This is an optimization exercise on Yosys and OpenROAD, whose aim is a short achievable clock period and few clock cycles, not a production implementation.
RTL that was checked went through simulation tests only; none was proved equivalent to the original.
The series may have gaps, and a smaller design here may also do less where the tests do not look.
Only the layout flow was run in runs 4 and 5; the RTL was not checked for function there.
Treat power and IR drop as tool artefacts here; the default activity estimate runs too high for this design.

### The metal 1 layer, run 1

Supply wires on this layer in grey.
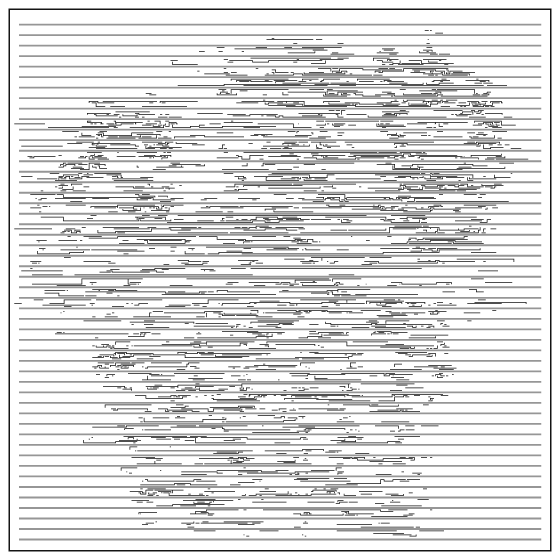
### Met2 routing, run 1

Cells faint in the background.
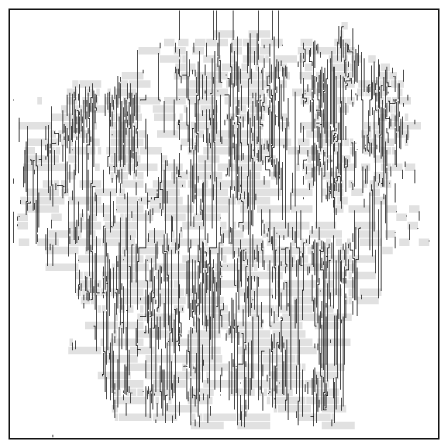
### M3 wires, run 1

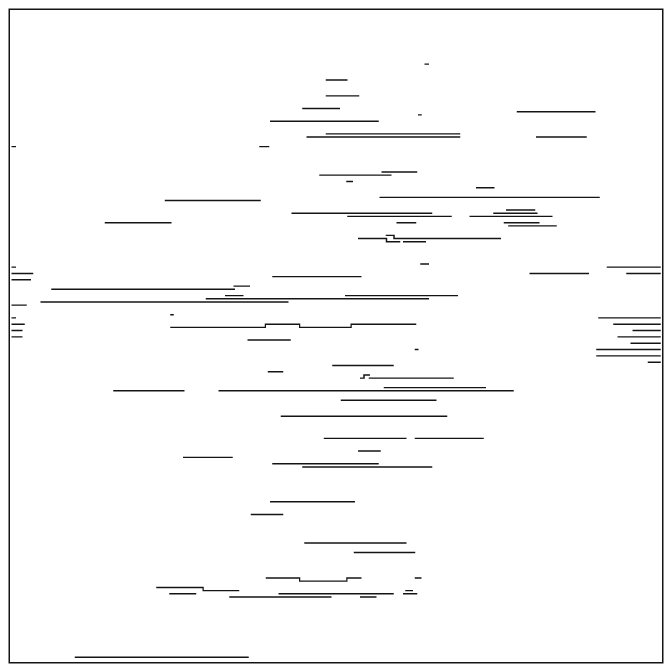
--- flow/design.v ---
`timescale 1ns/10ps
module flop(
    input wire clk,
    input wire reset,
    input wire [7:0] d,
    output reg [7:0] q
);
    always @(posedge clk ) begin
        if (reset)
            q <= 8'b0;
        else
            q <= d;
    end
endmodule
`timescale 1ns/10ps
module flop_en(
    input wire clk,
    input wire reset,
    input wire en,
    input wire [7:0] d,
    output reg [7:0] q
);
    always @(posedge clk) begin
        if (reset) begin
            q <= 8'b0;
        end else begin
            if (en) begin
                q <= d;
            end
        end
    end
endmodule
`timescale 1ns/10ps
module mux2 #(parameter DATA_WIDTH=8) (
    input wire [DATA_WIDTH-1:0] a,
    input wire [DATA_WIDTH-1:0] b,
    input wire sel,
    output reg [DATA_WIDTH-1:0] y
);
    always @(*) begin
        case (sel)
            1'b0: y <= a;
            1'b1: y <= b;
        endcase
    end
endmodule
`timescale 1ns/10ps
module mux3(
    input wire [7:0] a,
    input wire [7:0] b,
    input wire [7:0] c,
    input wire [1:0] sel,
    output reg [7:0] y
);
    always @(*) begin
        case (sel)
            2'b00: y <= a;
            2'b01: y <= b;
            2'b10: y <= c;
            default: y <= a;
        endcase
    end
endmodule
`timescale 1ns/10ps
module mux4(
    input wire [7:0] a,
    input wire [7:0] b,
    input wire [7:0] c,
    input wire [7:0] d,
    input wire [1:0] sel,
    output reg [7:0] y
);
    always @(*) begin
        case (sel)
            2'b00: y <= a;
            2'b01: y <= b;
            2'b10: y <= c;
            2'b11: y <= d;
        endcase
    end
endmodule
`timescale 1ns/10ps
module alu(
    input wire [7:0] a,
    input wire [7:0] b,
    input wire [2:0] alucont,        
    output reg [7:0] aluout,         
    output reg zero                  
);
    reg [7:0] b2;
    reg [7:0] sum;
    reg [7:0] slt;
    always @(*) begin
        b2 = alucont[2] ? ~b : b;
        sum = a + b2 + alucont[2];
        slt = (sum[7]) ? 8'b1 : 8'b0;
        case (alucont[1:0])
            2'b00: aluout = a & b;        
            2'b01: aluout = a | b;        
            2'b10: aluout = sum;          
            2'b11: aluout = slt;          
        endcase
        zero = (aluout == 8'b0);
    end
endmodule
`timescale 1ns/10ps
module alucontrol(
    input wire [1:0] aluop,
    input wire [5:0] funct,
    output reg [2:0] alucont
);
    always @(*) begin
        case (aluop)
            2'b00: alucont <= 3'b010;  
            2'b01: alucont <= 3'b110;  
            default: begin
                case (funct)
                    6'b100000: alucont <= 3'b010;  
                    6'b100010: alucont <= 3'b110;  
                    6'b100100: alucont <= 3'b000;  
                    6'b100101: alucont <= 3'b001;  
                    6'b101010: alucont <= 3'b111;  
                    default:   alucont <= 3'b010;  
                endcase
            end
        endcase
    end
endmodule
`timescale 1ns/10ps
module register_file(
    input wire clk,
    input wire reset,               
    input wire regwrite,            
    input wire [4:0] ra1,           
    input wire [4:0] ra2,           
    input wire [4:0] wa,            
    input wire [7:0] wd,            
    output reg [7:0] rd1,          
    output reg [7:0] rd2           
);
    reg [7:0] REGS [7:0];           
    always @ (*) begin
        rd1 = (ra1[2:0] == 3'b0) ? 8'b0 : REGS[ra1[2:0]];
        rd2 = (ra2[2:0] == 3'b0) ? 8'b0 : REGS[ra2[2:0]];
    end
    always @(posedge clk) begin
        if (reset) begin
            REGS[0] <= 8'b0;
            REGS[1] <= 8'b0;
            REGS[2] <= 8'b0;
            REGS[3] <= 8'b0;
            REGS[4] <= 8'b0;
            REGS[5] <= 8'b0;
            REGS[6] <= 8'b0;
            REGS[7] <= 8'b0;
        end else begin
            if (regwrite && wa[2:0] != 3'b0) begin
                REGS[wa[2:0]] <= wd;
            end
        end
    end
endmodule
`timescale 1ns/10ps
module controller(
    input clk, reset,
    input [5:0] op,
    input [5:0] funct,
    output reg alusrca, 
    output reg [1:0] alusrcb,
    output reg branch,
    output reg iord,
    output reg [3:0] irwrite,
    output reg memwrite,
    output reg memtoreg,
    output reg pcwrite,
    output reg [1:0] pcsource,
    output reg regwrite,
    output reg regdst,
    output wire [2:0] alucont
);
parameter FETCH1 = 4'b0001;       
parameter FETCH2 = 4'b0010;       
parameter FETCH3 = 4'b0011;       
parameter FETCH4 = 4'b0100;       
parameter DECODE = 4'b0101;       
parameter MEMADR = 4'b0110;       
parameter LBRD = 4'b0111;         
parameter LBWR = 4'b1000;         
parameter SBWR = 4'b1001;         
parameter RTYPEEX = 4'b1010;      
parameter RTYPEWR = 4'b1011;      
parameter BEQEX = 4'b1100;        
parameter JEX = 4'b1101;          
parameter LB = 6'b100000;         
parameter SB = 6'b101000;         
parameter RTYPE = 6'b000000;      
parameter BEQ = 6'b000010;        
parameter J = 6'b001000;          
reg [3:0] state, nextstate;
reg [1:0] aluop;
alucontrol alucontt(
    .aluop(aluop),
    .funct(funct),
    .alucont(alucont)
);
always @(posedge clk) begin
    if (reset) begin
        state <= FETCH1;
    end 
    else begin
        state <= nextstate;
    end
end
always @(*) begin
    nextstate = state;
    case (state)
        FETCH1: nextstate = FETCH2;
        FETCH2: nextstate = FETCH3;
        FETCH3: nextstate = FETCH4;
        FETCH4: nextstate = DECODE;
        DECODE: begin
            case (op)
                LB: nextstate = MEMADR;
                SB: nextstate = MEMADR;
                RTYPE: nextstate = RTYPEEX;
                BEQ: nextstate = BEQEX;
                J: nextstate = JEX;
                default: nextstate = FETCH1;  
            endcase
        end
        MEMADR: begin
            case (op)
                LB: nextstate = LBRD;
                SB: nextstate = SBWR;
                default: nextstate = FETCH1;  
            endcase
        end
        LBRD: nextstate = LBWR;
        LBWR: nextstate = FETCH1;
        SBWR: nextstate = FETCH1;
        RTYPEEX: nextstate = RTYPEWR;
        RTYPEWR: nextstate = FETCH1;
        BEQEX: nextstate = FETCH1;
        JEX: nextstate = FETCH1;
        default: nextstate = FETCH1;  
    endcase
end
always @(*) begin
    irwrite = 4'b0000;
    pcwrite = 1'b0;
    regwrite = 1'b0;
    regdst = 1'b0;
    memwrite = 1'b0;
    alusrca = 1'b0;
    alusrcb = 2'b00;
    aluop = 2'b00;
    pcsource = 2'b00;
    iord = 1'b0;
    memtoreg = 1'b0;
    branch = 1'b0;
    case (state)
        FETCH1: begin
            alusrca = 1'b0;
            iord = 1'b0;
            irwrite = 4'b0001;  
            alusrcb = 2'b01;
            aluop = 2'b00;
            pcwrite = 1'b1;
            pcsource = 2'b00;
        end
        FETCH2: begin
            alusrca = 1'b0;
            iord = 1'b0;
            irwrite = 4'b0010;  
            alusrcb = 2'b01;
            aluop = 2'b00;
            pcwrite = 1'b1;
            pcsource = 2'b00;
        end
        FETCH3: begin
            alusrca = 1'b0;
            iord = 1'b0;
            irwrite = 4'b0100;  
            alusrcb = 2'b01;
            aluop = 2'b00;
            pcwrite = 1'b1;
            pcsource = 2'b00;
        end
        FETCH4: begin
            alusrca = 1'b0;
            iord = 1'b0;
            irwrite = 4'b1000;  
            alusrcb = 2'b01;
            aluop = 2'b00;
            pcwrite = 1'b1;
            pcsource = 2'b00;
        end
        DECODE: begin
            alusrca = 1'b0;
            alusrcb = 2'b11;
            aluop = 2'b00;
        end
        MEMADR: begin
            alusrca = 1'b1;
            alusrcb = 2'b10;
            aluop = 2'b00;
        end
        LBRD: begin
            iord = 1'b1;
        end
        LBWR: begin
            regdst = 1'b0;
            regwrite = 1'b1;
            memtoreg = 1'b1;
        end
        SBWR: begin
            memwrite = 1'b1;
            iord = 1'b1;
        end
        RTYPEEX: begin
            alusrca = 1'b1;
            alusrcb = 2'b00;
            aluop = 2'b10;
        end
        RTYPEWR: begin
            regdst = 1'b1;
            regwrite = 1'b1;
            memtoreg = 1'b0;
        end
        BEQEX: begin
            alusrca = 1'b1;
            alusrcb = 2'b00;
            aluop = 2'b01;
            branch = 1'b1;
            pcsource = 2'b01;
        end
        JEX: begin
            pcwrite = 1'b1;
            pcsource = 2'b10;
        end
    endcase
end
endmodule
`timescale 1ns/10ps
module datapath_test_design(
    input wire clk,
    input wire reset,
    input wire pcen,
    input wire iord,
    input wire [3:0] irwrite,
    input wire regdst,
    input wire memtoreg,
    input wire regwrite,
    input wire alusrca,
    input wire [1:0] alusrcb,
    input wire [2:0] alucont,
    input wire [1:0] pcsource,
    input wire [7:0] memdata,
    output reg [5:0] op,
    output reg [5:0] funct,
    output wire zero,
    output wire [7:0] addr,
    output wire [7:0] wdata
);
    wire [7:0] pc, pcnext, data, a;
    wire [7:0] aluout, aluout_flop, aluin1, aluin2, wd, rd1, rd2;
    wire [4:0] wa;
    reg  [31:0] instr;
    wire [7:0] imm = instr[7:0];
    wire [7:0] immx4 = {instr[5:0], 2'b00};
    flop_en pc_flop(.clk(clk), .reset(reset), .en(pcen), .d(pcnext), .q(pc));
    mux2 mux2_pc(.a(pc), .b(aluout_flop), .sel(iord), .y(addr));
    always @(posedge clk) begin
        if (irwrite[0]) instr[7:0]   <= memdata;
        if (irwrite[1]) instr[15:8]  <= memdata;
        if (irwrite[2]) instr[23:16] <= memdata;
        if (irwrite[3]) instr[31:24] <= memdata;
    end
    flop memdata_flop(.clk(clk), .reset(reset), .d(memdata), .q(data));
    mux2 #(.DATA_WIDTH(5)) mux2_a3(
        .a(instr[20:16]), 
        .b(instr[15:11]), 
        .sel(regdst), 
        .y(wa)
    );
    mux2 mux2_w3(.a(aluout_flop), .b(data), .sel(memtoreg), .y(wd));
    register_file regfile(
        .clk(clk),
        .reset(reset),
        .regwrite(regwrite),
        .ra1(instr[25:21]),
        .ra2(instr[20:16]),
        .wa(wa),
        .wd(wd),
        .rd1(rd1),
        .rd2(rd2)
    );
    flop rdata1_flop(.clk(clk), .reset(reset), .d(rd1), .q(a));
    flop rdata2_flop(.clk(clk), .reset(reset), .d(rd2), .q(wdata));
    mux2 mux2_a(.a(pc), .b(a), .sel(alusrca), .y(aluin1));
    mux4 mux4_b(
        .a(wdata), 
        .b(8'b00000001), 
        .c(imm), 
        .d(immx4[7:0]), 
        .sel(alusrcb), 
        .y(aluin2)
    );
    alu alu(.alucont(alucont), .a(aluin1), .b(aluin2), .aluout(aluout), .zero(zero));
    flop aluout_ff(.clk(clk), .reset(reset), .d(aluout), .q(aluout_flop));
    mux3 mux3_pc(.a(aluout), .b(aluout_flop), .c(immx4), .sel(pcsource), .y(pcnext));
    always @(*) begin
        op    = instr[31:26];
        funct = instr[5:0];
    end
endmodule
module mini_mips_test_design(
    input clk,
    input reset,
    input [7:0] memdata,
    output memwrite,
    output [7:0] adr,
    output [7:0] writedata
);
    wire zero, branch, pcwrite, alusrca, iord, regdst, memtoreg, regwrite;
    wire [1:0] alusrcb, pcsource;
    wire [2:0] alucont;
    wire [3:0] irwrite;
    wire [5:0] op, funct;
    datapath_test_design dp (
        .clk(clk),
        .reset(reset),
        .pcen((zero & branch) | pcwrite),
        .iord(iord),
        .irwrite(irwrite),
        .regdst(regdst),
        .memtoreg(memtoreg),
        .regwrite(regwrite),
        .alusrca(alusrca),
        .alusrcb(alusrcb),
        .alucont(alucont),
        .pcsource(pcsource),
        .memdata(memdata),
        .op(op),
        .funct(funct),
        .zero(zero),
        .addr(adr),
        .wdata(writedata)
    );
    controller cont (
        .clk(clk),
        .reset(reset),
        .op(op),
        .funct(funct),
        .alusrca(alusrca),
        .alusrcb(alusrcb),
        .branch(branch),
        .iord(iord),
        .irwrite(irwrite),
        .memwrite(memwrite),
        .memtoreg(memtoreg),
        .pcwrite(pcwrite),
        .pcsource(pcsource),
        .regwrite(regwrite),
        .regdst(regdst),
        .alucont(alucont)
    );
endmodule
--- flow/run.sh ---
#!/bin/bash
# synth_recipe.tcl (not shown) runs the flow's synth.tcl, then flattens the netlist and writes it again
# the make line also repeats each setting of config.mk as NAME=value (left out here)
make -C /OpenROAD-flow-scripts/flow DESIGN_CONFIG=/design/flow/config.mk WORK_HOME=/design/flow/orfs CLKGATE_MAP_FILE= SYNTH_SCRIPT=/design/flow/synth_recipe.tcl finish
--- flow/config.mk ---
export PLATFORM = sky130hd
export DESIGN_NAME = mini_mips_test_design
export DESIGN_NICKNAME = mini_mips_test_design
export VERILOG_FILES = /design/flow/design.v
export SDC_FILE = /design/flow/constraint.sdc
export NUM_CORES = 4
export LEC_CHECK = 0
export CAP_MARGIN = 20
export CORE_MARGIN = 2
export CORE_UTILIZATION = 40
export SLEW_MARGIN = 20
--- flow/constraint.sdc ---
create_clock -name core_clock -period 5.0 [get_ports {clk}]
set_input_delay 1.0000 -clock core_clock [delete_from_list [all_inputs] [get_ports {clk}]]
set_output_delay 1.0000 -clock core_clock [all_outputs]
set_load 0.01 [all_outputs]
==> summary.md, run 1 <==
| Metric | Value |
|---|---|
| FF+latch count, synth | roughly 150 |
| Synth Area in Simple Gates | 14.8% |
| Synthesized instance count | between 600 and 700 |
| Fmax | about 0.24 GHz |
| GR Util All Layers | between 10% and 20% |
| Synth warnings | 11 |
| First-pass GRT wire length | just under 30,000 um |
| Xor-xnor portion of the synthesized cell area | under 10% |
| Final Hold Viols | 0 |
| I/O Pins | 27 |
| Worst hold endpoint | dp.pc_flop.q[2]$_SDFFE_PP0P_ |
| Main combinational cell family by area after synthesis | multiplexers |
| Drt wl/cell | about 21 um |
| Adder and majority cell fraction of the synthesized area | roughly 2.9% |
| Post-synthesis compound-gate area fraction | between 8 and 9% |
| # port buffers | 26 |
| GRT overflow | 0 |
| Die extent in x | 140 um |
| Setup CP Type | reg2reg |
| Startpoint types | register |
| DP Wirelength | approximately 13,000 um |
| Status | no timing/DRC/antenna violations |
| Setup TNS | 0 ns |
| Setup bufs post-CTS | 0 |
| DRT iter0 DRCs | ~420 |
| Asr flop ratio synth | 0% |
| Most frequent cells in the layout | nor2_1, edfxtp_1, dfxtp_1 |
| EDFF count, synth | between 80 and 90 |
| Critical Path End Type | register |
| Main synth FF type | edfxtp_1 |
| Synth area leader | edfxtp_1 |
| Post-DRT Antenna Nets | 0 |
| CTS Root Cell | clkbuf_16 |
| Area delta synth->final | 15.0% |
| Htree depth | 4 |
| Worst Tran Pin Value | about 1 ns |
| Slew headroom | around a third |
| Worst clock skew | between 0.009 and 0.01 ns |
| Full die area | between 0.015 and 0.02 mm^2 |
| Pin count of the biggest net entering global routing | 55 |
| Worst Reg-to-Reg Cells | 13 |
| Row count | 49 |
| Max Transition Viols Final | 0 |
| # DRC | 0 |
| Sequential fraction of the synthesis area | 51.7% |
| Synth area leaders | edfxtp_1, dfxtp_1, mux4_2 |
| Clk sink count | 147 |
| Reg2reg setup slack | ~0.90 ns |
| Detailed Routing Iterations Pass 1 | 5 |
| Mux contribution to synthesized area | approximately 18% |
| Post-synth top cells | nor2_1, edfxtp_1, dfxtp_1 |
| Final #Nets | roughly 670 |
| CP max FO | 10 |
| Crit path time final | 4.10 ns |
| Tcrit/Tclk final | 82.1% |
| Reg clk slew, reported paths | ~0.06 ns |
| Share of post-route cells with drive strength above 1 | 14.2% |
| Vias in the first global route | 5,063 |
| Hold Crit Depth | 2 |
| Commonest non-fill, non-tap cell in the layout | nor2_1 |
| Hold crit path type | reg2reg |
| Mapped Area | 0.00737 mm^2 |
| Reg2reg start | dp.instr[5]$_DFFE_PP_ |
| Placer Congestion | just under 0.9 |
| Max-Cap Viols | 0 |
| Post-cts sizing count | 0 |
| Initial antenna violation count | 0 |
| Die Y | approximately 140 um |
| Cts hold-fix bufs | 0 |
| Synth cell types | slightly below 70 |
| Antenna cells | 0 |
| CTS buffer count | 17 |
| Hold Startpoint | dp.pc_flop.q[2]$_SDFFE_PP0P_ |
| Critical path arrival | between 4 and 5 ns |
| Initial Util | about 41% |
| Most used standard cell by instance count after synthesis | nor2_1 |
| Via-to-Cell Ratio | between 5 and 6 |
| Top cell type's share of synthesized area | a little over a third |
| CTS tree | done |
| Critical Path RT | approximately 5.3 ns |
| Largest register FFs | 64 |
| Core footprint | 0.0180 mm^2 |
| Capturing point of the worst reg2reg path | dp.pc_flop.q[6]$_SDFFE_PP0P_ |
| Longest Clk Path Bufs | 2 |
| RSZ-0062 raised after global routing | false |
| Final Setup Violations | 0 |
| Worst-skew pair later-pin latency | around 0.43 ns |
| Syn_area_per_cell | around 12 um^2 |
Testbench counts for the RTL of run 1, summed over its fixed seeds: cycles 77,306.
## Picture notes: 'The metal 1 layer'
The wires run mostly horizontal. 625 nets have wire on it.
drt total wl: 18,500 um
M1 GR Usage: 26.7%
via count: 5,085

## Picture notes: 'Met2 routing'
The layer carries 8,980 um of wire. The longest straight run is 64.9 um.
GR Util met2: 31.5%

## Picture notes: 'M3 wires'
The wires run mostly horizontal. The longest straight run is 63.0 um. The layer carries 1,250 um of wire. The layer holds 6.7% of the routed length.
met3 GRT Util: 4.75%

[run 1: metrics by stage]
step	setup WS [ns]	instance area [um^2]	util, %	std cells	hold slack [ns]
after floorplan	1.33	7400	-	623	0.460
after global routing	0.598	8480	47.1	883	0.518
final	0.896	8480	47.1	883	0.500
after CTS	0.917	8470	47.0	882	0.499
after detailed placement	0.956	7840	43.5	850	0.484
after global placement	1.02	7840	43.5	850	0.480
[run 1: worst max-delay path by stage]
| stage | startpoint | endpoint | slack [ns] | cells after the start |
|---|---|---|---|---|
| after global routing | dp.instr[5]$_DFFE_PP_ | dp.pc_flop.q[6]$_SDFFE_PP0P_ | 0.60 | 13 |
| after CTS | dp.instr[5]$_DFFE_PP_ | dp.pc_flop.q[6]$_SDFFE_PP0P_ | 0.92 | 13 |
| after floorplan | dp.instr[5]$_DFFE_PP_ | dp.pc_flop.q[0]$_SDFFE_PP0P_ | 1.33 | 13 |
| after detailed placement | dp.instr[5]$_DFFE_PP_ | dp.pc_flop.q[6]$_SDFFE_PP0P_ | 0.96 | 13 |
| final | dp.instr[5]$_DFFE_PP_ | dp.pc_flop.q[6]$_SDFFE_PP0P_ | 0.90 | 13 |
| after global placement | dp.instr[5]$_DFFE_PP_ | dp.pc_flop.q[6]$_SDFFE_PP0P_ | 1.02 | 13 |
[run 1: critical path, stage by stage (launching register included)]
cell      delay, ns
edfxtp_1       0.48
and3b_4        0.25
a32oi_4        0.46
xnor2_1        0.20
inv_1          0.09
fa_1           0.43
nor2b_1        0.21
o21ai_0        0.16
a311oi_1       0.35
nand2_1        0.10
a31o_2         0.26
nor3b_1        0.34
a41oi_4        0.30
mux2_4         0.38
[run 1: per-layer routing]
layer / share of wire (%) / vias up / GRT usage, %
met5: 0 / - / 0
met4: 1.8 / 0 / 6.32
met3: 6.7 / 23 / 4.75
met2: 48 / 154 / 31.5
met1: 43 / 2578 / 26.7
li1: - / 2330 / -
[run 1: area by class of cell]
cell class              instances  area, um^2
clock buffers                  23         500
clock inverters                 9         124
fillers                      1631        9540
inverters                      19        71.3
multi-input cells             427        3400
flip-flops and latches        147        3810
well taps                     229         287
repair buffers                 29         285
### Track usage over the die, run 1

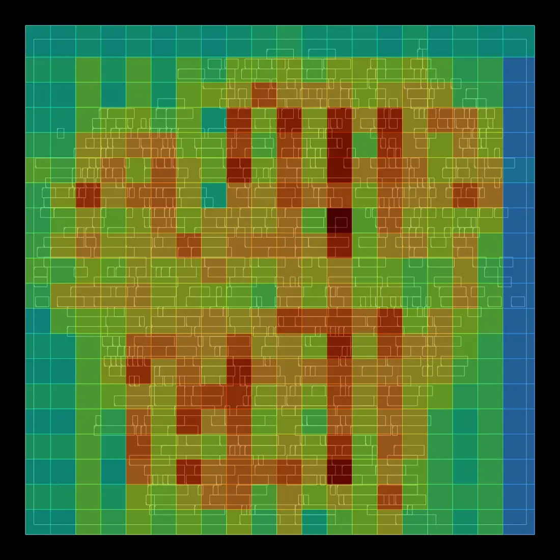

==> run 2, diff against run 1 <==
--- a/flow/design.v
+++ b/flow/design.v
@@ -424,45 +424,195 @@
 );
-    wire zero, branch, pcwrite, alusrca, iord, regdst, memtoreg, regwrite;
-    wire [1:0] alusrcb, pcsource;
-    wire [2:0] alucont;
-    wire [3:0] irwrite;
-    wire [5:0] op, funct;
-    datapath_test_design dp (
-        .clk(clk),
-        .reset(reset),
-        .pcen((zero & branch) | pcwrite),
-        .iord(iord),
-        .irwrite(irwrite),
-        .regdst(regdst),
-        .memtoreg(memtoreg),
-        .regwrite(regwrite),
-        .alusrca(alusrca),
-        .alusrcb(alusrcb),
-        .alucont(alucont),
-        .pcsource(pcsource),
-        .memdata(memdata),
-        .op(op),
-        .funct(funct),
-        .zero(zero),
-        .addr(adr),
-        .wdata(writedata)
-    );
-    controller cont (
-        .clk(clk),
-        .reset(reset),
-        .op(op),
-        .funct(funct),
-        .alusrca(alusrca),
-        .alusrcb(alusrcb),
-        .branch(branch),
-        .iord(iord),
-        .irwrite(irwrite),
-        .memwrite(memwrite),
-        .memtoreg(memtoreg),
-        .pcwrite(pcwrite),
-        .pcsource(pcsource),
-        .regwrite(regwrite),
-        .regdst(regdst),
-        .alucont(alucont)
-    );
+    localparam E_R = 0, E_LB = 1, E_SB = 2, E_BEQ = 3, E_J = 4;
+    localparam EW = 26;
+    localparam S_ST = 0, S_B2 = 1, S_B1 = 2, S_B0 = 3, S_MEM = 4;
+    reg  [4:0]    st;
+    reg  [5:0]    pcw;           
+    reg           la_ok;         
+    reg           hit_q;
+    reg  [EW-1:0] cur;           
+    reg  [4:0]    mk;            
+    reg  [7:0]    adr_q, wdata_q;
+    reg           mw_q;
+    reg           mem_lb;
+    reg  [2:0]    mem_dest;
+    assign adr = adr_q;
+    assign writedata = wdata_q;
+    assign memwrite = mw_q;
+    wire       c_isR   = cur[0];
+    wire       c_isLB  = cur[1];
+    wire       c_isSB  = cur[2];
+    wire       c_isBEQ = cur[3];
+    wire       c_isJ   = cur[4];
+    wire [2:0] c_rs    = cur[7:5];
+    wire [2:0] c_rt    = cur[10:8];
+    wire [2:0] c_dest  = cur[13:11];
+    wire [2:0] c_aluop = cur[16:14];
+    wire [7:0] c_imm   = cur[24:17];
+    wire [5:0] c_tgt   = cur[22:17];
+    wire       c_we    = cur[25];
+    reg [7:0] rf [1:7];
+    wire [7:0] ra = (c_rs == 3'd0) ? 8'd0 : rf[c_rs];
+    wire [7:0] rb = (c_rt == 3'd0) ? 8'd0 : rf[c_rt];
+    reg [EW-1:0] cdata [0:31];
+    reg [31:0]   cvalid;
+    reg [31:0]   ctag;
+    wire [5:0]    pcw1 = pcw + 6'd1;
+    wire [5:0]    addrB = la_ok ? c_tgt : pcw;
+    wire [EW-1:0] entA = cdata[pcw1[4:0]];
+    wire          hitA = cvalid[pcw1[4:0]] & (ctag[pcw1[4:0]] == pcw1[5]);
+    wire [EW-1:0] entB = cdata[addrB[4:0]];
+    wire          hitB = cvalid[addrB[4:0]] & (ctag[addrB[4:0]] == addrB[5]);
+    function [2:0] dec_funct(input [5:0] f);
+        case (f)
+            6'b100010: dec_funct = 3'd1;   
+            6'b100100: dec_funct = 3'd2;   
+            6'b100101: dec_funct = 3'd3;   
+            6'b101010: dec_funct = 3'd4;   
+            default:   dec_funct = 3'd0;   
+        endcase
+    endfunction
+    wire [2:0] aluop = st[S_B0] ? dec_funct(memdata[5:0]) : c_aluop;
+    wire [7:0] sum  = ra + rb;
+    wire [7:0] diff = ra - rb;
+    reg  [7:0] alu;
+    always @(*) begin
+        case (aluop)
+            3'd1:    alu = diff;
+            3'd2:    alu = ra & rb;
+            3'd3:    alu = ra | rb;
+            3'd4:    alu = {7'd0, diff[7]};
+            default: alu = sum;
+        endcase
+    end
+    wire eq = (ra == rb);
+    wire X   = st[S_ST] & la_ok & hit_q;           
+    wire LK  = st[S_ST] & ~la_ok & hitB;           
+    wire DEC = st[S_ST] & ~(la_ok & hit_q) & ~LK;  
+    wire [5:0] op = memdata[7:2];
+    wire op_R   = (op == 6'b000000);
+    wire op_LB  = (op == 6'b100000);
+    wire op_SB  = (op == 6'b101000);
+    wire op_BEQ = (op == 6'b000010);
+    wire op_J   = (op == 6'b001000);
+    wire wr_alu = (X & c_isR & c_we) | (st[S_B0] & mk[E_R] & (c_dest != 3'd0));
+    wire wr_mem = st[S_MEM] & mem_lb & (mem_dest != 3'd0);
+    wire [7:0] b0_imm = mk[E_BEQ] ? {2'b00, pcw1 + memdata[5:0]} :
+                        mk[E_J]   ? {2'b00, memdata[5:0]} : memdata;
+    wire       b0_we  = (mk[E_R] | mk[E_LB]) & (c_dest != 3'd0);
+    wire [EW-1:0] b0_ent = {b0_we, b0_imm, dec_funct(memdata[5:0]), c_dest, c_rt, c_rs, mk};
+    integer i;
+    always @(posedge clk) begin
+        if (reset) begin
+            for (i = 1; i < 8; i = i + 1) rf[i] <= 8'd0;
+        end else if (wr_mem) begin
+            rf[mem_dest] <= memdata;
+        end else if (wr_alu) begin
+            rf[c_dest] <= alu;
+        end
+    end
+    always @(posedge clk) begin
+        if (reset) begin
+            cvalid <= 32'd0;
+        end else if (st[S_B0]) begin
+            cvalid[pcw[4:0]] <= 1'b1;
+            ctag[pcw[4:0]]   <= pcw[5];
+            cdata[pcw[4:0]]  <= b0_ent;
+        end
+    end
+    reg       take;
+    reg [5:0] npc;
+    always @(posedge clk) begin
+        if (reset) begin
+            st     <= 5'b00001;
+            pcw    <= 6'd0;
+            la_ok  <= 1'b0;
+            hit_q  <= 1'b0;
+            adr_q  <= 8'h03;
+            mw_q   <= 1'b0;
+            mem_lb <= 1'b0;
+        end else begin
+            mw_q <= 1'b0;
+            if (X) begin
+                if (c_isLB | c_isSB) begin
+                    adr_q    <= ra + c_imm;
+                    wdata_q  <= rb;
+                    mw_q     <= c_isSB;
+                    mem_lb   <= c_isLB;
+                    mem_dest <= c_dest;
+                    st       <= 5'b10000;
+                    pcw      <= pcw1;
+                    cur      <= entA;
+                    hit_q    <= hitA;
+                    la_ok    <= 1'b1;
+                end else begin
+                    take = c_isJ | (c_isBEQ & eq);
+                    npc  = take ? c_tgt : pcw1;
+                    pcw   <= npc;
+                    adr_q <= {npc, 2'b11};
+                    cur   <= take ? entB : entA;
+                    hit_q <= take ? hitB : hitA;
+                    la_ok <= 1'b1;
+                end
+            end else if (LK) begin
+                cur   <= entB;
+                hit_q <= 1'b1;
+                la_ok <= 1'b1;
+            end else if (DEC) begin
+                mk <= {op_J, op_BEQ, op_SB, op_LB, op_R};
+                if (op_J) begin
+                    st    <= 5'b01000;
+                    adr_q <= {pcw, 2'b00};
+                end else if (op_R | op_LB | op_SB | op_BEQ) begin
+                    st    <= 5'b00010;
+                    adr_q <= {pcw, 2'b10};
+                end else begin
+                    pcw   <= pcw1;
+                    adr_q <= {pcw1, 2'b11};
+                    cur   <= entA;
+                    hit_q <= hitA;
+                    la_ok <= 1'b1;
+                end
+            end else if (st[S_B2]) begin
+                cur[7:5]   <= memdata[7:5];
+                cur[10:8]  <= memdata[2:0];
+                cur[13:11] <= memdata[2:0];
+                if (mk[E_R]) begin
+                    st    <= 5'b00100;
+                    adr_q <= {pcw, 2'b01};
+                end else begin
+                    st    <= 5'b01000;
+                    adr_q <= {pcw, 2'b00};
+                end
+            end else if (st[S_B1]) begin
+                cur[13:11] <= memdata[5:3];
+                st    <= 5'b01000;
+                adr_q <= {pcw, 2'b00};
+            end else if (st[S_B0]) begin
+                if (mk[E_LB] | mk[E_SB]) begin
+                    adr_q    <= ra + memdata;
+                    wdata_q  <= rb;
+                    mw_q     <= mk[E_SB];
+                    mem_lb   <= mk[E_LB];
+                    mem_dest <= c_dest;
+                    st       <= 5'b10000;
+                    pcw      <= pcw1;
+                    cur      <= entA;
+                    hit_q    <= hitA;
+                    la_ok    <= 1'b1;
+                end else begin
+                    take = mk[E_J] | (mk[E_BEQ] & eq);
+                    npc  = mk[E_J] ? memdata[5:0] : (take ? b0_imm[5:0] : pcw1);
+                    st    <= 5'b00001;
+                    pcw   <= npc;
+                    adr_q <= {npc, 2'b11};
+                    cur   <= entA;
+                    hit_q <= hitA;
+                    la_ok <= ~take;
+                end
+            end else begin  
+                st    <= 5'b00001;
+                adr_q <= {pcw, 2'b11};
+            end
+        end
+    end
 endmodule
--- a/flow/config.mk
+++ b/flow/config.mk
@@ -7,2 +7,3 @@
 export LEC_CHECK = 0
+export ABC_CLOCK_PERIOD_IN_PS = 2500
 export CAP_MARGIN = 20
@@ -10,2 +11,3 @@
 export CORE_UTILIZATION = 40
+export SETUP_SLACK_MARGIN = 2.2
 export SLEW_MARGIN = 20
### Track usage over the die, run 2

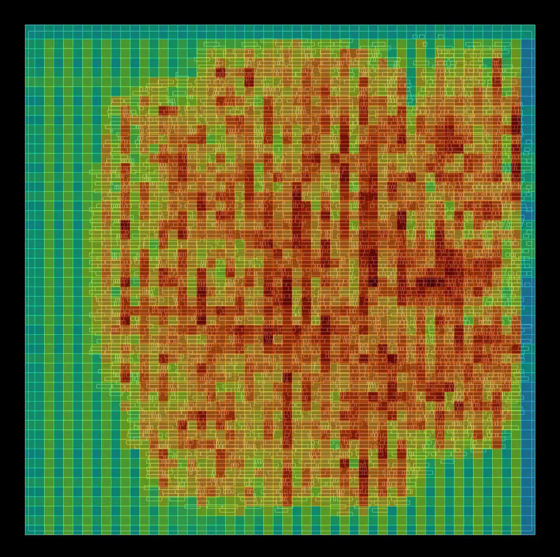
M1 GR Usage: 35.1%
GR Util All Layers: 26.4%
GRT busiest layer: met2

### Signal wires on met4, run 2

The bar under the picture is 100 um long. Supply wires on this layer in grey.
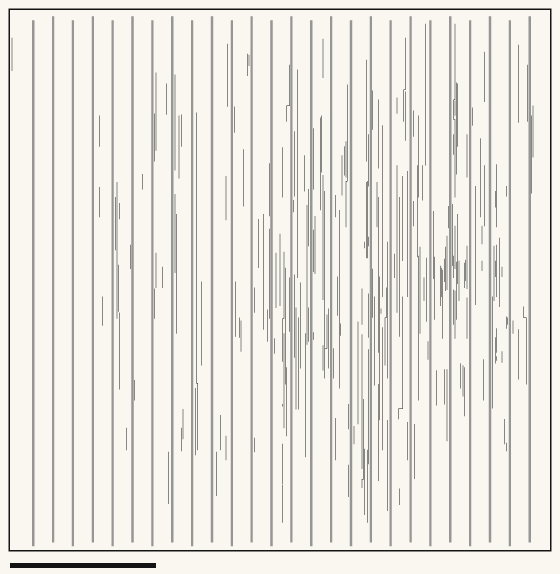
136 nets have wire on it. The layer holds 4.7% of the routed length.
via count: 40,200
drt total wl: 184,000 um

### M3 wires, run 2

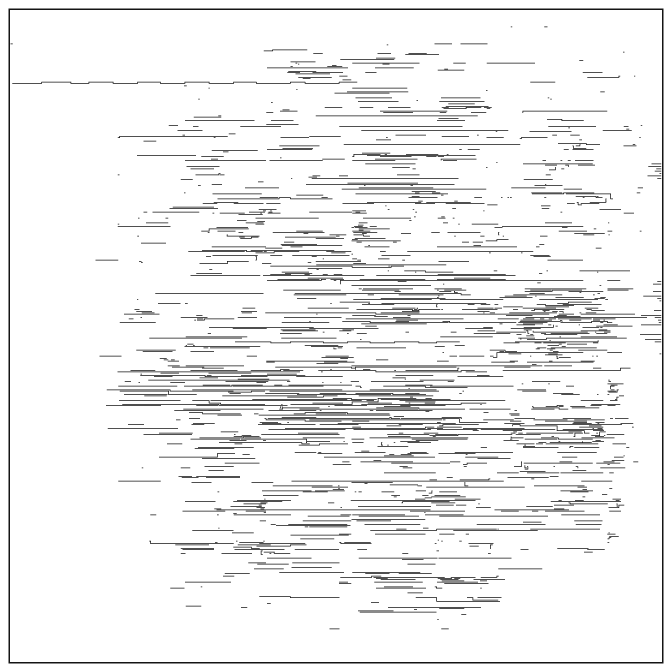
met3 GRT Util: 5.62%

==> run 2 against run 1 <==
  * Die area rose to 7.0 times the previous value
  * Still clean on timing, DRC and antenna
  * Synthesized area rose to 7.2 times the previous value
  * Critical endpoint is now cur[24]$_DFFE_PP_
  * Sequential share of layout area rose by 2.0 points
  * First-iteration DRC count rose to 13 times the previous value
  * Core utilization rose by 2.0 points
  * Register-to-register slack improved by 0.24 ns
  * Via count rose to 7.9 times the previous value
  * Critical path depth rose by 3
  * Sequential cell count rose by 884
==> summary.md, run 2 <==
| Metric | Value |
|---|---|
| Largest register FFs | 832 (+1200%) |
| Reg clk slew, reported paths | 0.06 ns (about the same) |
| Die extent in x | 369 um (+160%) |
| Hold crit path type | reg2reg |
| Worst Tran Pin Value | 1.06 ns (+0.0829 ns) |
| Crit-path slowest cell | or4_4 |
| FF+latch count, synth | 1,031 (+600%) |
| RSZ-0062 raised after global routing | true |
| Detailed Routing Iterations Pass 1 | 6 (+1) |
| EDFF count, synth | 970 (+1000%) |
| Multi-input logic area | 0.0238 mm^2 (+600%) |
| # port buffers | 26 (unchanged) |
| Post-DRT Antenna Nets | 0 (unchanged) |
| Post-synthesis compound-gate area fraction | 8.08% (-0.81 points) |
| Mux contribution to synthesized area | 14.8% (-3.1 points) |
| Slew headroom | 29.2% (-5.5 points) |
| Post-synth top cells | nand2_1, edfxtp_1, nand3_1 |
| Max-Cap Viols | 0 (unchanged) |
| Critical Path End Type | register |
| Commonest non-fill, non-tap cell in the layout | nand2_1 |
| Status | no timing/DRC/antenna violations |
| DP Wirelength | 99,500 um (+640%) |
| Area delta synth->final | 21.3% |
| Critical Path Max Stage Delay | 0.56 ns (+0.08 ns) |
| Critical path arrival | 4.33 ns (-0.09 ns) |
| Full die area | 0.136 mm^2 (+600%) |
| Pin count of the biggest net entering global routing | 147 (+170%) |
| Pre-CTS WS | 0.574 ns (-0.382 ns) |
| Crit path time final | 3.87 ns (-0.235 ns) |
| Startpoint types | register |
| CTS buffer count | 110 (+93) |
| Finished Core Util | 49.1% (+2.0 points) |
| Longest Clk Path Bufs | 3 (+1) |
| Synth warnings | 1 (-10) |
| Htree depth | 3 (-1) |
| Setup CP Type | reg2reg |
| DRT iter0 DRCs | 5,652 (+1200%) |
| Post-route setup slack | 1.13 ns (+0.235 ns) |
| Most frequent cells in the layout | nand2_1, edfxtp_1, nand3_1 |
| Tcrit/Tclk final | 77.4% (-4.7 points) |
| Final Hold Viols | 0 (unchanged) |
| Fmax | 0.258 GHz (+6.1%) |
| Syn_area_per_cell | 12.2 um^2 (+1.6%) |
| Asr flop ratio synth | 0% (unchanged) |
| Synth cell types | 80 (+18%) |
| Placer Congestion | 0.912 (+4.8%) |
| Buf/Inv on CP | 4 (+3) |
| Inst Count DP | 5,987 (+600%) |
| Core footprint | 0.132 mm^2 (+630%) |
| CP Depth | 16 (+3) |
| Max Transition Viols Final | 0 (unchanged) |
| Via-to-Cell Ratio | 6.28 (+9.0%) |
| CP max FO | 8 (-2) |
| GRT overflow | 0 (unchanged) |
| CTS tree | done |
| Initial Util | 40.4% (-0.48 points) |
| Hold_ws | 0.461 ns (-0.0383 ns) |
| Main synth FF type | edfxtp_1 |
| Final #Nets | 4,619 (+590%) |
Testbench counts for the RTL of run 2, summed over its fixed seeds: cycles 26,275.
## run 2: cell count changes in the layout (fill, tap and decap cells not counted), moves of 50 or more
| cell | delta |
|---|---|
| buf_4 | +235 |
| and3_1 | +62 |
| edfxtp_1 | +883 |
| mux4_2 | +247 |
| a311oi_1 | +154 |
| mux2i_1 | +79 |
| a21oi_1 | +50 |
| nor2_4 | +68 |
| nand3_1 | +407 |
| buf_12 | +71 |
| nand2_1 | +965 |
| clkbuf_16 | +96 |
## run 2: logic make-up after synthesis
family	count (synthesis)
AO/OA/AOI/OAI	579
XOR/XNOR	43
adder cells (fa/ha/maj)	55
buffers and inverters	400
flip-flops	1031
multiplexers	432
AND/OR/NAND/NOR	1841
## run 2: what timing repair did
item	4_1_cts	5_1_grt
endpoints found under the setup margin	1140	425
buffers inserted	160	34
gates cloned	18	2
gates resized for setup	294	161
pin swaps	120	67
hold buffers	0	0
## run 2: metal layers
metal / part of all wire (%) / vias to the layer above
met3: 11 / 505
li1: - / 17100
met5: 0.015 / -
met1: 38 / 20200
met4: 4.7 / 4
met2: 46 / 2398
## run 2: worst min path at each step
| stage | to | slack (ns) | cells after the start |
|---|---|---|---|
| 6_report | adr_q[6]$_SDFFE_PP0N_ | 0.46 | 2 |
| 3_5_place_dp | adr_q[6]$_SDFFE_PP0N_ | 0.46 | 2 |
| 3_3_place_gp | adr_q[6]$_SDFFE_PP0N_ | 0.45 | 2 |
| 4_1_cts | adr_q[6]$_SDFFE_PP0N_ | 0.47 | 2 |
| 5_1_grt | adr_q[6]$_SDFFE_PP0N_ | 0.49 | 2 |
| 2_1_floorplan | mem_lb$_SDFFE_PP0P_ | 0.43 | 2 |
## run 2: final cells by class
| cell class | instances | area share (%) |
|---|---|---|
| Multi-Input combinational cell | 2957 | 36.8 |
| Timing Repair Buffer | 400 | 6.93 |
| Clock buffer | 140 | 4.59 |
| Inverter | 58 | 0.391 |
| Clock inverter | 65 | 0.881 |
| Sequential cell | 1031 | 47.0 |
| Antenna cell | 1 | 0.00387 |
| Tap cell | 1755 | 3.40 |
### IR drop map, run 2

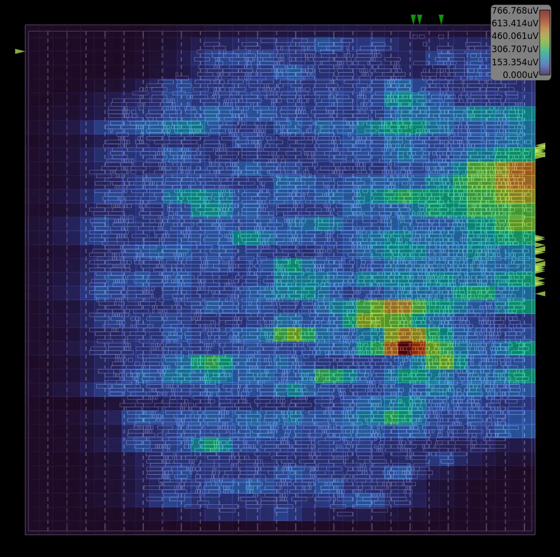

==> run 3, diff against run 2 <==
--- a/flow/config.mk
+++ b/flow/config.mk
@@ -7,3 +7,2 @@
 export LEC_CHECK = 0
-export ABC_CLOCK_PERIOD_IN_PS = 2500
 export CAP_MARGIN = 20
@@ -11,3 +10,2 @@
 export CORE_UTILIZATION = 40
-export SETUP_SLACK_MARGIN = 2.2
 export SLEW_MARGIN = 20
### IR drop map, run 3

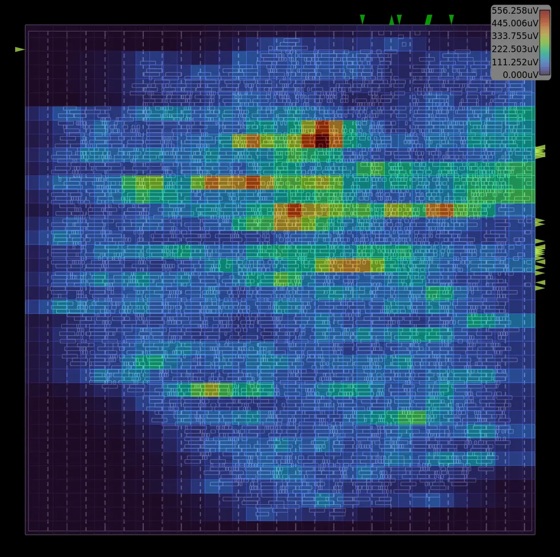

### Track usage over the die, run 3

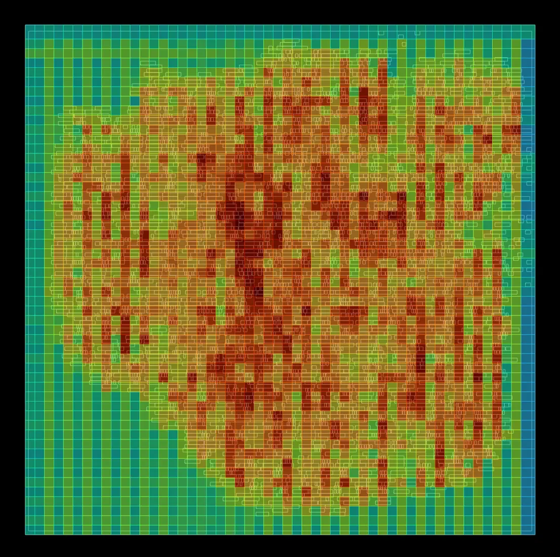
GR Util All Layers: 25.5%
GR Util met2: 40.3%
met3 GRT Util: 4.62%
drt wl/cell: 28.3 um

### Signal wires on met4, run 3

The bar under the picture is 100 um long. Supply wires on this layer in grey.
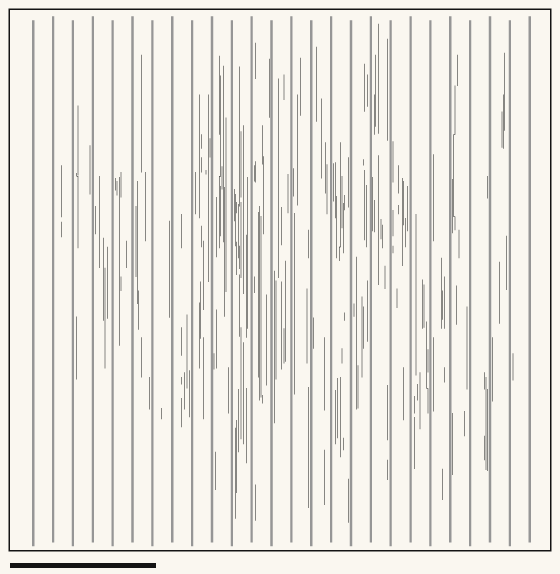
107 nets have wire on it. The layer carries 8,250 um of wire. The wires run mostly vertical. The layer holds 4.7% of the routed length. The longest straight run is 136 um.
drt total wl: 176,000 um
via count: 38,700

==> run 3 against run 2 <==
  * Still clean on timing, DRC and antenna
  * Sequential share of layout area increased by 3.4 points
  * Via count is 3.7% lower
  * Synthesized area is the same
  * Count of clock-buffer cells in the layout fell by 5
  * Sequential cell count unchanged
  * Register-to-register slack worse by 0.75 ns
  * Critical endpoint is now adr_q[2]$_SDFFE_PP0N_
==> summary.md, run 3 <==
| Metric | Value |
|---|---|
| Full die area | 0.136 mm^2 (unchanged) |
| Final instance area | about 0.060 mm^2 |
| CTS Root Cell | clkbuf_16 |
| Syn_area_per_cell | 12.2 um^2 (unchanged) |
| Max Transition Viols Final | 0 (unchanged) |
| CP max FO | 18 (+10) |
| Final #Nets | 4,437 (-3.9%) |
| Clk sink count | slightly above 1,000 |
| Setup bufs post-CTS | 0 (-100%) |
| FF+latch count, synth | 1,031 (unchanged) |
| Longest Clk Path Bufs | 3 (unchanged) |
| Fmax | 0.217 GHz (-16%) |
| Row count | 133 |
| RSZ-0062 raised after global routing | false |
| Startpoint types | register |
| Post-cts sizing count | 0 (-100%) |
| Most used standard cell by instance count after synthesis | nand2_1 |
| Setup CP Type | reg2reg |
| Post-synth top cells | nand2_1, edfxtp_1, nand3_1 |
| Initial Util | 40.4% (unchanged) |
| Share of post-route cells with drive strength above 1 | between 10% and 20% |
| Most frequent cells in the layout | nand2_1, edfxtp_1, nand3_1 |
| Die extent in x | 369 um (unchanged) |
| Area delta synth->final | 13.1% |
| Via-to-Cell Ratio | 6.22 (-0.97%) |
| Synth area leaders | edfxtp_1, mux4_2, nand2_1 |
| Pin count of the biggest net entering global routing | 146 (-0.68%) |
| Commonest non-fill, non-tap cell in the layout | nand2_1 |
| Main synth FF type | edfxtp_1 |
| # DRC | 0 |
| Initial antenna violation count | 3 |
| Top cell type's share of synthesized area | between 50% and 60% |
| DP Wirelength | 104,000 um (+5.1%) |
| Core footprint | 0.132 mm^2 (unchanged) |
| Slew headroom | 20.0% (-9.2 points) |
| Hold crit path type | reg2reg |
| Htree depth | 3 (unchanged) |
| Tcrit/Tclk final | 92.3% (+15 points) |
| Buf/Inv on CP | 2 (-2) |
| Critical Path End Type | register |
| Crit-path slowest cell | mux4_2 |
| Cts hold-fix bufs | 0 (unchanged) |
| I/O Pins | 27 |
| Crit path time final | 4.61 ns (+0.746 ns) |
| DRT iter0 DRCs | 4,691 (-17%) |
| Worst clock skew | around 0.033 ns |
| Synth warnings | 1 (unchanged) |
| Synth cell types | 80 (unchanged) |
| Largest register FFs | 832 (unchanged) |
| Setup TNS | 0 ns |
| Die Y | ~370 um |
| Inst Count DP | 6,018 (+0.52%) |
| Worst Tran Pin Value | 1.19 ns (+0.129 ns) |
| Worst-skew pair later-pin latency | 0.73 ns |
| Critical Path RT | 5.60 ns |
| Final Hold Viols | 0 (unchanged) |
| Critical Path Max Stage Delay | 0.55 ns (about the same) |
| Reg clk slew, reported paths | 0.08 ns (+0.02 ns) |
| Critical path arrival | 5.21 ns (+0.88 ns) |
| Fill cells | ~12,000 |
| Placer Congestion | 0.947 (+3.8%) |
| Max-Cap Viols | 0 (unchanged) |
| Post-DRT Antenna Nets | 0 (unchanged) |
| GRT overflow | 0 (unchanged) |
| CTS buffer count | 111 (+0.91%) |
| # port buffers | 26 (unchanged) |
| CTS tree | done |
| First-pass GRT wire length | about 260,000 um |
| Status | no timing/DRC/antenna violations |
| Asr flop ratio synth | 0% (unchanged) |
| EDFF count, synth | 970 (unchanged) |
| Detailed Routing Iterations Pass 1 | 6 (unchanged) |
[run 3: layout make-up]
| cell class | count | area [um^2] | area share, % |
|---|---|---|---|
| Tap cell | 1755 | 2200 | 3.64 |
| Inverter | 58 | 225 | 0.374 |
| Clock buffer | 135 | 2970 | 4.93 |
| Antenna cell | 4 | 10.0 | 0.0166 |
| Clock inverter | 76 | 797 | 1.32 |
| Sequential cell | 1031 | 30400 | 50.4 |
| Timing Repair Buffer | 224 | 2020 | 3.36 |
| Multi-Input combinational cell | 2950 | 21700 | 36.0 |
[run 3: per-layer routing]
metal | wire length, um | track usage, % | part of all wire [%] | vias up
li1 | - | - | - | 16700
met1 | 69900 | 34.4 | 40 | 19400
met2 | 81800 | 40.3 | 46 | 2146
met3 | 16300 | 4.62 | 9.3 | 457
met4 | 8250 | 11.5 | 4.7 | 2
met5 | 13 | 0 | 0.0074 | -
[run 3: cells by family (layout without fill, tap and decap cells)]
family                   count (synthesis)  in the layout  synth area share [%]
adder cells (fa/ha/maj)                 55             55                  1.34
XOR/XNOR                                43             43                 0.707
buffers and inverters                  400            493                  3.21
flip-flops                            1031           1031                  57.0
other                                    0              4                     0
multiplexers                           432            432                  14.8
AO/OA/AOI/OAI                          579            579                  8.08
AND/OR/NAND/NOR                       1841           1841                  14.9
[run 3: path summary, 6_finish.rpt]
check / startpoint / endpoint / slack (ns) / cells after the start
setup / recovery: register / adr_q[2]$_SDFFE_PP0N_ / 0.39 / 15
hold / removal: cvalid[21]$_SDFFE_PP0P_ / cvalid[21]$_SDFFE_PP0P_ / 0.49 / 1
setup reg to reg: register / adr_q[2]$_SDFFE_PP0N_ / 0.39 / 15
hold reg to reg: cvalid[21]$_SDFFE_PP0P_ / cvalid[21]$_SDFFE_PP0P_ / 0.49 / 1
[run 3: per-stage QoR]
stage	setup WS (ns)	utilization [%]	hold WS, ns
after global placement	0.402	42.8	0.483
after detailed placement	0.447	42.8	0.482
after CTS	0.408	45.7	0.491
after floorplan	0.136	-	0.432
after global routing	0.123	45.7	0.504
final	0.385	45.7	0.493
### M3 wires, run 3

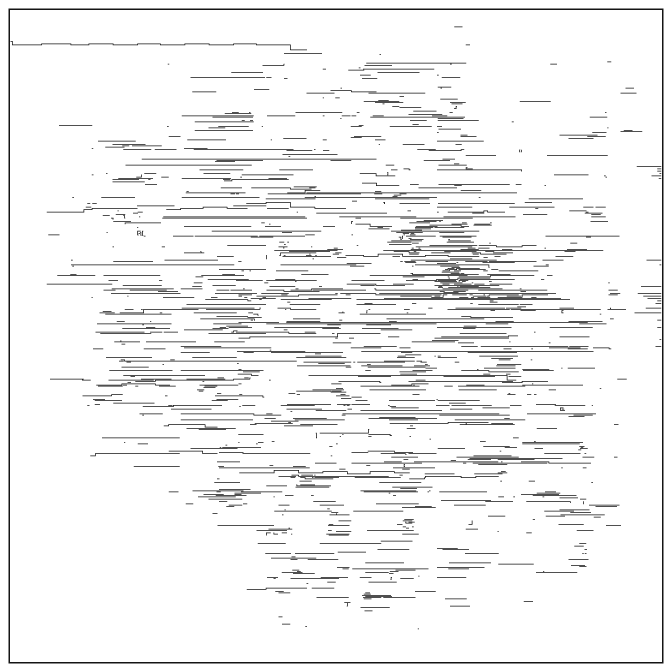

==> run 4, diff against run 3 <==
--- a/flow/design.v
+++ b/flow/design.v
@@ -424,4 +424,7 @@
 );
+    localparam IB = 4;               
+    localparam NE = 1 << IB;         
+    localparam TB = 6 - IB;          
     localparam E_R = 0, E_LB = 1, E_SB = 2, E_BEQ = 3, E_J = 4;
-    localparam EW = 26;
+    localparam EW = 30;
     localparam S_ST = 0, S_B2 = 1, S_B1 = 2, S_B0 = 3, S_MEM = 4;
@@ -429,2 +432,3 @@
     reg  [5:0]    pcw;           
+    reg  [5:0]    pcw1;          
     reg           la_ok;         
@@ -437,2 +441,6 @@
     reg  [2:0]    mem_dest;
+    reg           mis_q;         
+    reg  [EW-1:0] alt_ent;       
+    reg           alt_hit;
+    reg  [5:0]    alt_pc, alt_pc1;
     assign adr = adr_q;
@@ -448,6 +456,8 @@
     wire [2:0] c_dest  = cur[13:11];
-    wire [2:0] c_aluop = cur[16:14];
-    wire [7:0] c_imm   = cur[24:17];
-    wire [5:0] c_tgt   = cur[22:17];
-    wire       c_we    = cur[25];
+    wire [4:0] c_aluop = cur[18:14];     
+    wire [7:0] c_imm   = cur[26:19];
+    wire [5:0] c_tgt   = cur[24:19];
+    wire       c_we    = cur[27];
+    wire       c_ptk   = cur[28];        
+    wire       c_mem   = cur[29];        
     reg [7:0] rf [1:7];
@@ -455,37 +465,45 @@
     wire [7:0] rb = (c_rt == 3'd0) ? 8'd0 : rf[c_rt];
-    reg [EW-1:0] cdata [0:31];
-    reg [31:0]   cvalid;
-    reg [31:0]   ctag;
-    wire [5:0]    pcw1 = pcw + 6'd1;
-    wire [5:0]    addrB = la_ok ? c_tgt : pcw;
-    wire [EW-1:0] entA = cdata[pcw1[4:0]];
-    wire          hitA = cvalid[pcw1[4:0]] & (ctag[pcw1[4:0]] == pcw1[5]);
-    wire [EW-1:0] entB = cdata[addrB[4:0]];
-    wire          hitB = cvalid[addrB[4:0]] & (ctag[addrB[4:0]] == addrB[5]);
-    function [2:0] dec_funct(input [5:0] f);
+    reg [EW-1:0] cdata [0:NE-1];
+    reg [NE-1:0] cvalid;
+    reg [TB-1:0] ctag [0:NE-1];
+    wire [5:0] pcw2 = pcw1 + 6'd1;
+    wire [5:0] tgt1 = c_tgt + 6'd1;
+    wire [5:0] addrB = c_tgt;            
+    reg  [EW-1:0] entA, entB;
+    reg           hitA, hitB;
+    integer k;
+    always @(*) begin
+        entA = {EW{1'b0}};
+        entB = {EW{1'b0}};
+        hitA = 1'b0;
+        hitB = 1'b0;
+        for (k = 0; k < NE; k = k + 1) begin
+            entA = entA | (cdata[k] & {EW{pcw1[IB-1:0] == k}});
+            entB = entB | (cdata[k] & {EW{addrB[IB-1:0] == k}});
+            hitA = hitA | (cvalid[k] & (ctag[k] == pcw1[5:IB]) & (pcw1[IB-1:0] == k));
+            hitB = hitB | (cvalid[k] & (ctag[k] == addrB[5:IB]) & (addrB[IB-1:0] == k));
+        end
+    end
+    function [4:0] dec_funct(input [5:0] f);
         case (f)
-            6'b100010: dec_funct = 3'd1;   
-            6'b100100: dec_funct = 3'd2;   
-            6'b100101: dec_funct = 3'd3;   
-            6'b101010: dec_funct = 3'd4;   
-            default:   dec_funct = 3'd0;   
+            6'b100010: dec_funct = 5'b00010;   
+            6'b100100: dec_funct = 5'b00100;   
+            6'b100101: dec_funct = 5'b01000;   
+            6'b101010: dec_funct = 5'b10000;   
+            default:   dec_funct = 5'b00001;   
         endcase
     endfunction
-    wire [2:0] aluop = st[S_B0] ? dec_funct(memdata[5:0]) : c_aluop;
+    wire [4:0] aluop = st[S_B0] ? dec_funct(memdata[5:0]) : c_aluop;
     wire [7:0] sum  = ra + rb;
     wire [7:0] diff = ra - rb;
-    reg  [7:0] alu;
-    always @(*) begin
-        case (aluop)
-            3'd1:    alu = diff;
-            3'd2:    alu = ra & rb;
-            3'd3:    alu = ra | rb;
-            3'd4:    alu = {7'd0, diff[7]};
-            default: alu = sum;
-        endcase
-    end
+    wire [7:0] alu  = ({8{aluop[0]}} & sum)
+                    | ({8{aluop[1]}} & diff)
+                    | ({8{aluop[2]}} & (ra & rb))
+                    | ({8{aluop[3]}} & (ra | rb))
+                    | ({8{aluop[4]}} & {7'd0, diff[7]});
     wire eq = (ra == rb);
-    wire X   = st[S_ST] & la_ok & hit_q;           
-    wire LK  = st[S_ST] & ~la_ok & hitB;           
-    wire DEC = st[S_ST] & ~(la_ok & hit_q) & ~LK;  
+    wire ST  = st[S_ST] & ~mis_q;
+    wire X   = ST & la_ok & hit_q;               
+    wire LK  = ST & ~la_ok & hitB;               
+    wire DEC = ST & ~(la_ok & hit_q) & ~LK;      
     wire [5:0] op = memdata[7:2];
@@ -498,6 +516,11 @@
     wire wr_mem = st[S_MEM] & mem_lb & (mem_dest != 3'd0);
-    wire [7:0] b0_imm = mk[E_BEQ] ? {2'b00, pcw1 + memdata[5:0]} :
+    wire [5:0] b0_bt  = pcw1 + memdata[5:0];
+    wire [5:0] b0_bt1 = pcw2 + memdata[5:0];
+    wire [5:0] b0_jt1 = memdata[5:0] + 6'd1;
+    wire [7:0] b0_imm = mk[E_BEQ] ? {2'b00, b0_bt} :
                         mk[E_J]   ? {2'b00, memdata[5:0]} : memdata;
     wire       b0_we  = (mk[E_R] | mk[E_LB]) & (c_dest != 3'd0);
-    wire [EW-1:0] b0_ent = {b0_we, b0_imm, dec_funct(memdata[5:0]), c_dest, c_rt, c_rs, mk};
+    wire       b0_ptk = mk[E_J] | (mk[E_BEQ] & (c_rs == c_rt));
+    wire [EW-1:0] b0_ent = {mk[E_LB] | mk[E_SB], b0_ptk, b0_we, b0_imm,
+                            dec_funct(memdata[5:0]), c_dest, c_rt, c_rs, mk};
     integer i;
@@ -514,9 +537,15 @@
         if (reset) begin
-            cvalid <= 32'd0;
+            cvalid <= {NE{1'b0}};
         end else if (st[S_B0]) begin
-            cvalid[pcw[4:0]] <= 1'b1;
-            ctag[pcw[4:0]]   <= pcw[5];
-            cdata[pcw[4:0]]  <= b0_ent;
+            cvalid[pcw[IB-1:0]] <= 1'b1;
+            ctag[pcw[IB-1:0]]   <= pcw[5:IB];
+            cdata[pcw[IB-1:0]]  <= b0_ent;
         end
     end
+    always @(posedge clk) begin
+        alt_ent <= entB;
+        alt_hit <= hitB;
+        alt_pc  <= c_tgt;
+        alt_pc1 <= tgt1;
+    end
     reg       take;
@@ -527,2 +556,4 @@
             pcw    <= 6'd0;
+            pcw1   <= 6'd1;
+            cur[24:19] <= 6'd0;
             la_ok  <= 1'b0;
@@ -532,6 +563,15 @@
             mem_lb <= 1'b0;
+            mis_q  <= 1'b0;
         end else begin
-            mw_q <= 1'b0;
-            if (X) begin
-                if (c_isLB | c_isSB) begin
+            mw_q  <= 1'b0;
+            mis_q <= 1'b0;
+            if (mis_q) begin
+                pcw   <= alt_pc;
+                pcw1  <= alt_pc1;
+                adr_q <= {alt_pc, 2'b11};
+                cur   <= alt_ent;
+                hit_q <= alt_hit;
+                la_ok <= 1'b1;
+            end else if (X) begin
+                if (c_mem) begin
                     adr_q    <= ra + c_imm;
@@ -543,2 +583,3 @@
                     pcw      <= pcw1;
+                    pcw1     <= pcw2;
                     cur      <= entA;
@@ -547,8 +588,9 @@
                 end else begin
-                    take = c_isJ | (c_isBEQ & eq);
-                    npc  = take ? c_tgt : pcw1;
+                    mis_q <= c_isBEQ & ~c_ptk & eq;
+                    npc   = c_ptk ? c_tgt : pcw1;
                     pcw   <= npc;
+                    pcw1  <= c_ptk ? tgt1 : pcw2;
                     adr_q <= {npc, 2'b11};
-                    cur   <= take ? entB : entA;
-                    hit_q <= take ? hitB : hitA;
+                    cur   <= c_ptk ? entB : entA;
+                    hit_q <= c_ptk ? hitB : hitA;
                     la_ok <= 1'b1;
@@ -569,2 +611,3 @@
                     pcw   <= pcw1;
+                    pcw1  <= pcw2;
                     adr_q <= {pcw1, 2'b11};
@@ -598,2 +641,3 @@
                     pcw      <= pcw1;
+                    pcw1     <= pcw2;
                     cur      <= entA;
@@ -603,11 +647,16 @@
                     take = mk[E_J] | (mk[E_BEQ] & eq);
-                    npc  = mk[E_J] ? memdata[5:0] : (take ? b0_imm[5:0] : pcw1);
+                    npc  = mk[E_J] ? memdata[5:0] : (take ? b0_bt : pcw1);
                     st    <= 5'b00001;
                     pcw   <= npc;
+                    pcw1  <= mk[E_J] ? b0_jt1 : (take ? b0_bt1 : pcw2);
                     adr_q <= {npc, 2'b11};
-                    cur   <= entA;
-                    hit_q <= hitA;
+                    if (take) begin
+                        cur[24:19] <= npc;
+                    end else begin
+                        cur   <= entA;
+                        hit_q <= hitA;
+                    end
                     la_ok <= ~take;
                 end
-            end else begin  
+            end else if (st[S_MEM]) begin
                 st    <= 5'b00001;
--- a/flow/config.mk
+++ b/flow/config.mk
@@ -7,5 +7,7 @@
 export LEC_CHECK = 0
+export ABC_CLOCK_PERIOD_IN_PS = 2000
 export CAP_MARGIN = 20
 export CORE_MARGIN = 2
-export CORE_UTILIZATION = 40
+export CORE_UTILIZATION = 50
+export SETUP_SLACK_MARGIN = 2.6
 export SLEW_MARGIN = 20
### M3 wires, run 4

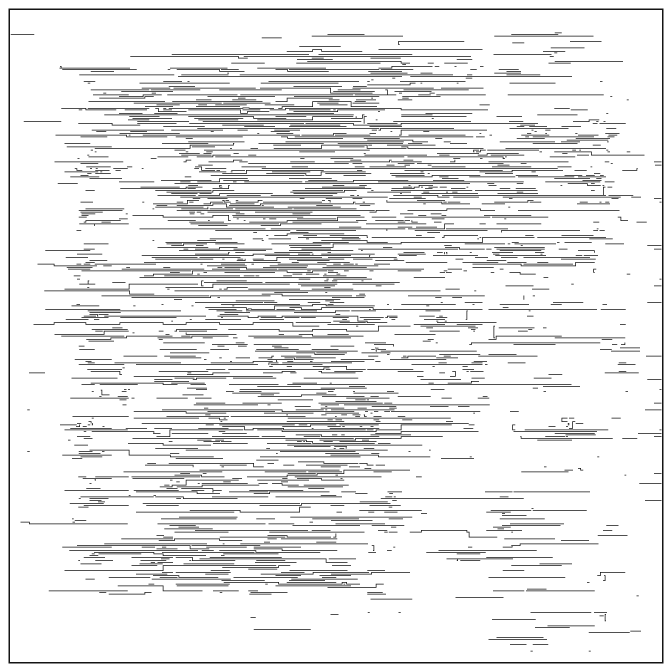
via count: 29,900
drt total wl: 154,000 um
met3 GRT Util: 14.5%

### Track usage over the die, run 4

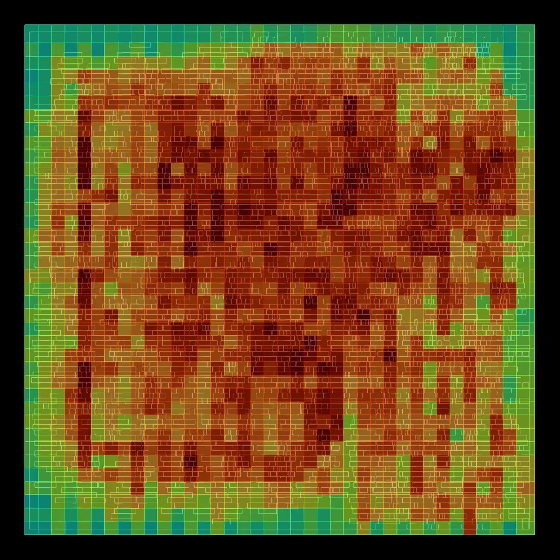
GR Util All Layers: 42.8%
drt wl/cell: 38.4 um
M1 GR Usage: 54.9%
GR Util met2: 62.8%

### The metal 1 layer, run 4

Supply wires on this layer in grey.
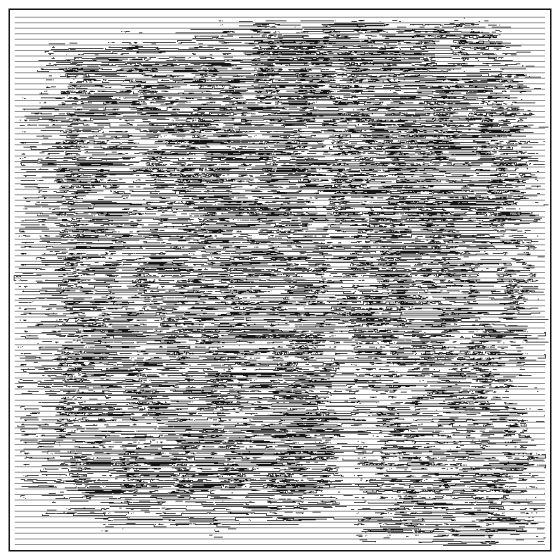
The layer holds 35% of the routed length. The longest straight run is 137 um. The layer carries 53.5 mm of wire. The wires run mostly horizontal.

==> run 4 against run 3 <==
  * Fmax rose by 28%
  * Hold slack improved by 0.021 ns
  * Sequential cell count decreased by 332
  * First-iteration DRC count grew 13%
  * Non-clock buffer count increased by 224
  * Sequential share of layout area decreased by 5.1 points
  * Highest routed layer unchanged
==> summary.md, run 4 <==
| Metric | Value |
|---|---|
| Setup TNS | 0 ns (unchanged) |
| CTS Root Cell | clkbuf_16 |
| Top cell type's share of synthesized area | 53.0% (-1.7 points) |
| Mapped Area | roughly 0.034 mm^2 |
| Critical Path RT | 5.50 ns (-0.10 ns) |
| Worst clock skew | 0.0342 ns (+0.000661 ns) |
| Synth warnings | 1 (unchanged) |
| Multi-input gate share of the layout cell area | 35.1% (-0.89 points) |
| Share of post-route cells with drive strength above 1 | 31.8% (+15 points) |
| CP Depth | 13 (-2) |
| Non-clock buffer share | 10.9% (+7.6 points) |
| DRT iter0 DRCs | 5,318 (+13%) |
| Tap cells | 873 (-50%) |
| # DRC | 0 (unchanged) |
| Clk sink count | 699 (-32%) |
| Asr flop ratio synth | 0% (unchanged) |
| FF+latch count, synth | 699 (-32%) |
| Full die area | 0.0700 mm^2 (-49%) |
| Final Hold Viols | 0 (unchanged) |
| Critical Path End Type | register |
| Vias in the first global route | ~28,000 |
| Via-to-Cell Ratio | 7.46 (+20%) |
| Inst Count DP | 3,522 (-41%) |
| CP max FO | 8 (-10) |
| Critical Path Max Stage Delay | 0.51 ns (-0.04 ns) |
| Worst Setup EP | pcw1[0]$_SDFFE_PP1P_ |
| CTS buffer count | 76 (-32%) |
| Initial Util | 50.6% (+10 points) |
| Worst Reg-to-Reg Cells | 13 (-2) |
| Tcrit/Tclk final | 72.3% (-20 points) |
| Clkbuf count | 108 (-20%) |
| Main synth FF type | edfxtp_1 |
| Final #Nets | 3,139 (-29%) |
| Slew headroom | 7.50% (-13 points) |
| Largest register FFs | 464 (-44%) |
| Cts hold-fix bufs | 0 (unchanged) |
| Status | no timing/DRC/antenna violations |
| Largest class | sequential cells |
| Synth area leaders | edfxtp_1, dfxtp_1, a221oi_1 |
| Syn_area_per_cell | 12.5 um^2 (+3.0%) |
| Invs w/o clock | 64 (+10%) |
| DP Wirelength | 80,800 um (-23%) |
| Seq_cells | 699 (-32%) |
| Antenna cells | 5 (+1) |
| Setup CP Type | reg2reg |
| Htree depth | 3 (unchanged) |
| Synth cell types | 88 (+10%) |
| Post-cts sizing count | 453 (+453) |
| GRT overflow | 0 (unchanged) |
| Register area | 0.0201 mm^2 (-34%) |
| Reg clk slew, reported paths | 0.06 ns (-0.02 ns) |
| First-pass GRT wire length | 211,000 um (-18%) |
| Max Transition Viols Final | 0 (unchanged) |
| Initial antenna violation count | 7 (+4) |
| Multi-input logic area | 0.0155 mm^2 (-28%) |
| Capturing point of the worst reg2reg path | pcw1[0]$_SDFFE_PP1P_ |
| Die extent in x | 265 um (-28%) |
| Die Y | 265 um (-28%) |
| Most frequent cells in the layout | edfxtp_1, buf_4, a22o_1 |
| Setup bufs post-CTS | 218 (+218) |
| I/O Pins | 27 (unchanged) |
| Hold Crit Depth | 2 (+1) |
| Worst Tran Pin Value | 1.38 ns (+0.191 ns) |
| Non-clock buffer count | 448 (+100%) |
| Synth area leader | edfxtp_1 |
| Crit path time final | 3.61 ns (-1.00 ns) |
| Critical path arrival | 4.11 ns (-1.10 ns) |
| Pre-CTS WS | 0.886 ns (+0.440 ns) |
| Detailed Routing Iterations Pass 1 | 11 (+5) |
| Final Setup Violations | 0 |
| RSZ-0062 raised after global routing | true |
| EDFF count, synth | 599 (-38%) |
| Commonest non-fill, non-tap cell in the layout | edfxtp_1 |
| Buf/Inv on CP | 2 (unchanged) |
| Fill cells | 4,869 (-58%) |
| Hold crit path type | reg2reg |
| Worst-skew pair later-pin latency | 0.65 ns (-0.08 ns) |
| Crit-path slowest cell | mux4_2 |
| Startpoint types | register |
| Pin count of the biggest net entering global routing | 52 (-64%) |
| Seq area share | 45.3% (-5.1 points) |
| Post-synth top cells | edfxtp_1, nor2_1, a221oi_1 |
| Multi-input gate count | 1,771 (-40%) |
| Core footprint | 0.0672 mm^2 (-49%) |
| GRT busiest layer | met2 |
| Area delta synth->final | 30.4% |
| Most used standard cell by instance count after synthesis | edfxtp_1 |
| CTS tree | done |
| Synthesized instance count | 2,711 |
| Reg2reg setup slack | 1.39 ns (+1.00 ns) |
| # port buffers | 26 (unchanged) |
| Fmax | 0.277 GHz (+28%) |
| Post-route setup slack | 1.39 ns (+1.00 ns) |
| Final clock-cell share | 5.58% (-0.67 points) |
| Longest Clk Path Bufs | 3 (unchanged) |
| Row count | 95 (-29%) |
| Max-Cap Viols | 0 (unchanged) |
| Placer Congestion | 0.977 (+3.2%) |
| Post-DRT Antenna Nets | 0 (unchanged) |
run 4: stage by stage:
stage | hold WS (ns) | util, % | area [um^2]
5_1_grt | 0.546 | 65.9 | 44300
4_1_cts | 0.500 | 63.2 | 42400
2_1_floorplan | 0.361 | - | 34600
6_report | 0.513 | 65.9 | 44300
3_3_place_gp | 0.469 | 53.4 | 35900
3_5_place_dp | 0.480 | 53.4 | 35900
run 4: logic make-up (layout without fill, tap and decap cells):
kind of cell               after synthesis  count (layout)  synth area share [%]
muxes                                   91              92                  3.94
other                                    0               5                     0
adders and majority gates               69              69                  2.67
and+or+nand+nor                        673             684                  10.1
DFF                                    699             699                  58.9
xor gates and xnor gates               106             106                  2.73
buffers and inverters                  253             652                  3.16
AOI/OAI and AO/OA                      820             820                  18.6
run 4: worst min-delay path by stage:
| stage | startpoint | to | slack (ns) |
|---|---|---|---|
| floorplan | cur[24]$_SDFFE_PP0P_ | alt_pc[5]$_DFF_P_ | 0.36 |
| global placement | alt_ent[24]$_DFF_P_ | cur[24]$_SDFFE_PP0P_ | 0.47 |
| detailed placement | mem_lb$_SDFFE_PP0P_ | mem_lb$_SDFFE_PP0P_ | 0.48 |
| CTS | mem_lb$_SDFFE_PP0P_ | mem_lb$_SDFFE_PP0P_ | 0.50 |
| global route | alt_pc[1]$_DFF_P_ | adr_q[3]$_SDFFE_PP0P_ | 0.55 |
| finish | cvalid[11]$_SDFFE_PP0P_ | cvalid[11]$_SDFFE_PP0P_ | 0.51 |
run 4: routing by layer:
metal	wire length, um	up-vias
met3	22500	822
met1	53500	14600
li1	-	11600
met5	121	-
met4	12500	8
met2	65200	2759
run 4: worst reg2reg max path: stages, from the launching register on:
cell and delay [ns]:
dfxtp_4 0.39, buf_12 0.15, mux4_2 0.51, nand2_2 0.08, a21o_1 0.21, buf_6 0.12
ha_4 0.20, nor4_4 0.34, and3_4 0.32, mux2i_1 0.23, mux2_4 0.27, a21bo_1 0.22
a311o_1 0.29, a21boi_1 0.14
==> run 5, diff against run 4 <==
--- a/flow/design.v
+++ b/flow/design.v
@@ -424,3 +424,3 @@
 );
-    localparam IB = 4;               
+    localparam IB = 5;               
     localparam NE = 1 << IB;         
@@ -428,3 +428,3 @@
     localparam E_R = 0, E_LB = 1, E_SB = 2, E_BEQ = 3, E_J = 4;
-    localparam EW = 30;
+    localparam EW = 41;
     localparam S_ST = 0, S_B2 = 1, S_B1 = 2, S_B0 = 3, S_MEM = 4;
@@ -440,3 +440,3 @@
     reg           mem_lb;
-    reg  [2:0]    mem_dest;
+    reg  [7:1]    mem_dest;
     reg           mis_q;         
@@ -445,2 +445,8 @@
     reg  [5:0]    alt_pc, alt_pc1;
+    reg  [5:0]    pf;            
+    reg  [3:0]    pf_st;         
+    reg  [4:0]    pf_mk;
+    reg  [7:1]    pf_rs, pf_rt, pf_dest;
+    reg  [4:0]    pf_alu;
+    reg           pf_own;        
     assign adr = adr_q;
@@ -453,14 +459,34 @@
     wire       c_isJ   = cur[4];
-    wire [2:0] c_rs    = cur[7:5];
-    wire [2:0] c_rt    = cur[10:8];
-    wire [2:0] c_dest  = cur[13:11];
-    wire [4:0] c_aluop = cur[18:14];     
-    wire [7:0] c_imm   = cur[26:19];
-    wire [5:0] c_tgt   = cur[24:19];
-    wire       c_we    = cur[27];
-    wire       c_ptk   = cur[28];        
-    wire       c_mem   = cur[29];        
+    wire [7:1] c_rs    = cur[11:5];
+    wire [7:1] c_rt    = cur[18:12];
+    wire [7:1] c_dest  = cur[25:19];
+    wire [4:0] c_aluop = cur[30:26];     
+    wire [7:0] c_imm   = cur[38:31];
+    wire [5:0] c_tgt   = cur[36:31];
+    wire       c_ptk   = cur[39];        
+    wire       c_mem   = cur[40];        
+    function [7:1] dec_reg(input [2:0] r);
+        integer j;
+        for (j = 1; j < 8; j = j + 1) dec_reg[j] = (r == j);
+    endfunction
+    function [4:0] dec_funct(input [5:0] f);
+        case (f)
+            6'b100010: dec_funct = 5'b00010;   
+            6'b100100: dec_funct = 5'b00100;   
+            6'b100101: dec_funct = 5'b01000;   
+            6'b101010: dec_funct = 5'b10000;   
+            default:   dec_funct = 5'b00001;   
+        endcase
+    endfunction
     reg [7:0] rf [1:7];
-    wire [7:0] ra = (c_rs == 3'd0) ? 8'd0 : rf[c_rs];
-    wire [7:0] rb = (c_rt == 3'd0) ? 8'd0 : rf[c_rt];
+    reg [7:0] ra, rb;
+    integer m;
+    always @(*) begin
+        ra = 8'd0;
+        rb = 8'd0;
+        for (m = 1; m < 8; m = m + 1) begin
+            ra = ra | (rf[m] & {8{c_rs[m]}});
+            rb = rb | (rf[m] & {8{c_rt[m]}});
+        end
+    end
     reg [EW-1:0] cdata [0:NE-1];
@@ -486,12 +512,4 @@
     end
-    function [4:0] dec_funct(input [5:0] f);
-        case (f)
-            6'b100010: dec_funct = 5'b00010;   
-            6'b100100: dec_funct = 5'b00100;   
-            6'b100101: dec_funct = 5'b01000;   
-            6'b101010: dec_funct = 5'b10000;   
-            default:   dec_funct = 5'b00001;   
-        endcase
-    endfunction
-    wire [4:0] aluop = st[S_B0] ? dec_funct(memdata[5:0]) : c_aluop;
+    wire pf_busy = cvalid[pf[IB-1:0]];    
+    wire [4:0] aluop = c_aluop;
     wire [7:0] sum  = ra + rb;
@@ -514,4 +532,6 @@
     wire op_J   = (op == 6'b001000);
-    wire wr_alu = (X & c_isR & c_we) | (st[S_B0] & mk[E_R] & (c_dest != 3'd0));
-    wire wr_mem = st[S_MEM] & mem_lb & (mem_dest != 3'd0);
+    wire op_4   = op_R | op_LB | op_SB | op_BEQ;    
+    wire [7:1] md_dest = dec_reg(memdata[5:3]);    
+    wire [7:1] wr_alu = ({7{X & c_isR}} & c_dest) | ({7{st[S_B1]}} & md_dest);
+    wire wr_mem = st[S_MEM] & mem_lb;
     wire [5:0] b0_bt  = pcw1 + memdata[5:0];
@@ -521,14 +541,90 @@
                         mk[E_J]   ? {2'b00, memdata[5:0]} : memdata;
-    wire       b0_we  = (mk[E_R] | mk[E_LB]) & (c_dest != 3'd0);
     wire       b0_ptk = mk[E_J] | (mk[E_BEQ] & (c_rs == c_rt));
-    wire [EW-1:0] b0_ent = {mk[E_LB] | mk[E_SB], b0_ptk, b0_we, b0_imm,
-                            dec_funct(memdata[5:0]), c_dest, c_rt, c_rs, mk};
-    integer i;
+    wire [EW-1:0] b0_ent = {mk[E_LB] | mk[E_SB], b0_ptk, b0_imm, c_aluop,
+                            st[S_B1] ? md_dest : (c_dest & {7{mk[E_LB]}}), c_rt, c_rs, mk};
+    wire b0_wr = (st[S_B0] & ~mk[E_R]) | st[S_B1];
+    wire [5:0] pf1   = pf + 6'd1;
+    wire [5:0] pf_bt = pf1 + memdata[5:0];
+    wire [7:0] pf_imm = pf_mk[E_BEQ] ? {2'b00, pf_bt} :
+                        pf_mk[E_J]   ? {2'b00, memdata[5:0]} : memdata;
+    wire [4:0] pf_k   = pf_mk;
+    wire       pf_ptk = pf_k[E_J] | (pf_k[E_BEQ] & (pf_rs == pf_rt));
+    wire [EW-1:0] pf_ent = {pf_k[E_LB] | pf_k[E_SB], pf_ptk, pf_imm, pf_alu,
+                            pf_st[2] ? md_dest : (pf_dest & {7{pf_k[E_LB]}}), pf_rt, pf_rs, pf_k};
+    wire pf_wr = pf_own & ((pf_st[3] & ~pf_mk[E_R]) | pf_st[2]);
+    reg next_free, main_done;
+    always @(*) begin
+        next_free = 1'b0;
+        main_done = 1'b0;
+        if (mis_q)          next_free = alt_hit;
+        else if (X)         next_free = ~c_mem & (c_ptk ? hitB : hitA);
+        else if (LK)        next_free = 1'b1;
+        else if (DEC) begin
+            next_free = ~(op_4 | op_J) & hitA;
+            main_done = ~(op_4 | op_J);
+        end else if (st[S_B0]) begin
+            next_free = ~(mk[E_LB] | mk[E_SB] | mk[E_R]) & ~(mk[E_J] | (mk[E_BEQ] & eq)) & hitA;
+            main_done = ~mk[E_R];
+        end else if (st[S_B1]) begin
+            next_free = hitA;
+            main_done = 1'b1;
+        end else if (st[S_MEM]) next_free = la_ok & hit_q;
+    end
+    reg [5:0] pf_n;
+    reg [3:0] pf_st_n;
+    reg [4:0] pf_mk_n;
+    reg [1:0] pf_b_n;
+    always @(*) begin
+        pf_n    = pf;
+        pf_st_n = pf_st;
+        pf_mk_n = pf_mk;
+        if (main_done) begin
+            pf_n    = pcw1;
+            pf_st_n = 4'b0001;
+        end else if (pf_st[0] & pf_busy) begin
+            pf_n    = pf1;
+        end else if (pf_own) begin
+            if (pf_st[0]) begin
+                pf_mk_n = {op_J, op_BEQ, op_SB, op_LB, op_R};
+                if (op_J)      pf_st_n = 4'b1000;
+                else if (op_4) pf_st_n = 4'b0010;
+                else           pf_n    = pf1;
+            end else if (pf_st[1]) begin
+                pf_st_n = 4'b1000;
+            end else if (pf_st[3] & pf_mk[E_R]) begin
+                pf_st_n = 4'b0100;
+            end else begin
+                pf_n    = pf1;
+                pf_st_n = 4'b0001;
+            end
+        end
+        pf_b_n = pf_st_n[0] ? 2'b11 : pf_st_n[1] ? 2'b10 : pf_st_n[2] ? 2'b01 : 2'b00;
+    end
     always @(posedge clk) begin
         if (reset) begin
-            for (i = 1; i < 8; i = i + 1) rf[i] <= 8'd0;
-        end else if (wr_mem) begin
-            rf[mem_dest] <= memdata;
-        end else if (wr_alu) begin
-            rf[c_dest] <= alu;
+            pf     <= 6'd1;
+            pf_st  <= 4'b0001;
+            pf_own <= 1'b0;
+        end else begin
+            pf     <= pf_n;
+            pf_st  <= pf_st_n;
+            pf_mk  <= pf_mk_n;
+            pf_own <= next_free;
+            if (pf_own & pf_st[1]) begin
+                pf_rs   <= dec_reg(memdata[7:5]);
+                pf_rt   <= dec_reg(memdata[2:0]);
+                pf_dest <= dec_reg(memdata[2:0]);
+            end
+            if (pf_own & pf_st[3]) pf_alu <= dec_funct(memdata[5:0]);
+        end
+    end
+    integer i;
+    always @(posedge clk) begin
+        for (i = 1; i < 8; i = i + 1) begin
+            if (reset)
+                rf[i] <= 8'd0;
+            else if (wr_mem & mem_dest[i])
+                rf[i] <= memdata;
+            else if (wr_alu[i])
+                rf[i] <= alu;
         end
@@ -538,3 +634,3 @@
             cvalid <= {NE{1'b0}};
-        end else if (st[S_B0]) begin
+        end else if (b0_wr) begin
             cvalid[pcw[IB-1:0]] <= 1'b1;
@@ -542,2 +638,6 @@
             cdata[pcw[IB-1:0]]  <= b0_ent;
+        end else if (pf_wr) begin
+            cvalid[pf[IB-1:0]] <= 1'b1;
+            ctag[pf[IB-1:0]]   <= pf[5:IB];
+            cdata[pf[IB-1:0]]  <= pf_ent;
         end
@@ -557,3 +657,3 @@
             pcw1   <= 6'd1;
-            cur[24:19] <= 6'd0;
+            cur[36:31] <= 6'd0;
             la_ok  <= 1'b0;
@@ -606,3 +706,3 @@
                     adr_q <= {pcw, 2'b00};
-                end else if (op_R | op_LB | op_SB | op_BEQ) begin
+                end else if (op_4) begin
                     st    <= 5'b00010;
@@ -618,6 +718,10 @@
             end else if (st[S_B2]) begin
-                cur[7:5]   <= memdata[7:5];
-                cur[10:8]  <= memdata[2:0];
-                cur[13:11] <= memdata[2:0];
-                if (mk[E_R]) begin
+                cur[11:5]  <= dec_reg(memdata[7:5]);
+                cur[18:12] <= dec_reg(memdata[2:0]);
+                cur[25:19] <= dec_reg(memdata[2:0]);
+                st    <= 5'b01000;
+                adr_q <= {pcw, 2'b00};
+            end else if (st[S_B1] | (st[S_B0] & mk[E_R])) begin
+                if (st[S_B0]) begin
+                    cur[30:26] <= dec_funct(memdata[5:0]);
                     st    <= 5'b00100;
@@ -625,9 +729,10 @@
                 end else begin
-                    st    <= 5'b01000;
-                    adr_q <= {pcw, 2'b00};
+                    st    <= 5'b00001;
+                    pcw   <= pcw1;
+                    pcw1  <= pcw2;
+                    adr_q <= {pcw1, 2'b11};
+                    cur   <= entA;
+                    hit_q <= hitA;
+                    la_ok <= 1'b1;
                 end
-            end else if (st[S_B1]) begin
-                cur[13:11] <= memdata[5:3];
-                st    <= 5'b01000;
-                adr_q <= {pcw, 2'b00};
             end else if (st[S_B0]) begin
@@ -653,3 +758,3 @@
                     if (take) begin
-                        cur[24:19] <= npc;
+                        cur[36:31] <= npc;
                     end else begin
@@ -664,2 +769,3 @@
             end
+            if (next_free) adr_q <= {pf_n, pf_b_n};
         end
==> run 5 against run 4 <==
  * The run now fails in 5_1_grt
  * Synthesized cell count rose by 100%
  * Synthesized area rose by 110%
==> summary.md, run 5 <==
| Metric | Value |
|---|---|
| Status | stopped before the end |
| Last stage | 5_1_grt |
| First error | [ERROR GRT-0232] Routing congestion too high. Check the congestion heatmap in the GUI. |
| Row count | 138 (+45%) |
| Htree depth | 4 (+1) |
| Synth warnings | 2 (+1) |
| Most used standard cell by instance count after synthesis | edfxtp_1 |
| Die extent in x | 382 um (+44%) |
| CTS buffer count | 164 (+120%) |
| GR Util All Layers | just over 70% |
| Synth area leader | edfxtp_1 |
| Main synth FF type | edfxtp_1 |
| Top cell type's share of synthesized area | 58.6% (+5.6 points) |
| Synth cell types | 94 (+6.8%) |
| Pin count of the biggest net entering global routing | 71 |
| Post-synth top cells | edfxtp_1, a22oi_1, clkbuf_1 |
| CTS Root Cell | clkbuf_16 |
| Synthesized instance count | 5,475 (+100%) |
| Longest Clk Path Bufs | 3 (unchanged) |
| EDFF count, synth | 1,390 (+130%) |
| FF+latch count, synth | 1,578 (+130%) |
| Syn_area_per_cell | 13.0 um^2 (+3.9%) |
| Synth area leaders | edfxtp_1, a22oi_1, dfxtp_1 |
| Sequential fraction of the synthesis area | a little under two thirds |
| Mapped Area | 0.0713 mm^2 (+110%) |
| Initial Util | 50.3% (-0.23 points) |
| Die Y | 382 um (+44%) |
| GRT overflow | 1 |
| Asr flop ratio synth | 0% (unchanged) |
| DP Wirelength | 188,000 um (+130%) |
| # port buffers | 26 (unchanged) |
| Placer Congestion | 0.983 (+0.62%) |
| Clk sink count | 1,578 (+130%) |
| I/O Pins | 27 (unchanged) |
run 5: cell types whose count changed after synthesis, sizes merged, moves of 31 or more:
cell    before   now
edfxtp     599  1390
a22oi      107   877
clkbuf     107   362
nand4       97   252
a222oi      17   166
a21oi       85   198
dfxtp      100   188
nor2       185   258
nand3       45   116
nand2      152   222
a22o       160   116
a31oi       11    55
a221oi     169   135
or4          2    33
run 5: metrics by stage:
step           instances  hold slack [ns]  setup slack [ns]  util, %  area (um^2)
3_5_place_dp        7162            0.460             0.370     54.1        76600
4_1_cts             8377            0.473              1.27     71.4       101000
3_3_place_gp        7162            0.460             0.402     54.1        76600
2_1_floorplan       5475            0.355              1.62        -        73100
run 5: worst min path at each step:
stage / from / to / slack, ns
2_1_floorplan: cur[33]$_SDFFE_PP0P_ / alt_pc[2]$_DFF_P_ / 0.36
3_3_place_gp: cur[31]$_SDFFE_PP0P_ / alt_pc[0]$_DFF_P_ / 0.46
3_5_place_dp: cur[31]$_SDFFE_PP0P_ / alt_pc[0]$_DFF_P_ / 0.46
4_1_cts: reset / cvalid[9]$_SDFFE_PP0P_ / 0.47
run 5: metal layers:
layer / GRT usage, % / GRT overflow
met2: 82.4 / 0
met1: 71.8 / 1
met3: 63.5 / 0
met5: 50.0 / 0
met4: 68.7 / 0
run 5: kinds of logic after synthesis:
family / count (synthesis) / share of synthesized area [%]
AND/OR/NAND/NOR: 1216 / 9.14
multiplexers: 60 / 0.964
XOR/XNOR: 128 / 1.57
AO/OA/AOI/OAI: 1869 / 19.9
flip-flops: 1578 / 63.8
adder cells (fa/ha/maj): 86 / 1.58
buffers and inverters: 538 / 3.03
run 5: repair_timing:
item / 4_1_cts
hold buffers: 0
setup buffers: 612
pin swaps: 311
gates cloned: 297
setup endpoints to repair: 2907
resized for setup: 1320
==> run 6: too many edits to list; what changed since run 5 <==
flow/design.v: 773 -> 802 lines; modules unchanged: 10
  mini_mips_test_design: edited, 357 -> 386 lines
--- a/flow/config.mk
+++ b/flow/config.mk
@@ -8,6 +8,9 @@
 export ABC_CLOCK_PERIOD_IN_PS = 2000
 export CAP_MARGIN = 20
+export CELL_PAD_IN_SITES_DETAIL_PLACEMENT = 1
+export CELL_PAD_IN_SITES_GLOBAL_PLACEMENT = 1
 export CORE_MARGIN = 2
-export CORE_UTILIZATION = 50
+export CORE_UTILIZATION = 33
+export PLACE_DENSITY = 0.45
 export SETUP_SLACK_MARGIN = 2.6
 export SLEW_MARGIN = 20
### Met2 routing, run 6

Cells faint in the background.
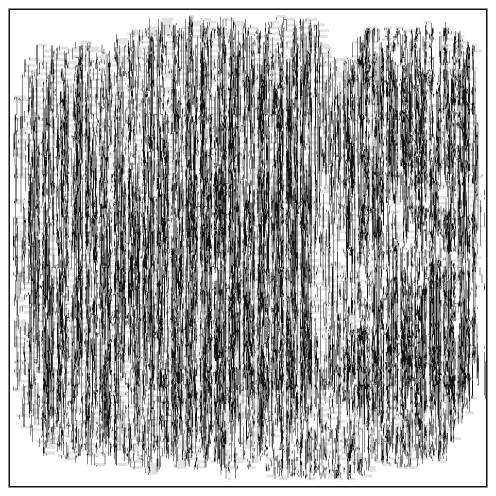
The layer carries 156 mm of wire. The longest straight run is 204 um. The layer holds 48% of the routed length.
GR Util met2: 52.3%
via count: 48,800
drt total wl: 326,000 um

### The metal 1 layer, run 6

Supply wires on this layer in grey.
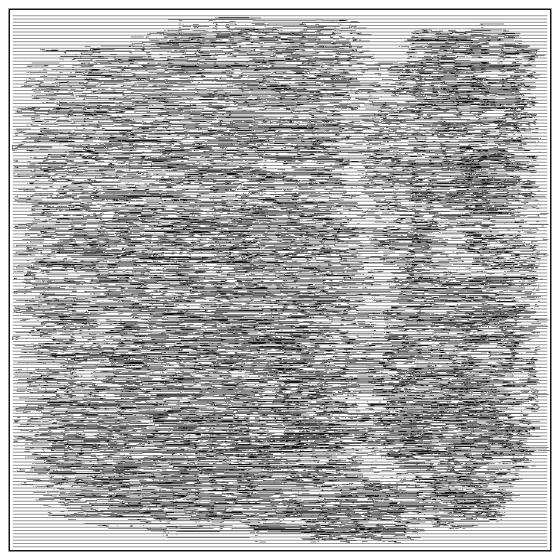
5,112 nets have wire on it. The layer carries 134 mm of wire.
M1 GR Usage: 41.4%

==> run 6 against run 5 <==
  * The run now finishes clean
  * Synthesized cell count shrank 16%
  * Synthesized area shrank 7.6%
==> summary.md, run 6 <==
| Metric | Value |
|---|---|
| Main combinational cell family by area after synthesis | compound AO/OA/AOI/OAI gates |
| Critical Path RT | between 5 and 6 ns |
| # port buffers | 26 (unchanged) |
| CTS tree | done |
| Area delta synth->final | 30.8% |
| Tcrit/Tclk final | between 60% and 70% |
| Worst-skew pair later-pin latency | ~0.86 ns |
| Reg2reg start | la_q[1]$_SDFFE_PP0P_ |
| GR Util All Layers | roughly a third |
| Commonest non-fill, non-tap cell in the layout | edfxtp_1 |
| Slew headroom | 18.4% |
| Asr flop ratio synth | 0% (unchanged) |
| Synth area leaders | edfxtp_1, dfxtp_1, a22oi_1 |
| Placer Congestion | 0.845 (-14%) |
| Die extent in x | 451 um (+18%) |
| CP max FO | 8 |
| Htree depth | 4 (unchanged) |
| CTS buffer count | 182 (+11%) |
| Synth area leader | edfxtp_1 |
| Row count | 163 (+18%) |
| Post-synth top cells | edfxtp_1, a22oi_1, nand2_1 |
| Cts hold-fix bufs | 0 (unchanged) |
| I/O Pins | 27 (unchanged) |
| GRT overflow | 0 |
| DRT iter0 DRCs | 6,331 |
| Setup TNS | 0 ns |
| Xor-xnor portion of the synthesized cell area | 1.28% (-0.30 points) |
| Die Y | 451 um (+18%) |
| FF+latch count, synth | 1,607 (+1.8%) |
| Via-to-Cell Ratio | approximately 6.1 |
| Status | no timing/DRC/antenna violations |
| Reg2reg setup slack | slightly below 2 ns |
| Share of post-route cells with drive strength above 1 | 31.0% |
| Synthesized instance count | 4,596 (-16%) |
| Vias in the first global route | about 48,000 |
| Startpoint types | register |
| Final Setup Violations | 0 |
| Final Hold Viols | 0 |
| DP Wirelength | 170,000 um (-9.7%) |
| Core footprint | a little under 0.2 mm^2 |
| Hold crit path type | reg2reg |
| Worst Tran Pin Value | around 1.2 ns |
| Detailed Routing Iterations Pass 1 | 6 |
| Post-cts sizing count | 764 (-42%) |
| Pin count of the biggest net entering global routing | 64 |
| Post-DRT Antenna Nets | 0 |
| Capturing point of the worst reg2reg path | la_q[1]$_SDFFE_PP0P_ |
| Full die area | 0.203 mm^2 |
| Post-synthesis compound-gate area fraction | 14.4% (-5.5 points) |
| Initial Util | 33.3% (-17 points) |
| Mapped Area | 0.0659 mm^2 (-7.6%) |
| # DRC | 0 |
| Critical Path Max Stage Delay | 0.63 ns |
| Sequential fraction of the synthesis area | 70.4% (+6.6 points) |
| Mux contribution to synthesized area | 2.24% (+1.3 points) |
| Reg clk slew, reported paths | about 0.060 ns |
| Worst hold endpoint | c_imm[3]$_DFFE_PP_ |
| Synth warnings | 2 (unchanged) |
| Most used standard cell by instance count after synthesis | edfxtp_1 |
| Critical Path End Type | register |
| Crit path time final | between 3 and 4 ns |
| Fmax | about 0.33 GHz |
| Top cell type's share of synthesized area | 64.7% (+6.2 points) |
| Adder and majority cell fraction of the synthesized area | 1.45% (-0.14 points) |
| CTS Root Cell | clkbuf_16 |
| Hold Startpoint | nxt[28]$_DFFE_PP_ |
| Max Transition Viols Final | 0 |
| Largest register FFs | approximately 1,200 |
| Max-Cap Viols | 0 |
| Hold Crit Depth | 0 |
| RSZ-0062 raised after global routing | true |
| CP Cell Sequence | ha_4 > and3_4 > ha_4 > buf_12 > a222oi_1 > nand4b_1 > or4_4 > mux2_4 > a221oi_2 > a311oi_1 |
| EDFF count, synth | 1,420 (+2.2%) |
| Worst Reg-to-Reg Cells | 10 |
| Setup bufs post-CTS | 404 (-34%) |
| Initial antenna violation count | 19 |
| Synth Area in Simple Gates | 7.82% (-1.3 points) |
| Main synth FF type | edfxtp_1 |
| Most frequent cells in the layout | edfxtp_1, buf_4, a22oi_1 |
| Syn_area_per_cell | 14.3 um^2 (+10%) |
| Worst clock skew | just over 0.04 ns |
| Final #Nets | between 5,000 and 6,000 |
| First-pass GRT wire length | 437,000 um |
| Critical path arrival | 3.72 ns |
| Clk sink count | 1,607 (+1.8%) |
| Setup CP Type | reg2reg |
| Longest Clk Path Bufs | 3 (unchanged) |
| Crit-path slowest cell | or4_4 |
| Synth cell types | 91 (-3.2%) |
| Worst path most repeated cell | ha_4 |
Testbench counts for the RTL of run 6, summed over its fixed seeds: cycles 24,133.
### Track usage over the die, run 6

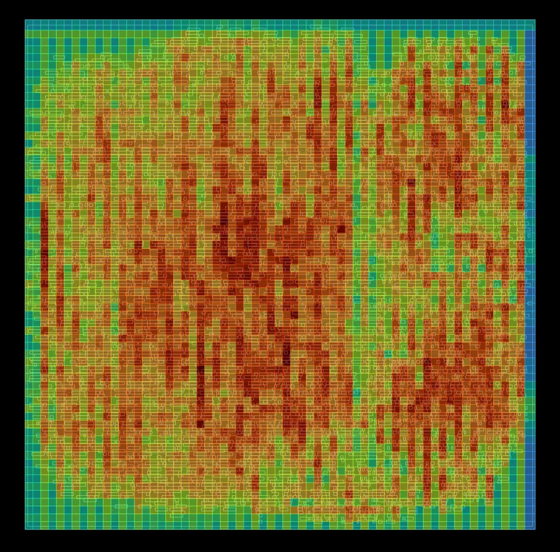
met3 GRT Util: 4.55%
drt wl/cell: 40.7 um
Finished Core Util: 43.6%

-- run 6: stage by stage --
| step | instances | setup slack [ns] | utilization, % | hold slack (ns) | cell area [um^2] |
|---|---|---|---|---|---|
| 2_1_floorplan | 4596 | 1.24 | - | 0.400 | 66400 |
| 3_3_place_gp | 7131 | 0.731 | 35.7 | 0.400 | 70700 |
| 3_5_place_dp | 7133 | 0.669 | 35.8 | 0.405 | 70800 |
| 4_1_cts | 7917 | 2.01 | 42.6 | 0.414 | 84300 |
| 5_1_grt | 8005 | 1.90 | 43.6 | 0.424 | 86200 |
| 6_report | 8009 | 1.98 | 43.6 | 0.418 | 86200 |
-- run 6: routing by layer --
layer,vias up,track usage (%),wire [um]
met5,-,0,50
met4,8,11.8,15100
met3,539,4.55,21100
met2,2062,52.3,156000
met1,26300,41.4,134000
li1,19900,-,-
-- run 6: worst max-delay path by stage --
stage | depth (start not counted) | startpoint | slack (ns) | end
finish | 10 | la_q[1]$_SDFFE_PP0P_ | 1.98 | la_q[1]$_SDFFE_PP0P_
global route | 12 | la_q[0]$_SDFFE_PP1P_ | 1.90 | la_q[4]$_SDFFE_PP0P_
CTS | 12 | la_q[1]$_SDFFE_PP0P_ | 2.01 | la_q[4]$_SDFFE_PP0P_
detailed placement | 10 | memdata[1] | 0.67 | adr_q[7]$_SDFFE_PP0P_
global placement | 10 | memdata[1] | 0.73 | adr_q[7]$_SDFFE_PP0P_
floorplan | 6 | memdata[7] | 1.24 | c_isBEQ$_SDFFCE_PN0P_
-- run 6: layout make-up --
cell class | instances | area [um^2]
fillers | 19500 | 112000
flip-flops and latches | 1607 | 46500
well taps | 2640 | 3300
clock inverters | 88 | 917
diodes | 4 | 10.0
clock buffers | 249 | 5070
repair buffers | 742 | 8800
inverters | 65 | 265
multi-input cells | 2614 | 21300
-- run 6: critical path, delay by kind of cell, from the launching register on --
family	cells	cell delay [ns]
simple gates	3	0.99
compound gates	3	0.69
flops	1	0.38
fa+ha+maj	2	0.38
mux	1	0.29
buf+inv	1	0.14
### Signal wires on met4, run 6

The bar under the picture is 100 um long. Supply wires on this layer in grey.
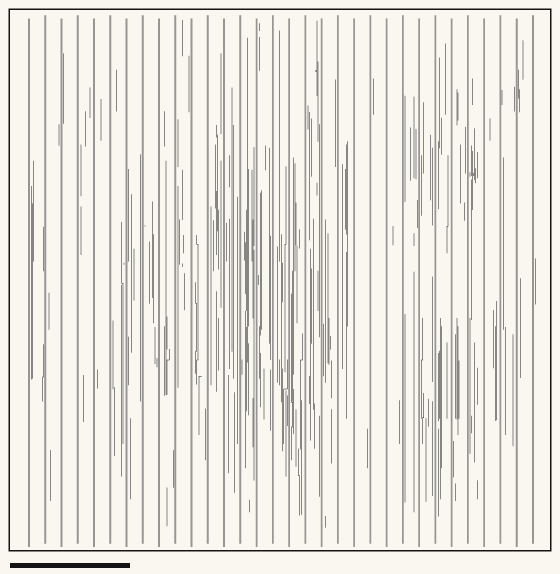

==> run 7, diff against run 6 <==
--- a/flow/config.mk
+++ b/flow/config.mk
@@ -9,7 +9,7 @@
 export CAP_MARGIN = 20
-export CELL_PAD_IN_SITES_DETAIL_PLACEMENT = 1
-export CELL_PAD_IN_SITES_GLOBAL_PLACEMENT = 1
+export CELL_PAD_IN_SITES_DETAIL_PLACEMENT = 2
+export CELL_PAD_IN_SITES_GLOBAL_PLACEMENT = 2
 export CORE_MARGIN = 2
-export CORE_UTILIZATION = 33
-export PLACE_DENSITY = 0.45
+export CORE_UTILIZATION = 30
+export PLACE_DENSITY = 0.4
 export SETUP_SLACK_MARGIN = 2.6
### Signal wires on met4, run 7

The bar under the picture is 100 um long. Supply wires on this layer in grey.
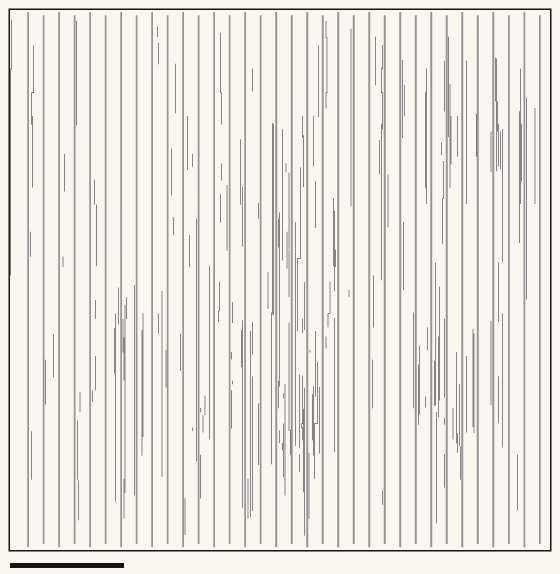
The layer carries 10,600 um of wire. The wires run mostly vertical.
via count: 48,400
drt total wl: 348,000 um

### M3 wires, run 7

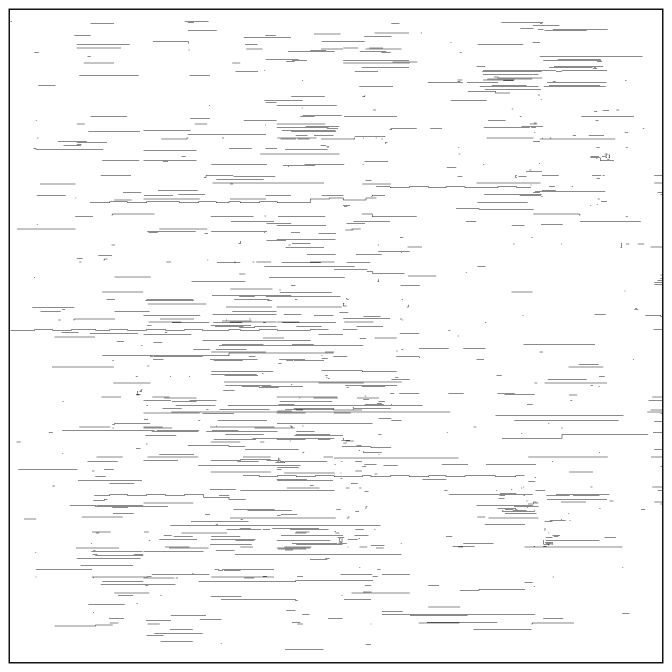
The layer carries 16,000 um of wire. The longest straight run is 202 um.
met3 GRT Util: 3.20%

### IR drop map, run 7

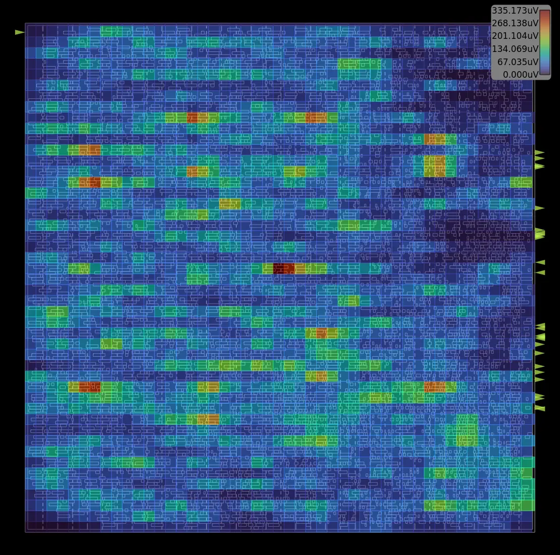

==> run 7 against run 6 <==
  * Still clean on timing, DRC and antenna
  * Non-clock buffer count fell by 27
  * Hold slack gained 0.012 ns
  * Sequential share of layout area increased by 0.17 points
  * First-iteration DRC count shrank 17%
  * Register-to-register slack barely moved
  * Via count fell by 0.91%
  * Final area is 0.27% lower
  * Core utilization down 4.3 points
  * Synthesized area stayed put
==> summary.md, run 7 <==
| Metric | Value |
|---|---|
| Status | no timing/DRC/antenna violations |
| FF+latch count, synth | 1,607 (unchanged) |
| Asr flop ratio synth | 0% (unchanged) |
| Drt wl/cell | 42.3 um (+3.9%) |
| Placed instance area | 0.0712 mm^2 (+0.64%) |
| Post-synth top cells | edfxtp_1, a22oi_1, nand2_1 |
| Synth cell types | 91 (unchanged) |
| Setup CP Type | reg2reg |
| Pre-CTS WS | 0.601 ns (-0.0684 ns) |
| Share of post-route cells with drive strength above 1 | 30.7% (-0.29 points) |
| Synth area leader | edfxtp_1 |
| I/O Pins | 27 (unchanged) |
| M1 GR Usage | 41.2% (-0.13 points) |
| Worst path top cell family by delay | simple AND/OR/NAND/NOR gates |
| Fill cells | 21,400 (+9.9%) |
| Post-route setup slack | 1.97 ns (-0.0108 ns) |
| Final instance area | 0.0860 mm^2 (-0.27%) |
| Clk sink count | 1,607 (unchanged) |
| GRT busiest layer | met2 |
| Multi-input logic area | 0.0214 mm^2 (+0.43%) |
| Post-DRT Antenna Nets | 0 (unchanged) |
| Fmax | 0.330 GHz (-0.36%) |
| Worst clock skew | 0.0767 ns (+0.0363 ns) |
| # port buffers | 26 (unchanged) |
| Initial Util | 30.1% (-3.2 points) |
| Sequential fraction of the synthesis area | 70.4% (unchanged) |
| Core footprint | 0.219 mm^2 (+11%) |
| Cts hold-fix bufs | 0 (unchanged) |
| CTS tree | done |
| GRT overflow | 0 (unchanged) |
| Synth warnings | 2 (unchanged) |
| Crit-path slowest cell | or4_4 |
| RSZ-0062 raised after global routing | true |
| Final Setup Violations | 0 (unchanged) |
| Die Y | 473 um (+4.8%) |
| Buf/Inv on CP | 2 (+1) |
| Setup TNS | 0 ns (unchanged) |
| Worst Tran Pin Value | 1.12 ns (-0.102 ns) |
| Initial antenna violation count | 23 (+4) |
| DP Wirelength | 187,000 um (+10%) |
| CP max FO | 7 (-1) |
| Critical Path Max Stage Delay | 0.55 ns (-0.08 ns) |
| CTS buffer count | 189 (+3.8%) |
| Syn_area_per_cell | 14.3 um^2 (unchanged) |
| # DRC | 0 (unchanged) |
| GR Util met2 | 51.5% (-0.76 points) |
| Worst-skew pair later-pin latency | 0.86 ns (about the same) |
| EDFF count, synth | 1,420 (unchanged) |
| Main synth FF type | edfxtp_1 |
| Longest Clk Path Bufs | 3 (unchanged) |
| Most used standard cell by instance count after synthesis | edfxtp_1 |
| Largest register FFs | 1,248 (unchanged) |
| Reg2reg setup slack | 1.97 ns (about the same) |
| Reg clk slew, reported paths | 0.05 ns (about the same) |
| Max Transition Viols Final | 0 (unchanged) |
| Row count | 172 (+5.5%) |
| Synthesized instance count | 4,596 (unchanged) |
| Commonest non-fill, non-tap cell in the layout | edfxtp_1 |
| Startpoint types | register |
| Top cell type's share of synthesized area | 64.7% (unchanged) |
| Critical path arrival | 3.68 ns (-0.04 ns) |
| Tcrit/Tclk final | 60.7% (+0.22 points) |
| Crit path time final | 3.03 ns (+0.0108 ns) |
| First-pass GRT wire length | 461,000 um (+5.4%) |
| Critical Path RT | 5.64 ns (-0.05 ns) |
| Most frequent cells in the layout | edfxtp_1, buf_4, a22oi_1 |
| Area delta synth->final | 30.5% |
| CP Cell Sequence | buf_16 > and3_4 > ha_4 > buf_12 > a222oi_1 > nand4b_1 > or4_4 > mux2_4 > a221oi_2 > a311oi_2 |
| Die extent in x | 473 um (+4.8%) |
| Hold_ws | 0.430 ns (+0.0124 ns) |
| Via-to-Cell Ratio | 5.88 (-3.6%) |
| Mapped Area | 0.0659 mm^2 (unchanged) |
| Placer Congestion | 0.806 (-4.7%) |
| Final Hold Viols | 0 (unchanged) |
| Critical Path End Type | register |
| Register area | 0.0465 mm^2 (about the same) |
[run 7: final cells by class]
class | instances | share of cell area, %
sequential | 1607 | 54.1
multi-input combinational | 2611 | 24.9
timing repair buffer | 715 | 9.37
clock buffer | 268 | 6.15
tap | 2871 | 4.18
clock inverter | 87 | 0.923
inverter | 65 | 0.319
antenna | 5 | 0.0146
[run 7: cell families after synthesis]
logic type,share of synthesized area (%)
simple gates,7.82
flops,70.4
mux,2.24
xor+xnor,1.28
buf+inv,2.41
compound gates,14.4
fa+ha+maj,1.45
[run 7: stage by stage]
step	cells	utilization [%]
final	8229	39.2
after global routing	8226	39.2
after CTS	8130	38.2
after detailed placement	7380	32.5
after global placement	7380	32.5
after floorplan	4596	-
[run 7: path summary, 6_finish.rpt]
check                                     startpoint                   end  cells past startpoint
worst min register to register     nxt[31]$_DFFE_PP_    c_imm[6]$_DFFE_PP_                      0
worst max-delay path            la_q[2]$_SDFFE_PP0P_  la_q[1]$_SDFFE_PP0P_                     10
worst min-delay path               nxt[31]$_DFFE_PP_    c_imm[6]$_DFFE_PP_                      0
worst max register to register  la_q[2]$_SDFFE_PP0P_  la_q[1]$_SDFFE_PP0P_                     10
[run 7: per-layer routing]
layer,up-vias,wire length [um]
li1,19800,-
met1,26700,152000
met2,1444,169000
met3,431,16000
met4,6,10600
met5,-,36
[run 7: repair_timing]
item,4_1_cts,5_1_grt
endpoints found under the setup margin,1447,315
buffers inserted,365,85
gates cloned,30,9
resized for setup,698,252
pin swaps,235,202
[run 7: worst register-to-register path: stages, from the launching register on]
cell and delay (ns):
dfxtp_4 0.39, buf_16 0.16, and3_4 0.20, ha_4 0.21
buf_12 0.16, a222oi_1 0.38, nand4b_1 0.15, or4_4 0.56
mux2_4 0.29, a221oi_2 0.26, a311oi_2 0.13
==> run 8, diff against run 7 <==
--- a/flow/design.v
+++ b/flow/design.v
@@ -508,3 +508,4 @@
     reg [7:0] rf [1:7];
-    function [7:0] rd_reg(input [7:1] sel);
+    wire [63:8] rfv = {rf[7], rf[6], rf[5], rf[4], rf[3], rf[2], rf[1]};
+    function [7:0] rd_reg(input [7:1] sel, input [63:8] regs);
         integer j;
@@ -512,3 +513,3 @@
             rd_reg = 8'd0;
-            for (j = 1; j < 8; j = j + 1) rd_reg = rd_reg | (rf[j] & {8{sel[j]}});
+            for (j = 1; j < 8; j = j + 1) rd_reg = rd_reg | (regs[8*j +: 8] & {8{sel[j]}});
         end
@@ -674,4 +675,4 @@
     wire fwd_b = c_isR & |(c_dest & n_rt);
-    wire [7:0] nxt_a = fwd_a ? alu : (ldw & |(mem_dest & n_rs)) ? memdata : rd_reg(n_rs);
-    wire [7:0] nxt_b = fwd_b ? alu : (ldw & |(mem_dest & n_rt)) ? memdata : rd_reg(n_rt);
+    wire [7:0] nxt_a = fwd_a ? alu : (ldw & |(mem_dest & n_rs)) ? memdata : rd_reg(n_rs, rfv);
+    wire [7:0] nxt_b = fwd_b ? alu : (ldw & |(mem_dest & n_rt)) ? memdata : rd_reg(n_rt, rfv);
     wire ovl = nxt_hit & ~(c_isLB & |(c_dest & (n_rs | n_rt)));
@@ -760,4 +761,4 @@
                 cur[21:19] <= memdata[2:0];
-                opa   <= rd_reg(dec_reg(memdata[7:5]));
-                opb   <= rd_reg(dec_reg(memdata[2:0]));
+                opa   <= rd_reg(dec_reg(memdata[7:5]), rfv);
+                opb   <= rd_reg(dec_reg(memdata[2:0]), rfv);
                 st    <= 5'b01000;
### Met2 routing, run 8

Cells faint in the background.
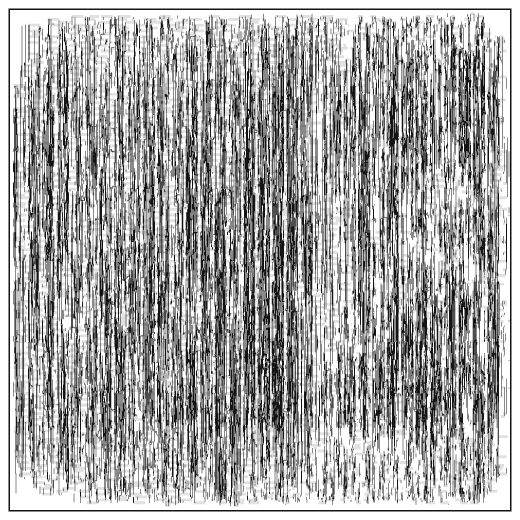
The longest straight run is 238 um. The layer carries 169 mm of wire. 4,790 nets have wire on it.
GR Util met2: 51.5%

### The metal 1 layer, run 8

Supply wires on this layer in grey.
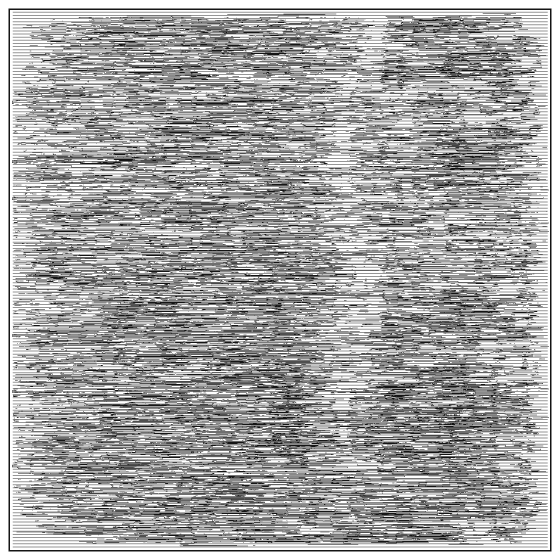
The layer carries 152 mm of wire. The layer holds 44% of the routed length.
M1 GR Usage: 41.2%

==> run 8 against run 7 <==
  * Clock skew unchanged
  * Final area unchanged
  * Critical path type unchanged
  * Register-to-register slack about the same
  * Final cell count unchanged
  * Core utilization unchanged
  * Count of clock-buffer cells in the layout unchanged
  * Synthesized area unchanged
  * Global-route usage unchanged
==> summary.md, run 8 <==
| Metric | Value |
|---|---|
| Syn_area_per_cell | 14.3 um^2 (unchanged) |
| Mux contribution to synthesized area | 2.24% (unchanged) |
| Most frequent cells in the layout | edfxtp_1, buf_4, a22oi_1 |
| Synth area leader | edfxtp_1 |
| Post-synth top cells | edfxtp_1, a22oi_1, nand2_1 |
| Sequential fraction of the synthesis area | 70.4% (unchanged) |
| GRT busiest layer | met2 |
| Setup CP Type | reg2reg |
| Via-to-Cell Ratio | 5.88 (unchanged) |
| Status | no timing/DRC/antenna violations |
| Asr flop ratio synth | 0% (unchanged) |
| DP Wirelength | 187,000 um (unchanged) |
| Post-DRT Antenna Nets | 0 (unchanged) |
| Worst Tran Pin Value | 1.12 ns (unchanged) |
| Synth cell types | 91 (unchanged) |
| Initial antenna violation count | 23 (unchanged) |
| Area delta synth->final | 30.5% (unchanged) |
| Die extent in x | 473 um (unchanged) |
| Final Setup Violations | 0 (unchanged) |
| # port buffers | 26 (unchanged) |
| CP Depth | 10 (unchanged) |
| Row count | 172 (unchanged) |
| Xor-xnor portion of the synthesized cell area | 1.28% (unchanged) |
| Htree depth | 4 |
| Fmax | 0.330 GHz (unchanged) |
| Critical Path End Type | register |
| Synthesized instance count | 4,596 (unchanged) |
| EDFF count, synth | 1,420 (unchanged) |
| Crit-path slowest cell | or4_4 |
| Worst Reg-to-Reg Cells | 10 (unchanged) |
| Placed instance area | 0.0712 mm^2 (unchanged) |
| Worst path top cell family by delay | simple AND/OR/NAND/NOR gates |
| Adder and majority cell fraction of the synthesized area | 1.45% (unchanged) |
| Drt total wl | 348,000 um (unchanged) |
| Synth area leaders | edfxtp_1, dfxtp_1, a22oi_1 |
| Placer Congestion | 0.806 (unchanged) |
| Die Y | 473 um (unchanged) |
| Main synth FF type | edfxtp_1 |
| Most used standard cell by instance count after synthesis | edfxtp_1 |
| Core footprint | 0.219 mm^2 (unchanged) |
| Share of post-route cells with drive strength above 1 | 30.7% (unchanged) |
| RSZ-0062 raised after global routing | true |
| GRT overflow | 0 (unchanged) |
| Startpoint types | register |
| Tcrit/Tclk final | 60.7% (unchanged) |
| Commonest non-fill, non-tap cell in the layout | edfxtp_1 |
| Synth Area in Simple Gates | 7.82% (unchanged) |
| Worst-skew pair later-pin latency | 0.86 ns (about the same) |
| Critical Path RT | 5.64 ns (about the same) |
| First-pass GRT wire length | 461,000 um (unchanged) |
| CTS tree | done |
| Main combinational cell family by area after synthesis | compound AO/OA/AOI/OAI gates |
| Critical Path Max Stage Delay | 0.55 ns (about the same) |
| Via count | 48,400 (unchanged) |
| Longest Clk Path Bufs | 3 (unchanged) |
| Setup TNS | 0 ns (unchanged) |
| Cts hold-fix bufs | 0 (unchanged) |
| Post-synthesis compound-gate area fraction | 14.4% (unchanged) |
| I/O Pins | 27 (unchanged) |
| # DRC | 0 (unchanged) |
| Buf/Inv on CP | 2 (unchanged) |
| Clk sink count | 1,607 (unchanged) |
| Final instance area | 0.0860 mm^2 (unchanged) |
| Largest register FFs | 1,248 (unchanged) |
| Top cell type's share of synthesized area | 64.7% (unchanged) |
| Crit path time final | 3.03 ns (unchanged) |
| Initial Util | 30.1% (unchanged) |
| Worst clock skew | 0.0767 ns (unchanged) |
| CP Cell Sequence | buf_16 > and3_4 > ha_4 > buf_12 > a222oi_1 > nand4b_1 > or4_4 > mux2_4 > a221oi_2 > a311oi_2 |
| Critical path arrival | 3.68 ns (about the same) |
Testbench counts for the RTL of run 8, summed over its fixed seeds: cycles 24,133.
### Track usage over the die, run 8

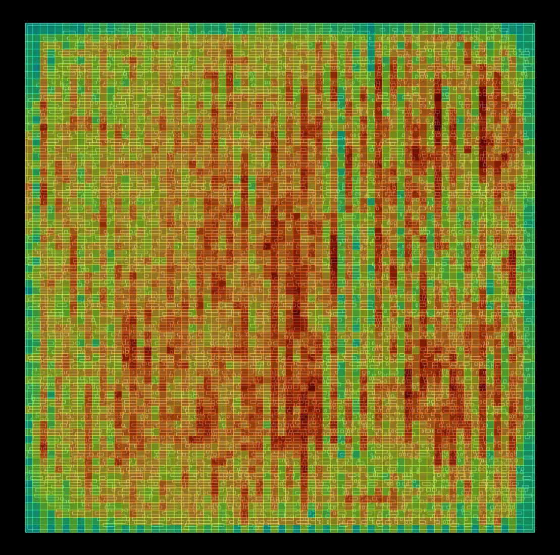
Finished Core Util: 39.2%
GR Util All Layers: 30.4%
drt wl/cell: 42.3 um

run 8: cell counts after synthesis:
Identical to the previous run, type by type.
run 8: per-stage QoR:
stage / utilization, % / instances / hold slack [ns] / setup slack, ns
finish: 39.2 / 8229 / 0.430 / 1.97
CTS: 38.2 / 8130 / 0.432 / 1.99
global placement: 32.5 / 7380 / 0.404 / 0.605
floorplan: - / 4596 / 0.400 / 1.24
global route: 39.2 / 8226 / 0.438 / 1.93
detailed placement: 32.5 / 7380 / 0.406 / 0.601
run 8: final cells by class:
type | instances | area, um^2
well taps | 2871 | 3590
flip-flops and latches | 1607 | 46500
inverters | 65 | 274
fillers | 21400 | 133000
clock inverters | 87 | 793
multi-input cells | 2611 | 21400
clock buffers | 268 | 5290
diodes | 5 | 12.5
repair buffers | 715 | 8060
run 8: kinds of logic after synthesis:
kind of cell / count (synthesis)
flip-flops: 1607
AO/OA/AOI/OAI: 1277
AND/OR/NAND/NOR: 1029
buffers and inverters: 390
multiplexers: 125
XOR/XNOR: 96
adder cells (fa/ha/maj): 72
run 8: metal layers:
layer / vias to the layer above / share of wire [%] / wire [um]
met5: - / 0.010 / 36
met4: 6 / 3.1 / 10600
met3: 431 / 4.6 / 16000
met2: 1444 / 49 / 169000
met1: 26700 / 44 / 152000
li1: 19800 / - / -
run 8: path summary, 6_finish.rpt:
check	to	from	slack, ns
max reg2reg	la_q[1]$_SDFFE_PP0P_	la_q[2]$_SDFFE_PP0P_	1.97
min reg2reg	c_imm[6]$_DFFE_PP_	nxt[31]$_DFFE_PP_	0.43
min	c_imm[6]$_DFFE_PP_	nxt[31]$_DFFE_PP_	0.43
max	la_q[1]$_SDFFE_PP0P_	la_q[2]$_SDFFE_PP0P_	1.97
run 8: repair_timing:
action | 4_1_cts | 5_1_grt
setup buffers | 365 | 85
resized for setup | 698 | 252
endpoints found under the setup margin | 1447 | 315
cloned | 30 | 9
pin swaps | 235 | 202

## Gallery

IR drop map.
(a)
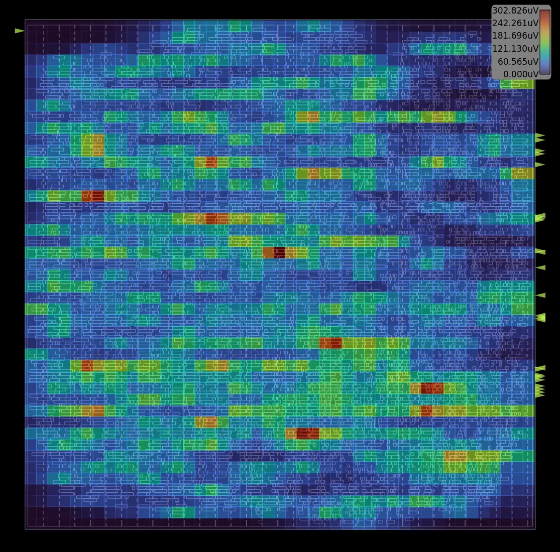
(b)
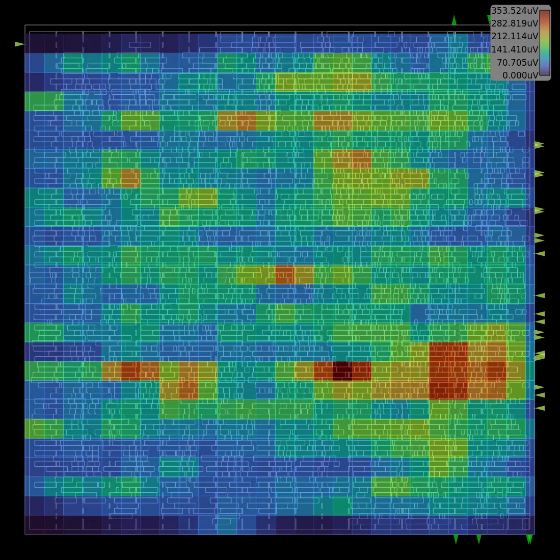
(c)
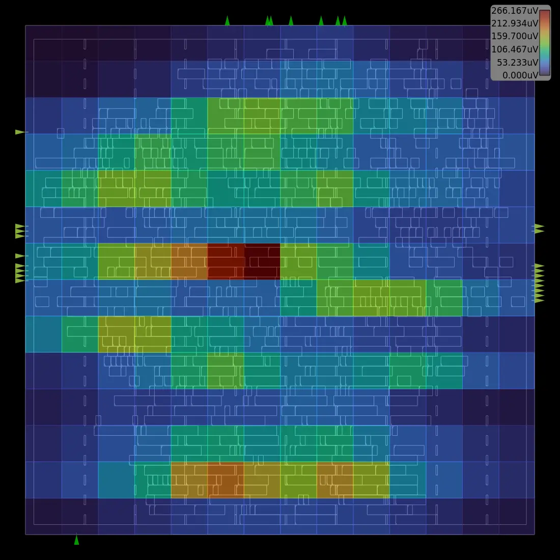
(b) is run 4.
(c) is run 1.
(a) is run 6.


==> gallery <==
Met2 routing.
Cells faint in the background.
image #1
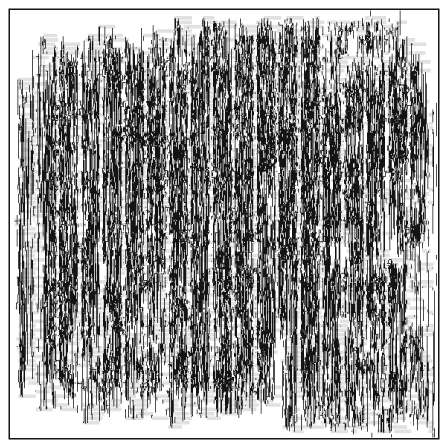
image #2
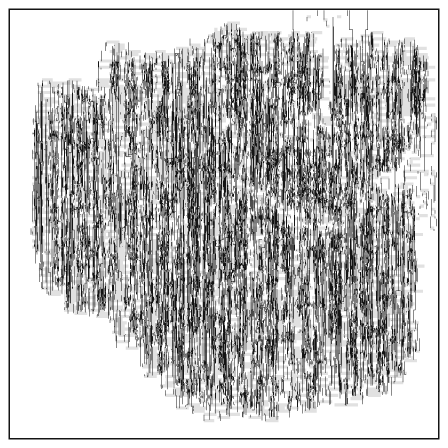
For run 4, see image #1.
For run 3, see image #2.

## afterwards: timing with drivers on the ports
The flow's constraints put no driver on any port. The routed layouts listed below were extracted and timed again, unchanged, in two steps. Step 1 (the two cells are an assumption about what drives the block):
set clk [get_ports {clk}]
set_driving_cell -lib_cell sky130_fd_sc_hd__clkbuf_16 $clk
set_driving_cell -lib_cell sky130_fd_sc_hd__buf_2 [delete_from_list [all_inputs] $clk]
Step 2 adds t to the input delays and takes it off the output delays; t is the mean of the earliest and latest rising clock arrival at the registers after step 1. Input paths then give back, and output paths get back, about the clock's delay inside the block. Slacks: no drivers / after step 1 / after step 2; pairs: no drivers / after step 1.
| run | t, ns | setup WS [ns] | hold slack, ns | worst setup path at the end | worst register clock-pin slew, ns |
|---|---|---|---|---|---|
| run 1 | 0.462 | 0.896 / 0.896 / 0.896 | 0.500 / 0.500 / 0.500 | register to register | 0.06 / 0.06 |
| run 2 | 0.794 | 1.131 / 1.131 / 0.774 | 0.461 / 0.461 / 0.461 | input to register | 0.07 / 0.07 |
| run 3 | 0.792 | 0.385 / 0.385 / 0.385 | 0.493 / 0.493 / 0.493 | register to register | 0.08 / 0.08 |
| run 4 | 0.700 | 1.387 / 1.387 / 1.193 | 0.513 / 0.513 / 0.513 | input to register | 0.07 / 0.07 |
| run 6 | 0.916 | 1.976 / 1.976 / 1.441 | 0.418 / 0.418 / 0.418 | input to register | 0.06 / 0.06 |
| run 7 | 0.911 | 1.965 / 1.965 / 1.399 | 0.430 / 0.430 / 0.430 | input to register | 0.07 / 0.07 |
| run 8 | 0.911 | 1.965 / 1.965 / 1.399 | 0.430 / 0.430 / 0.430 | input to register | 0.07 / 0.07 |
After both steps setup and hold are still met in every run listed.
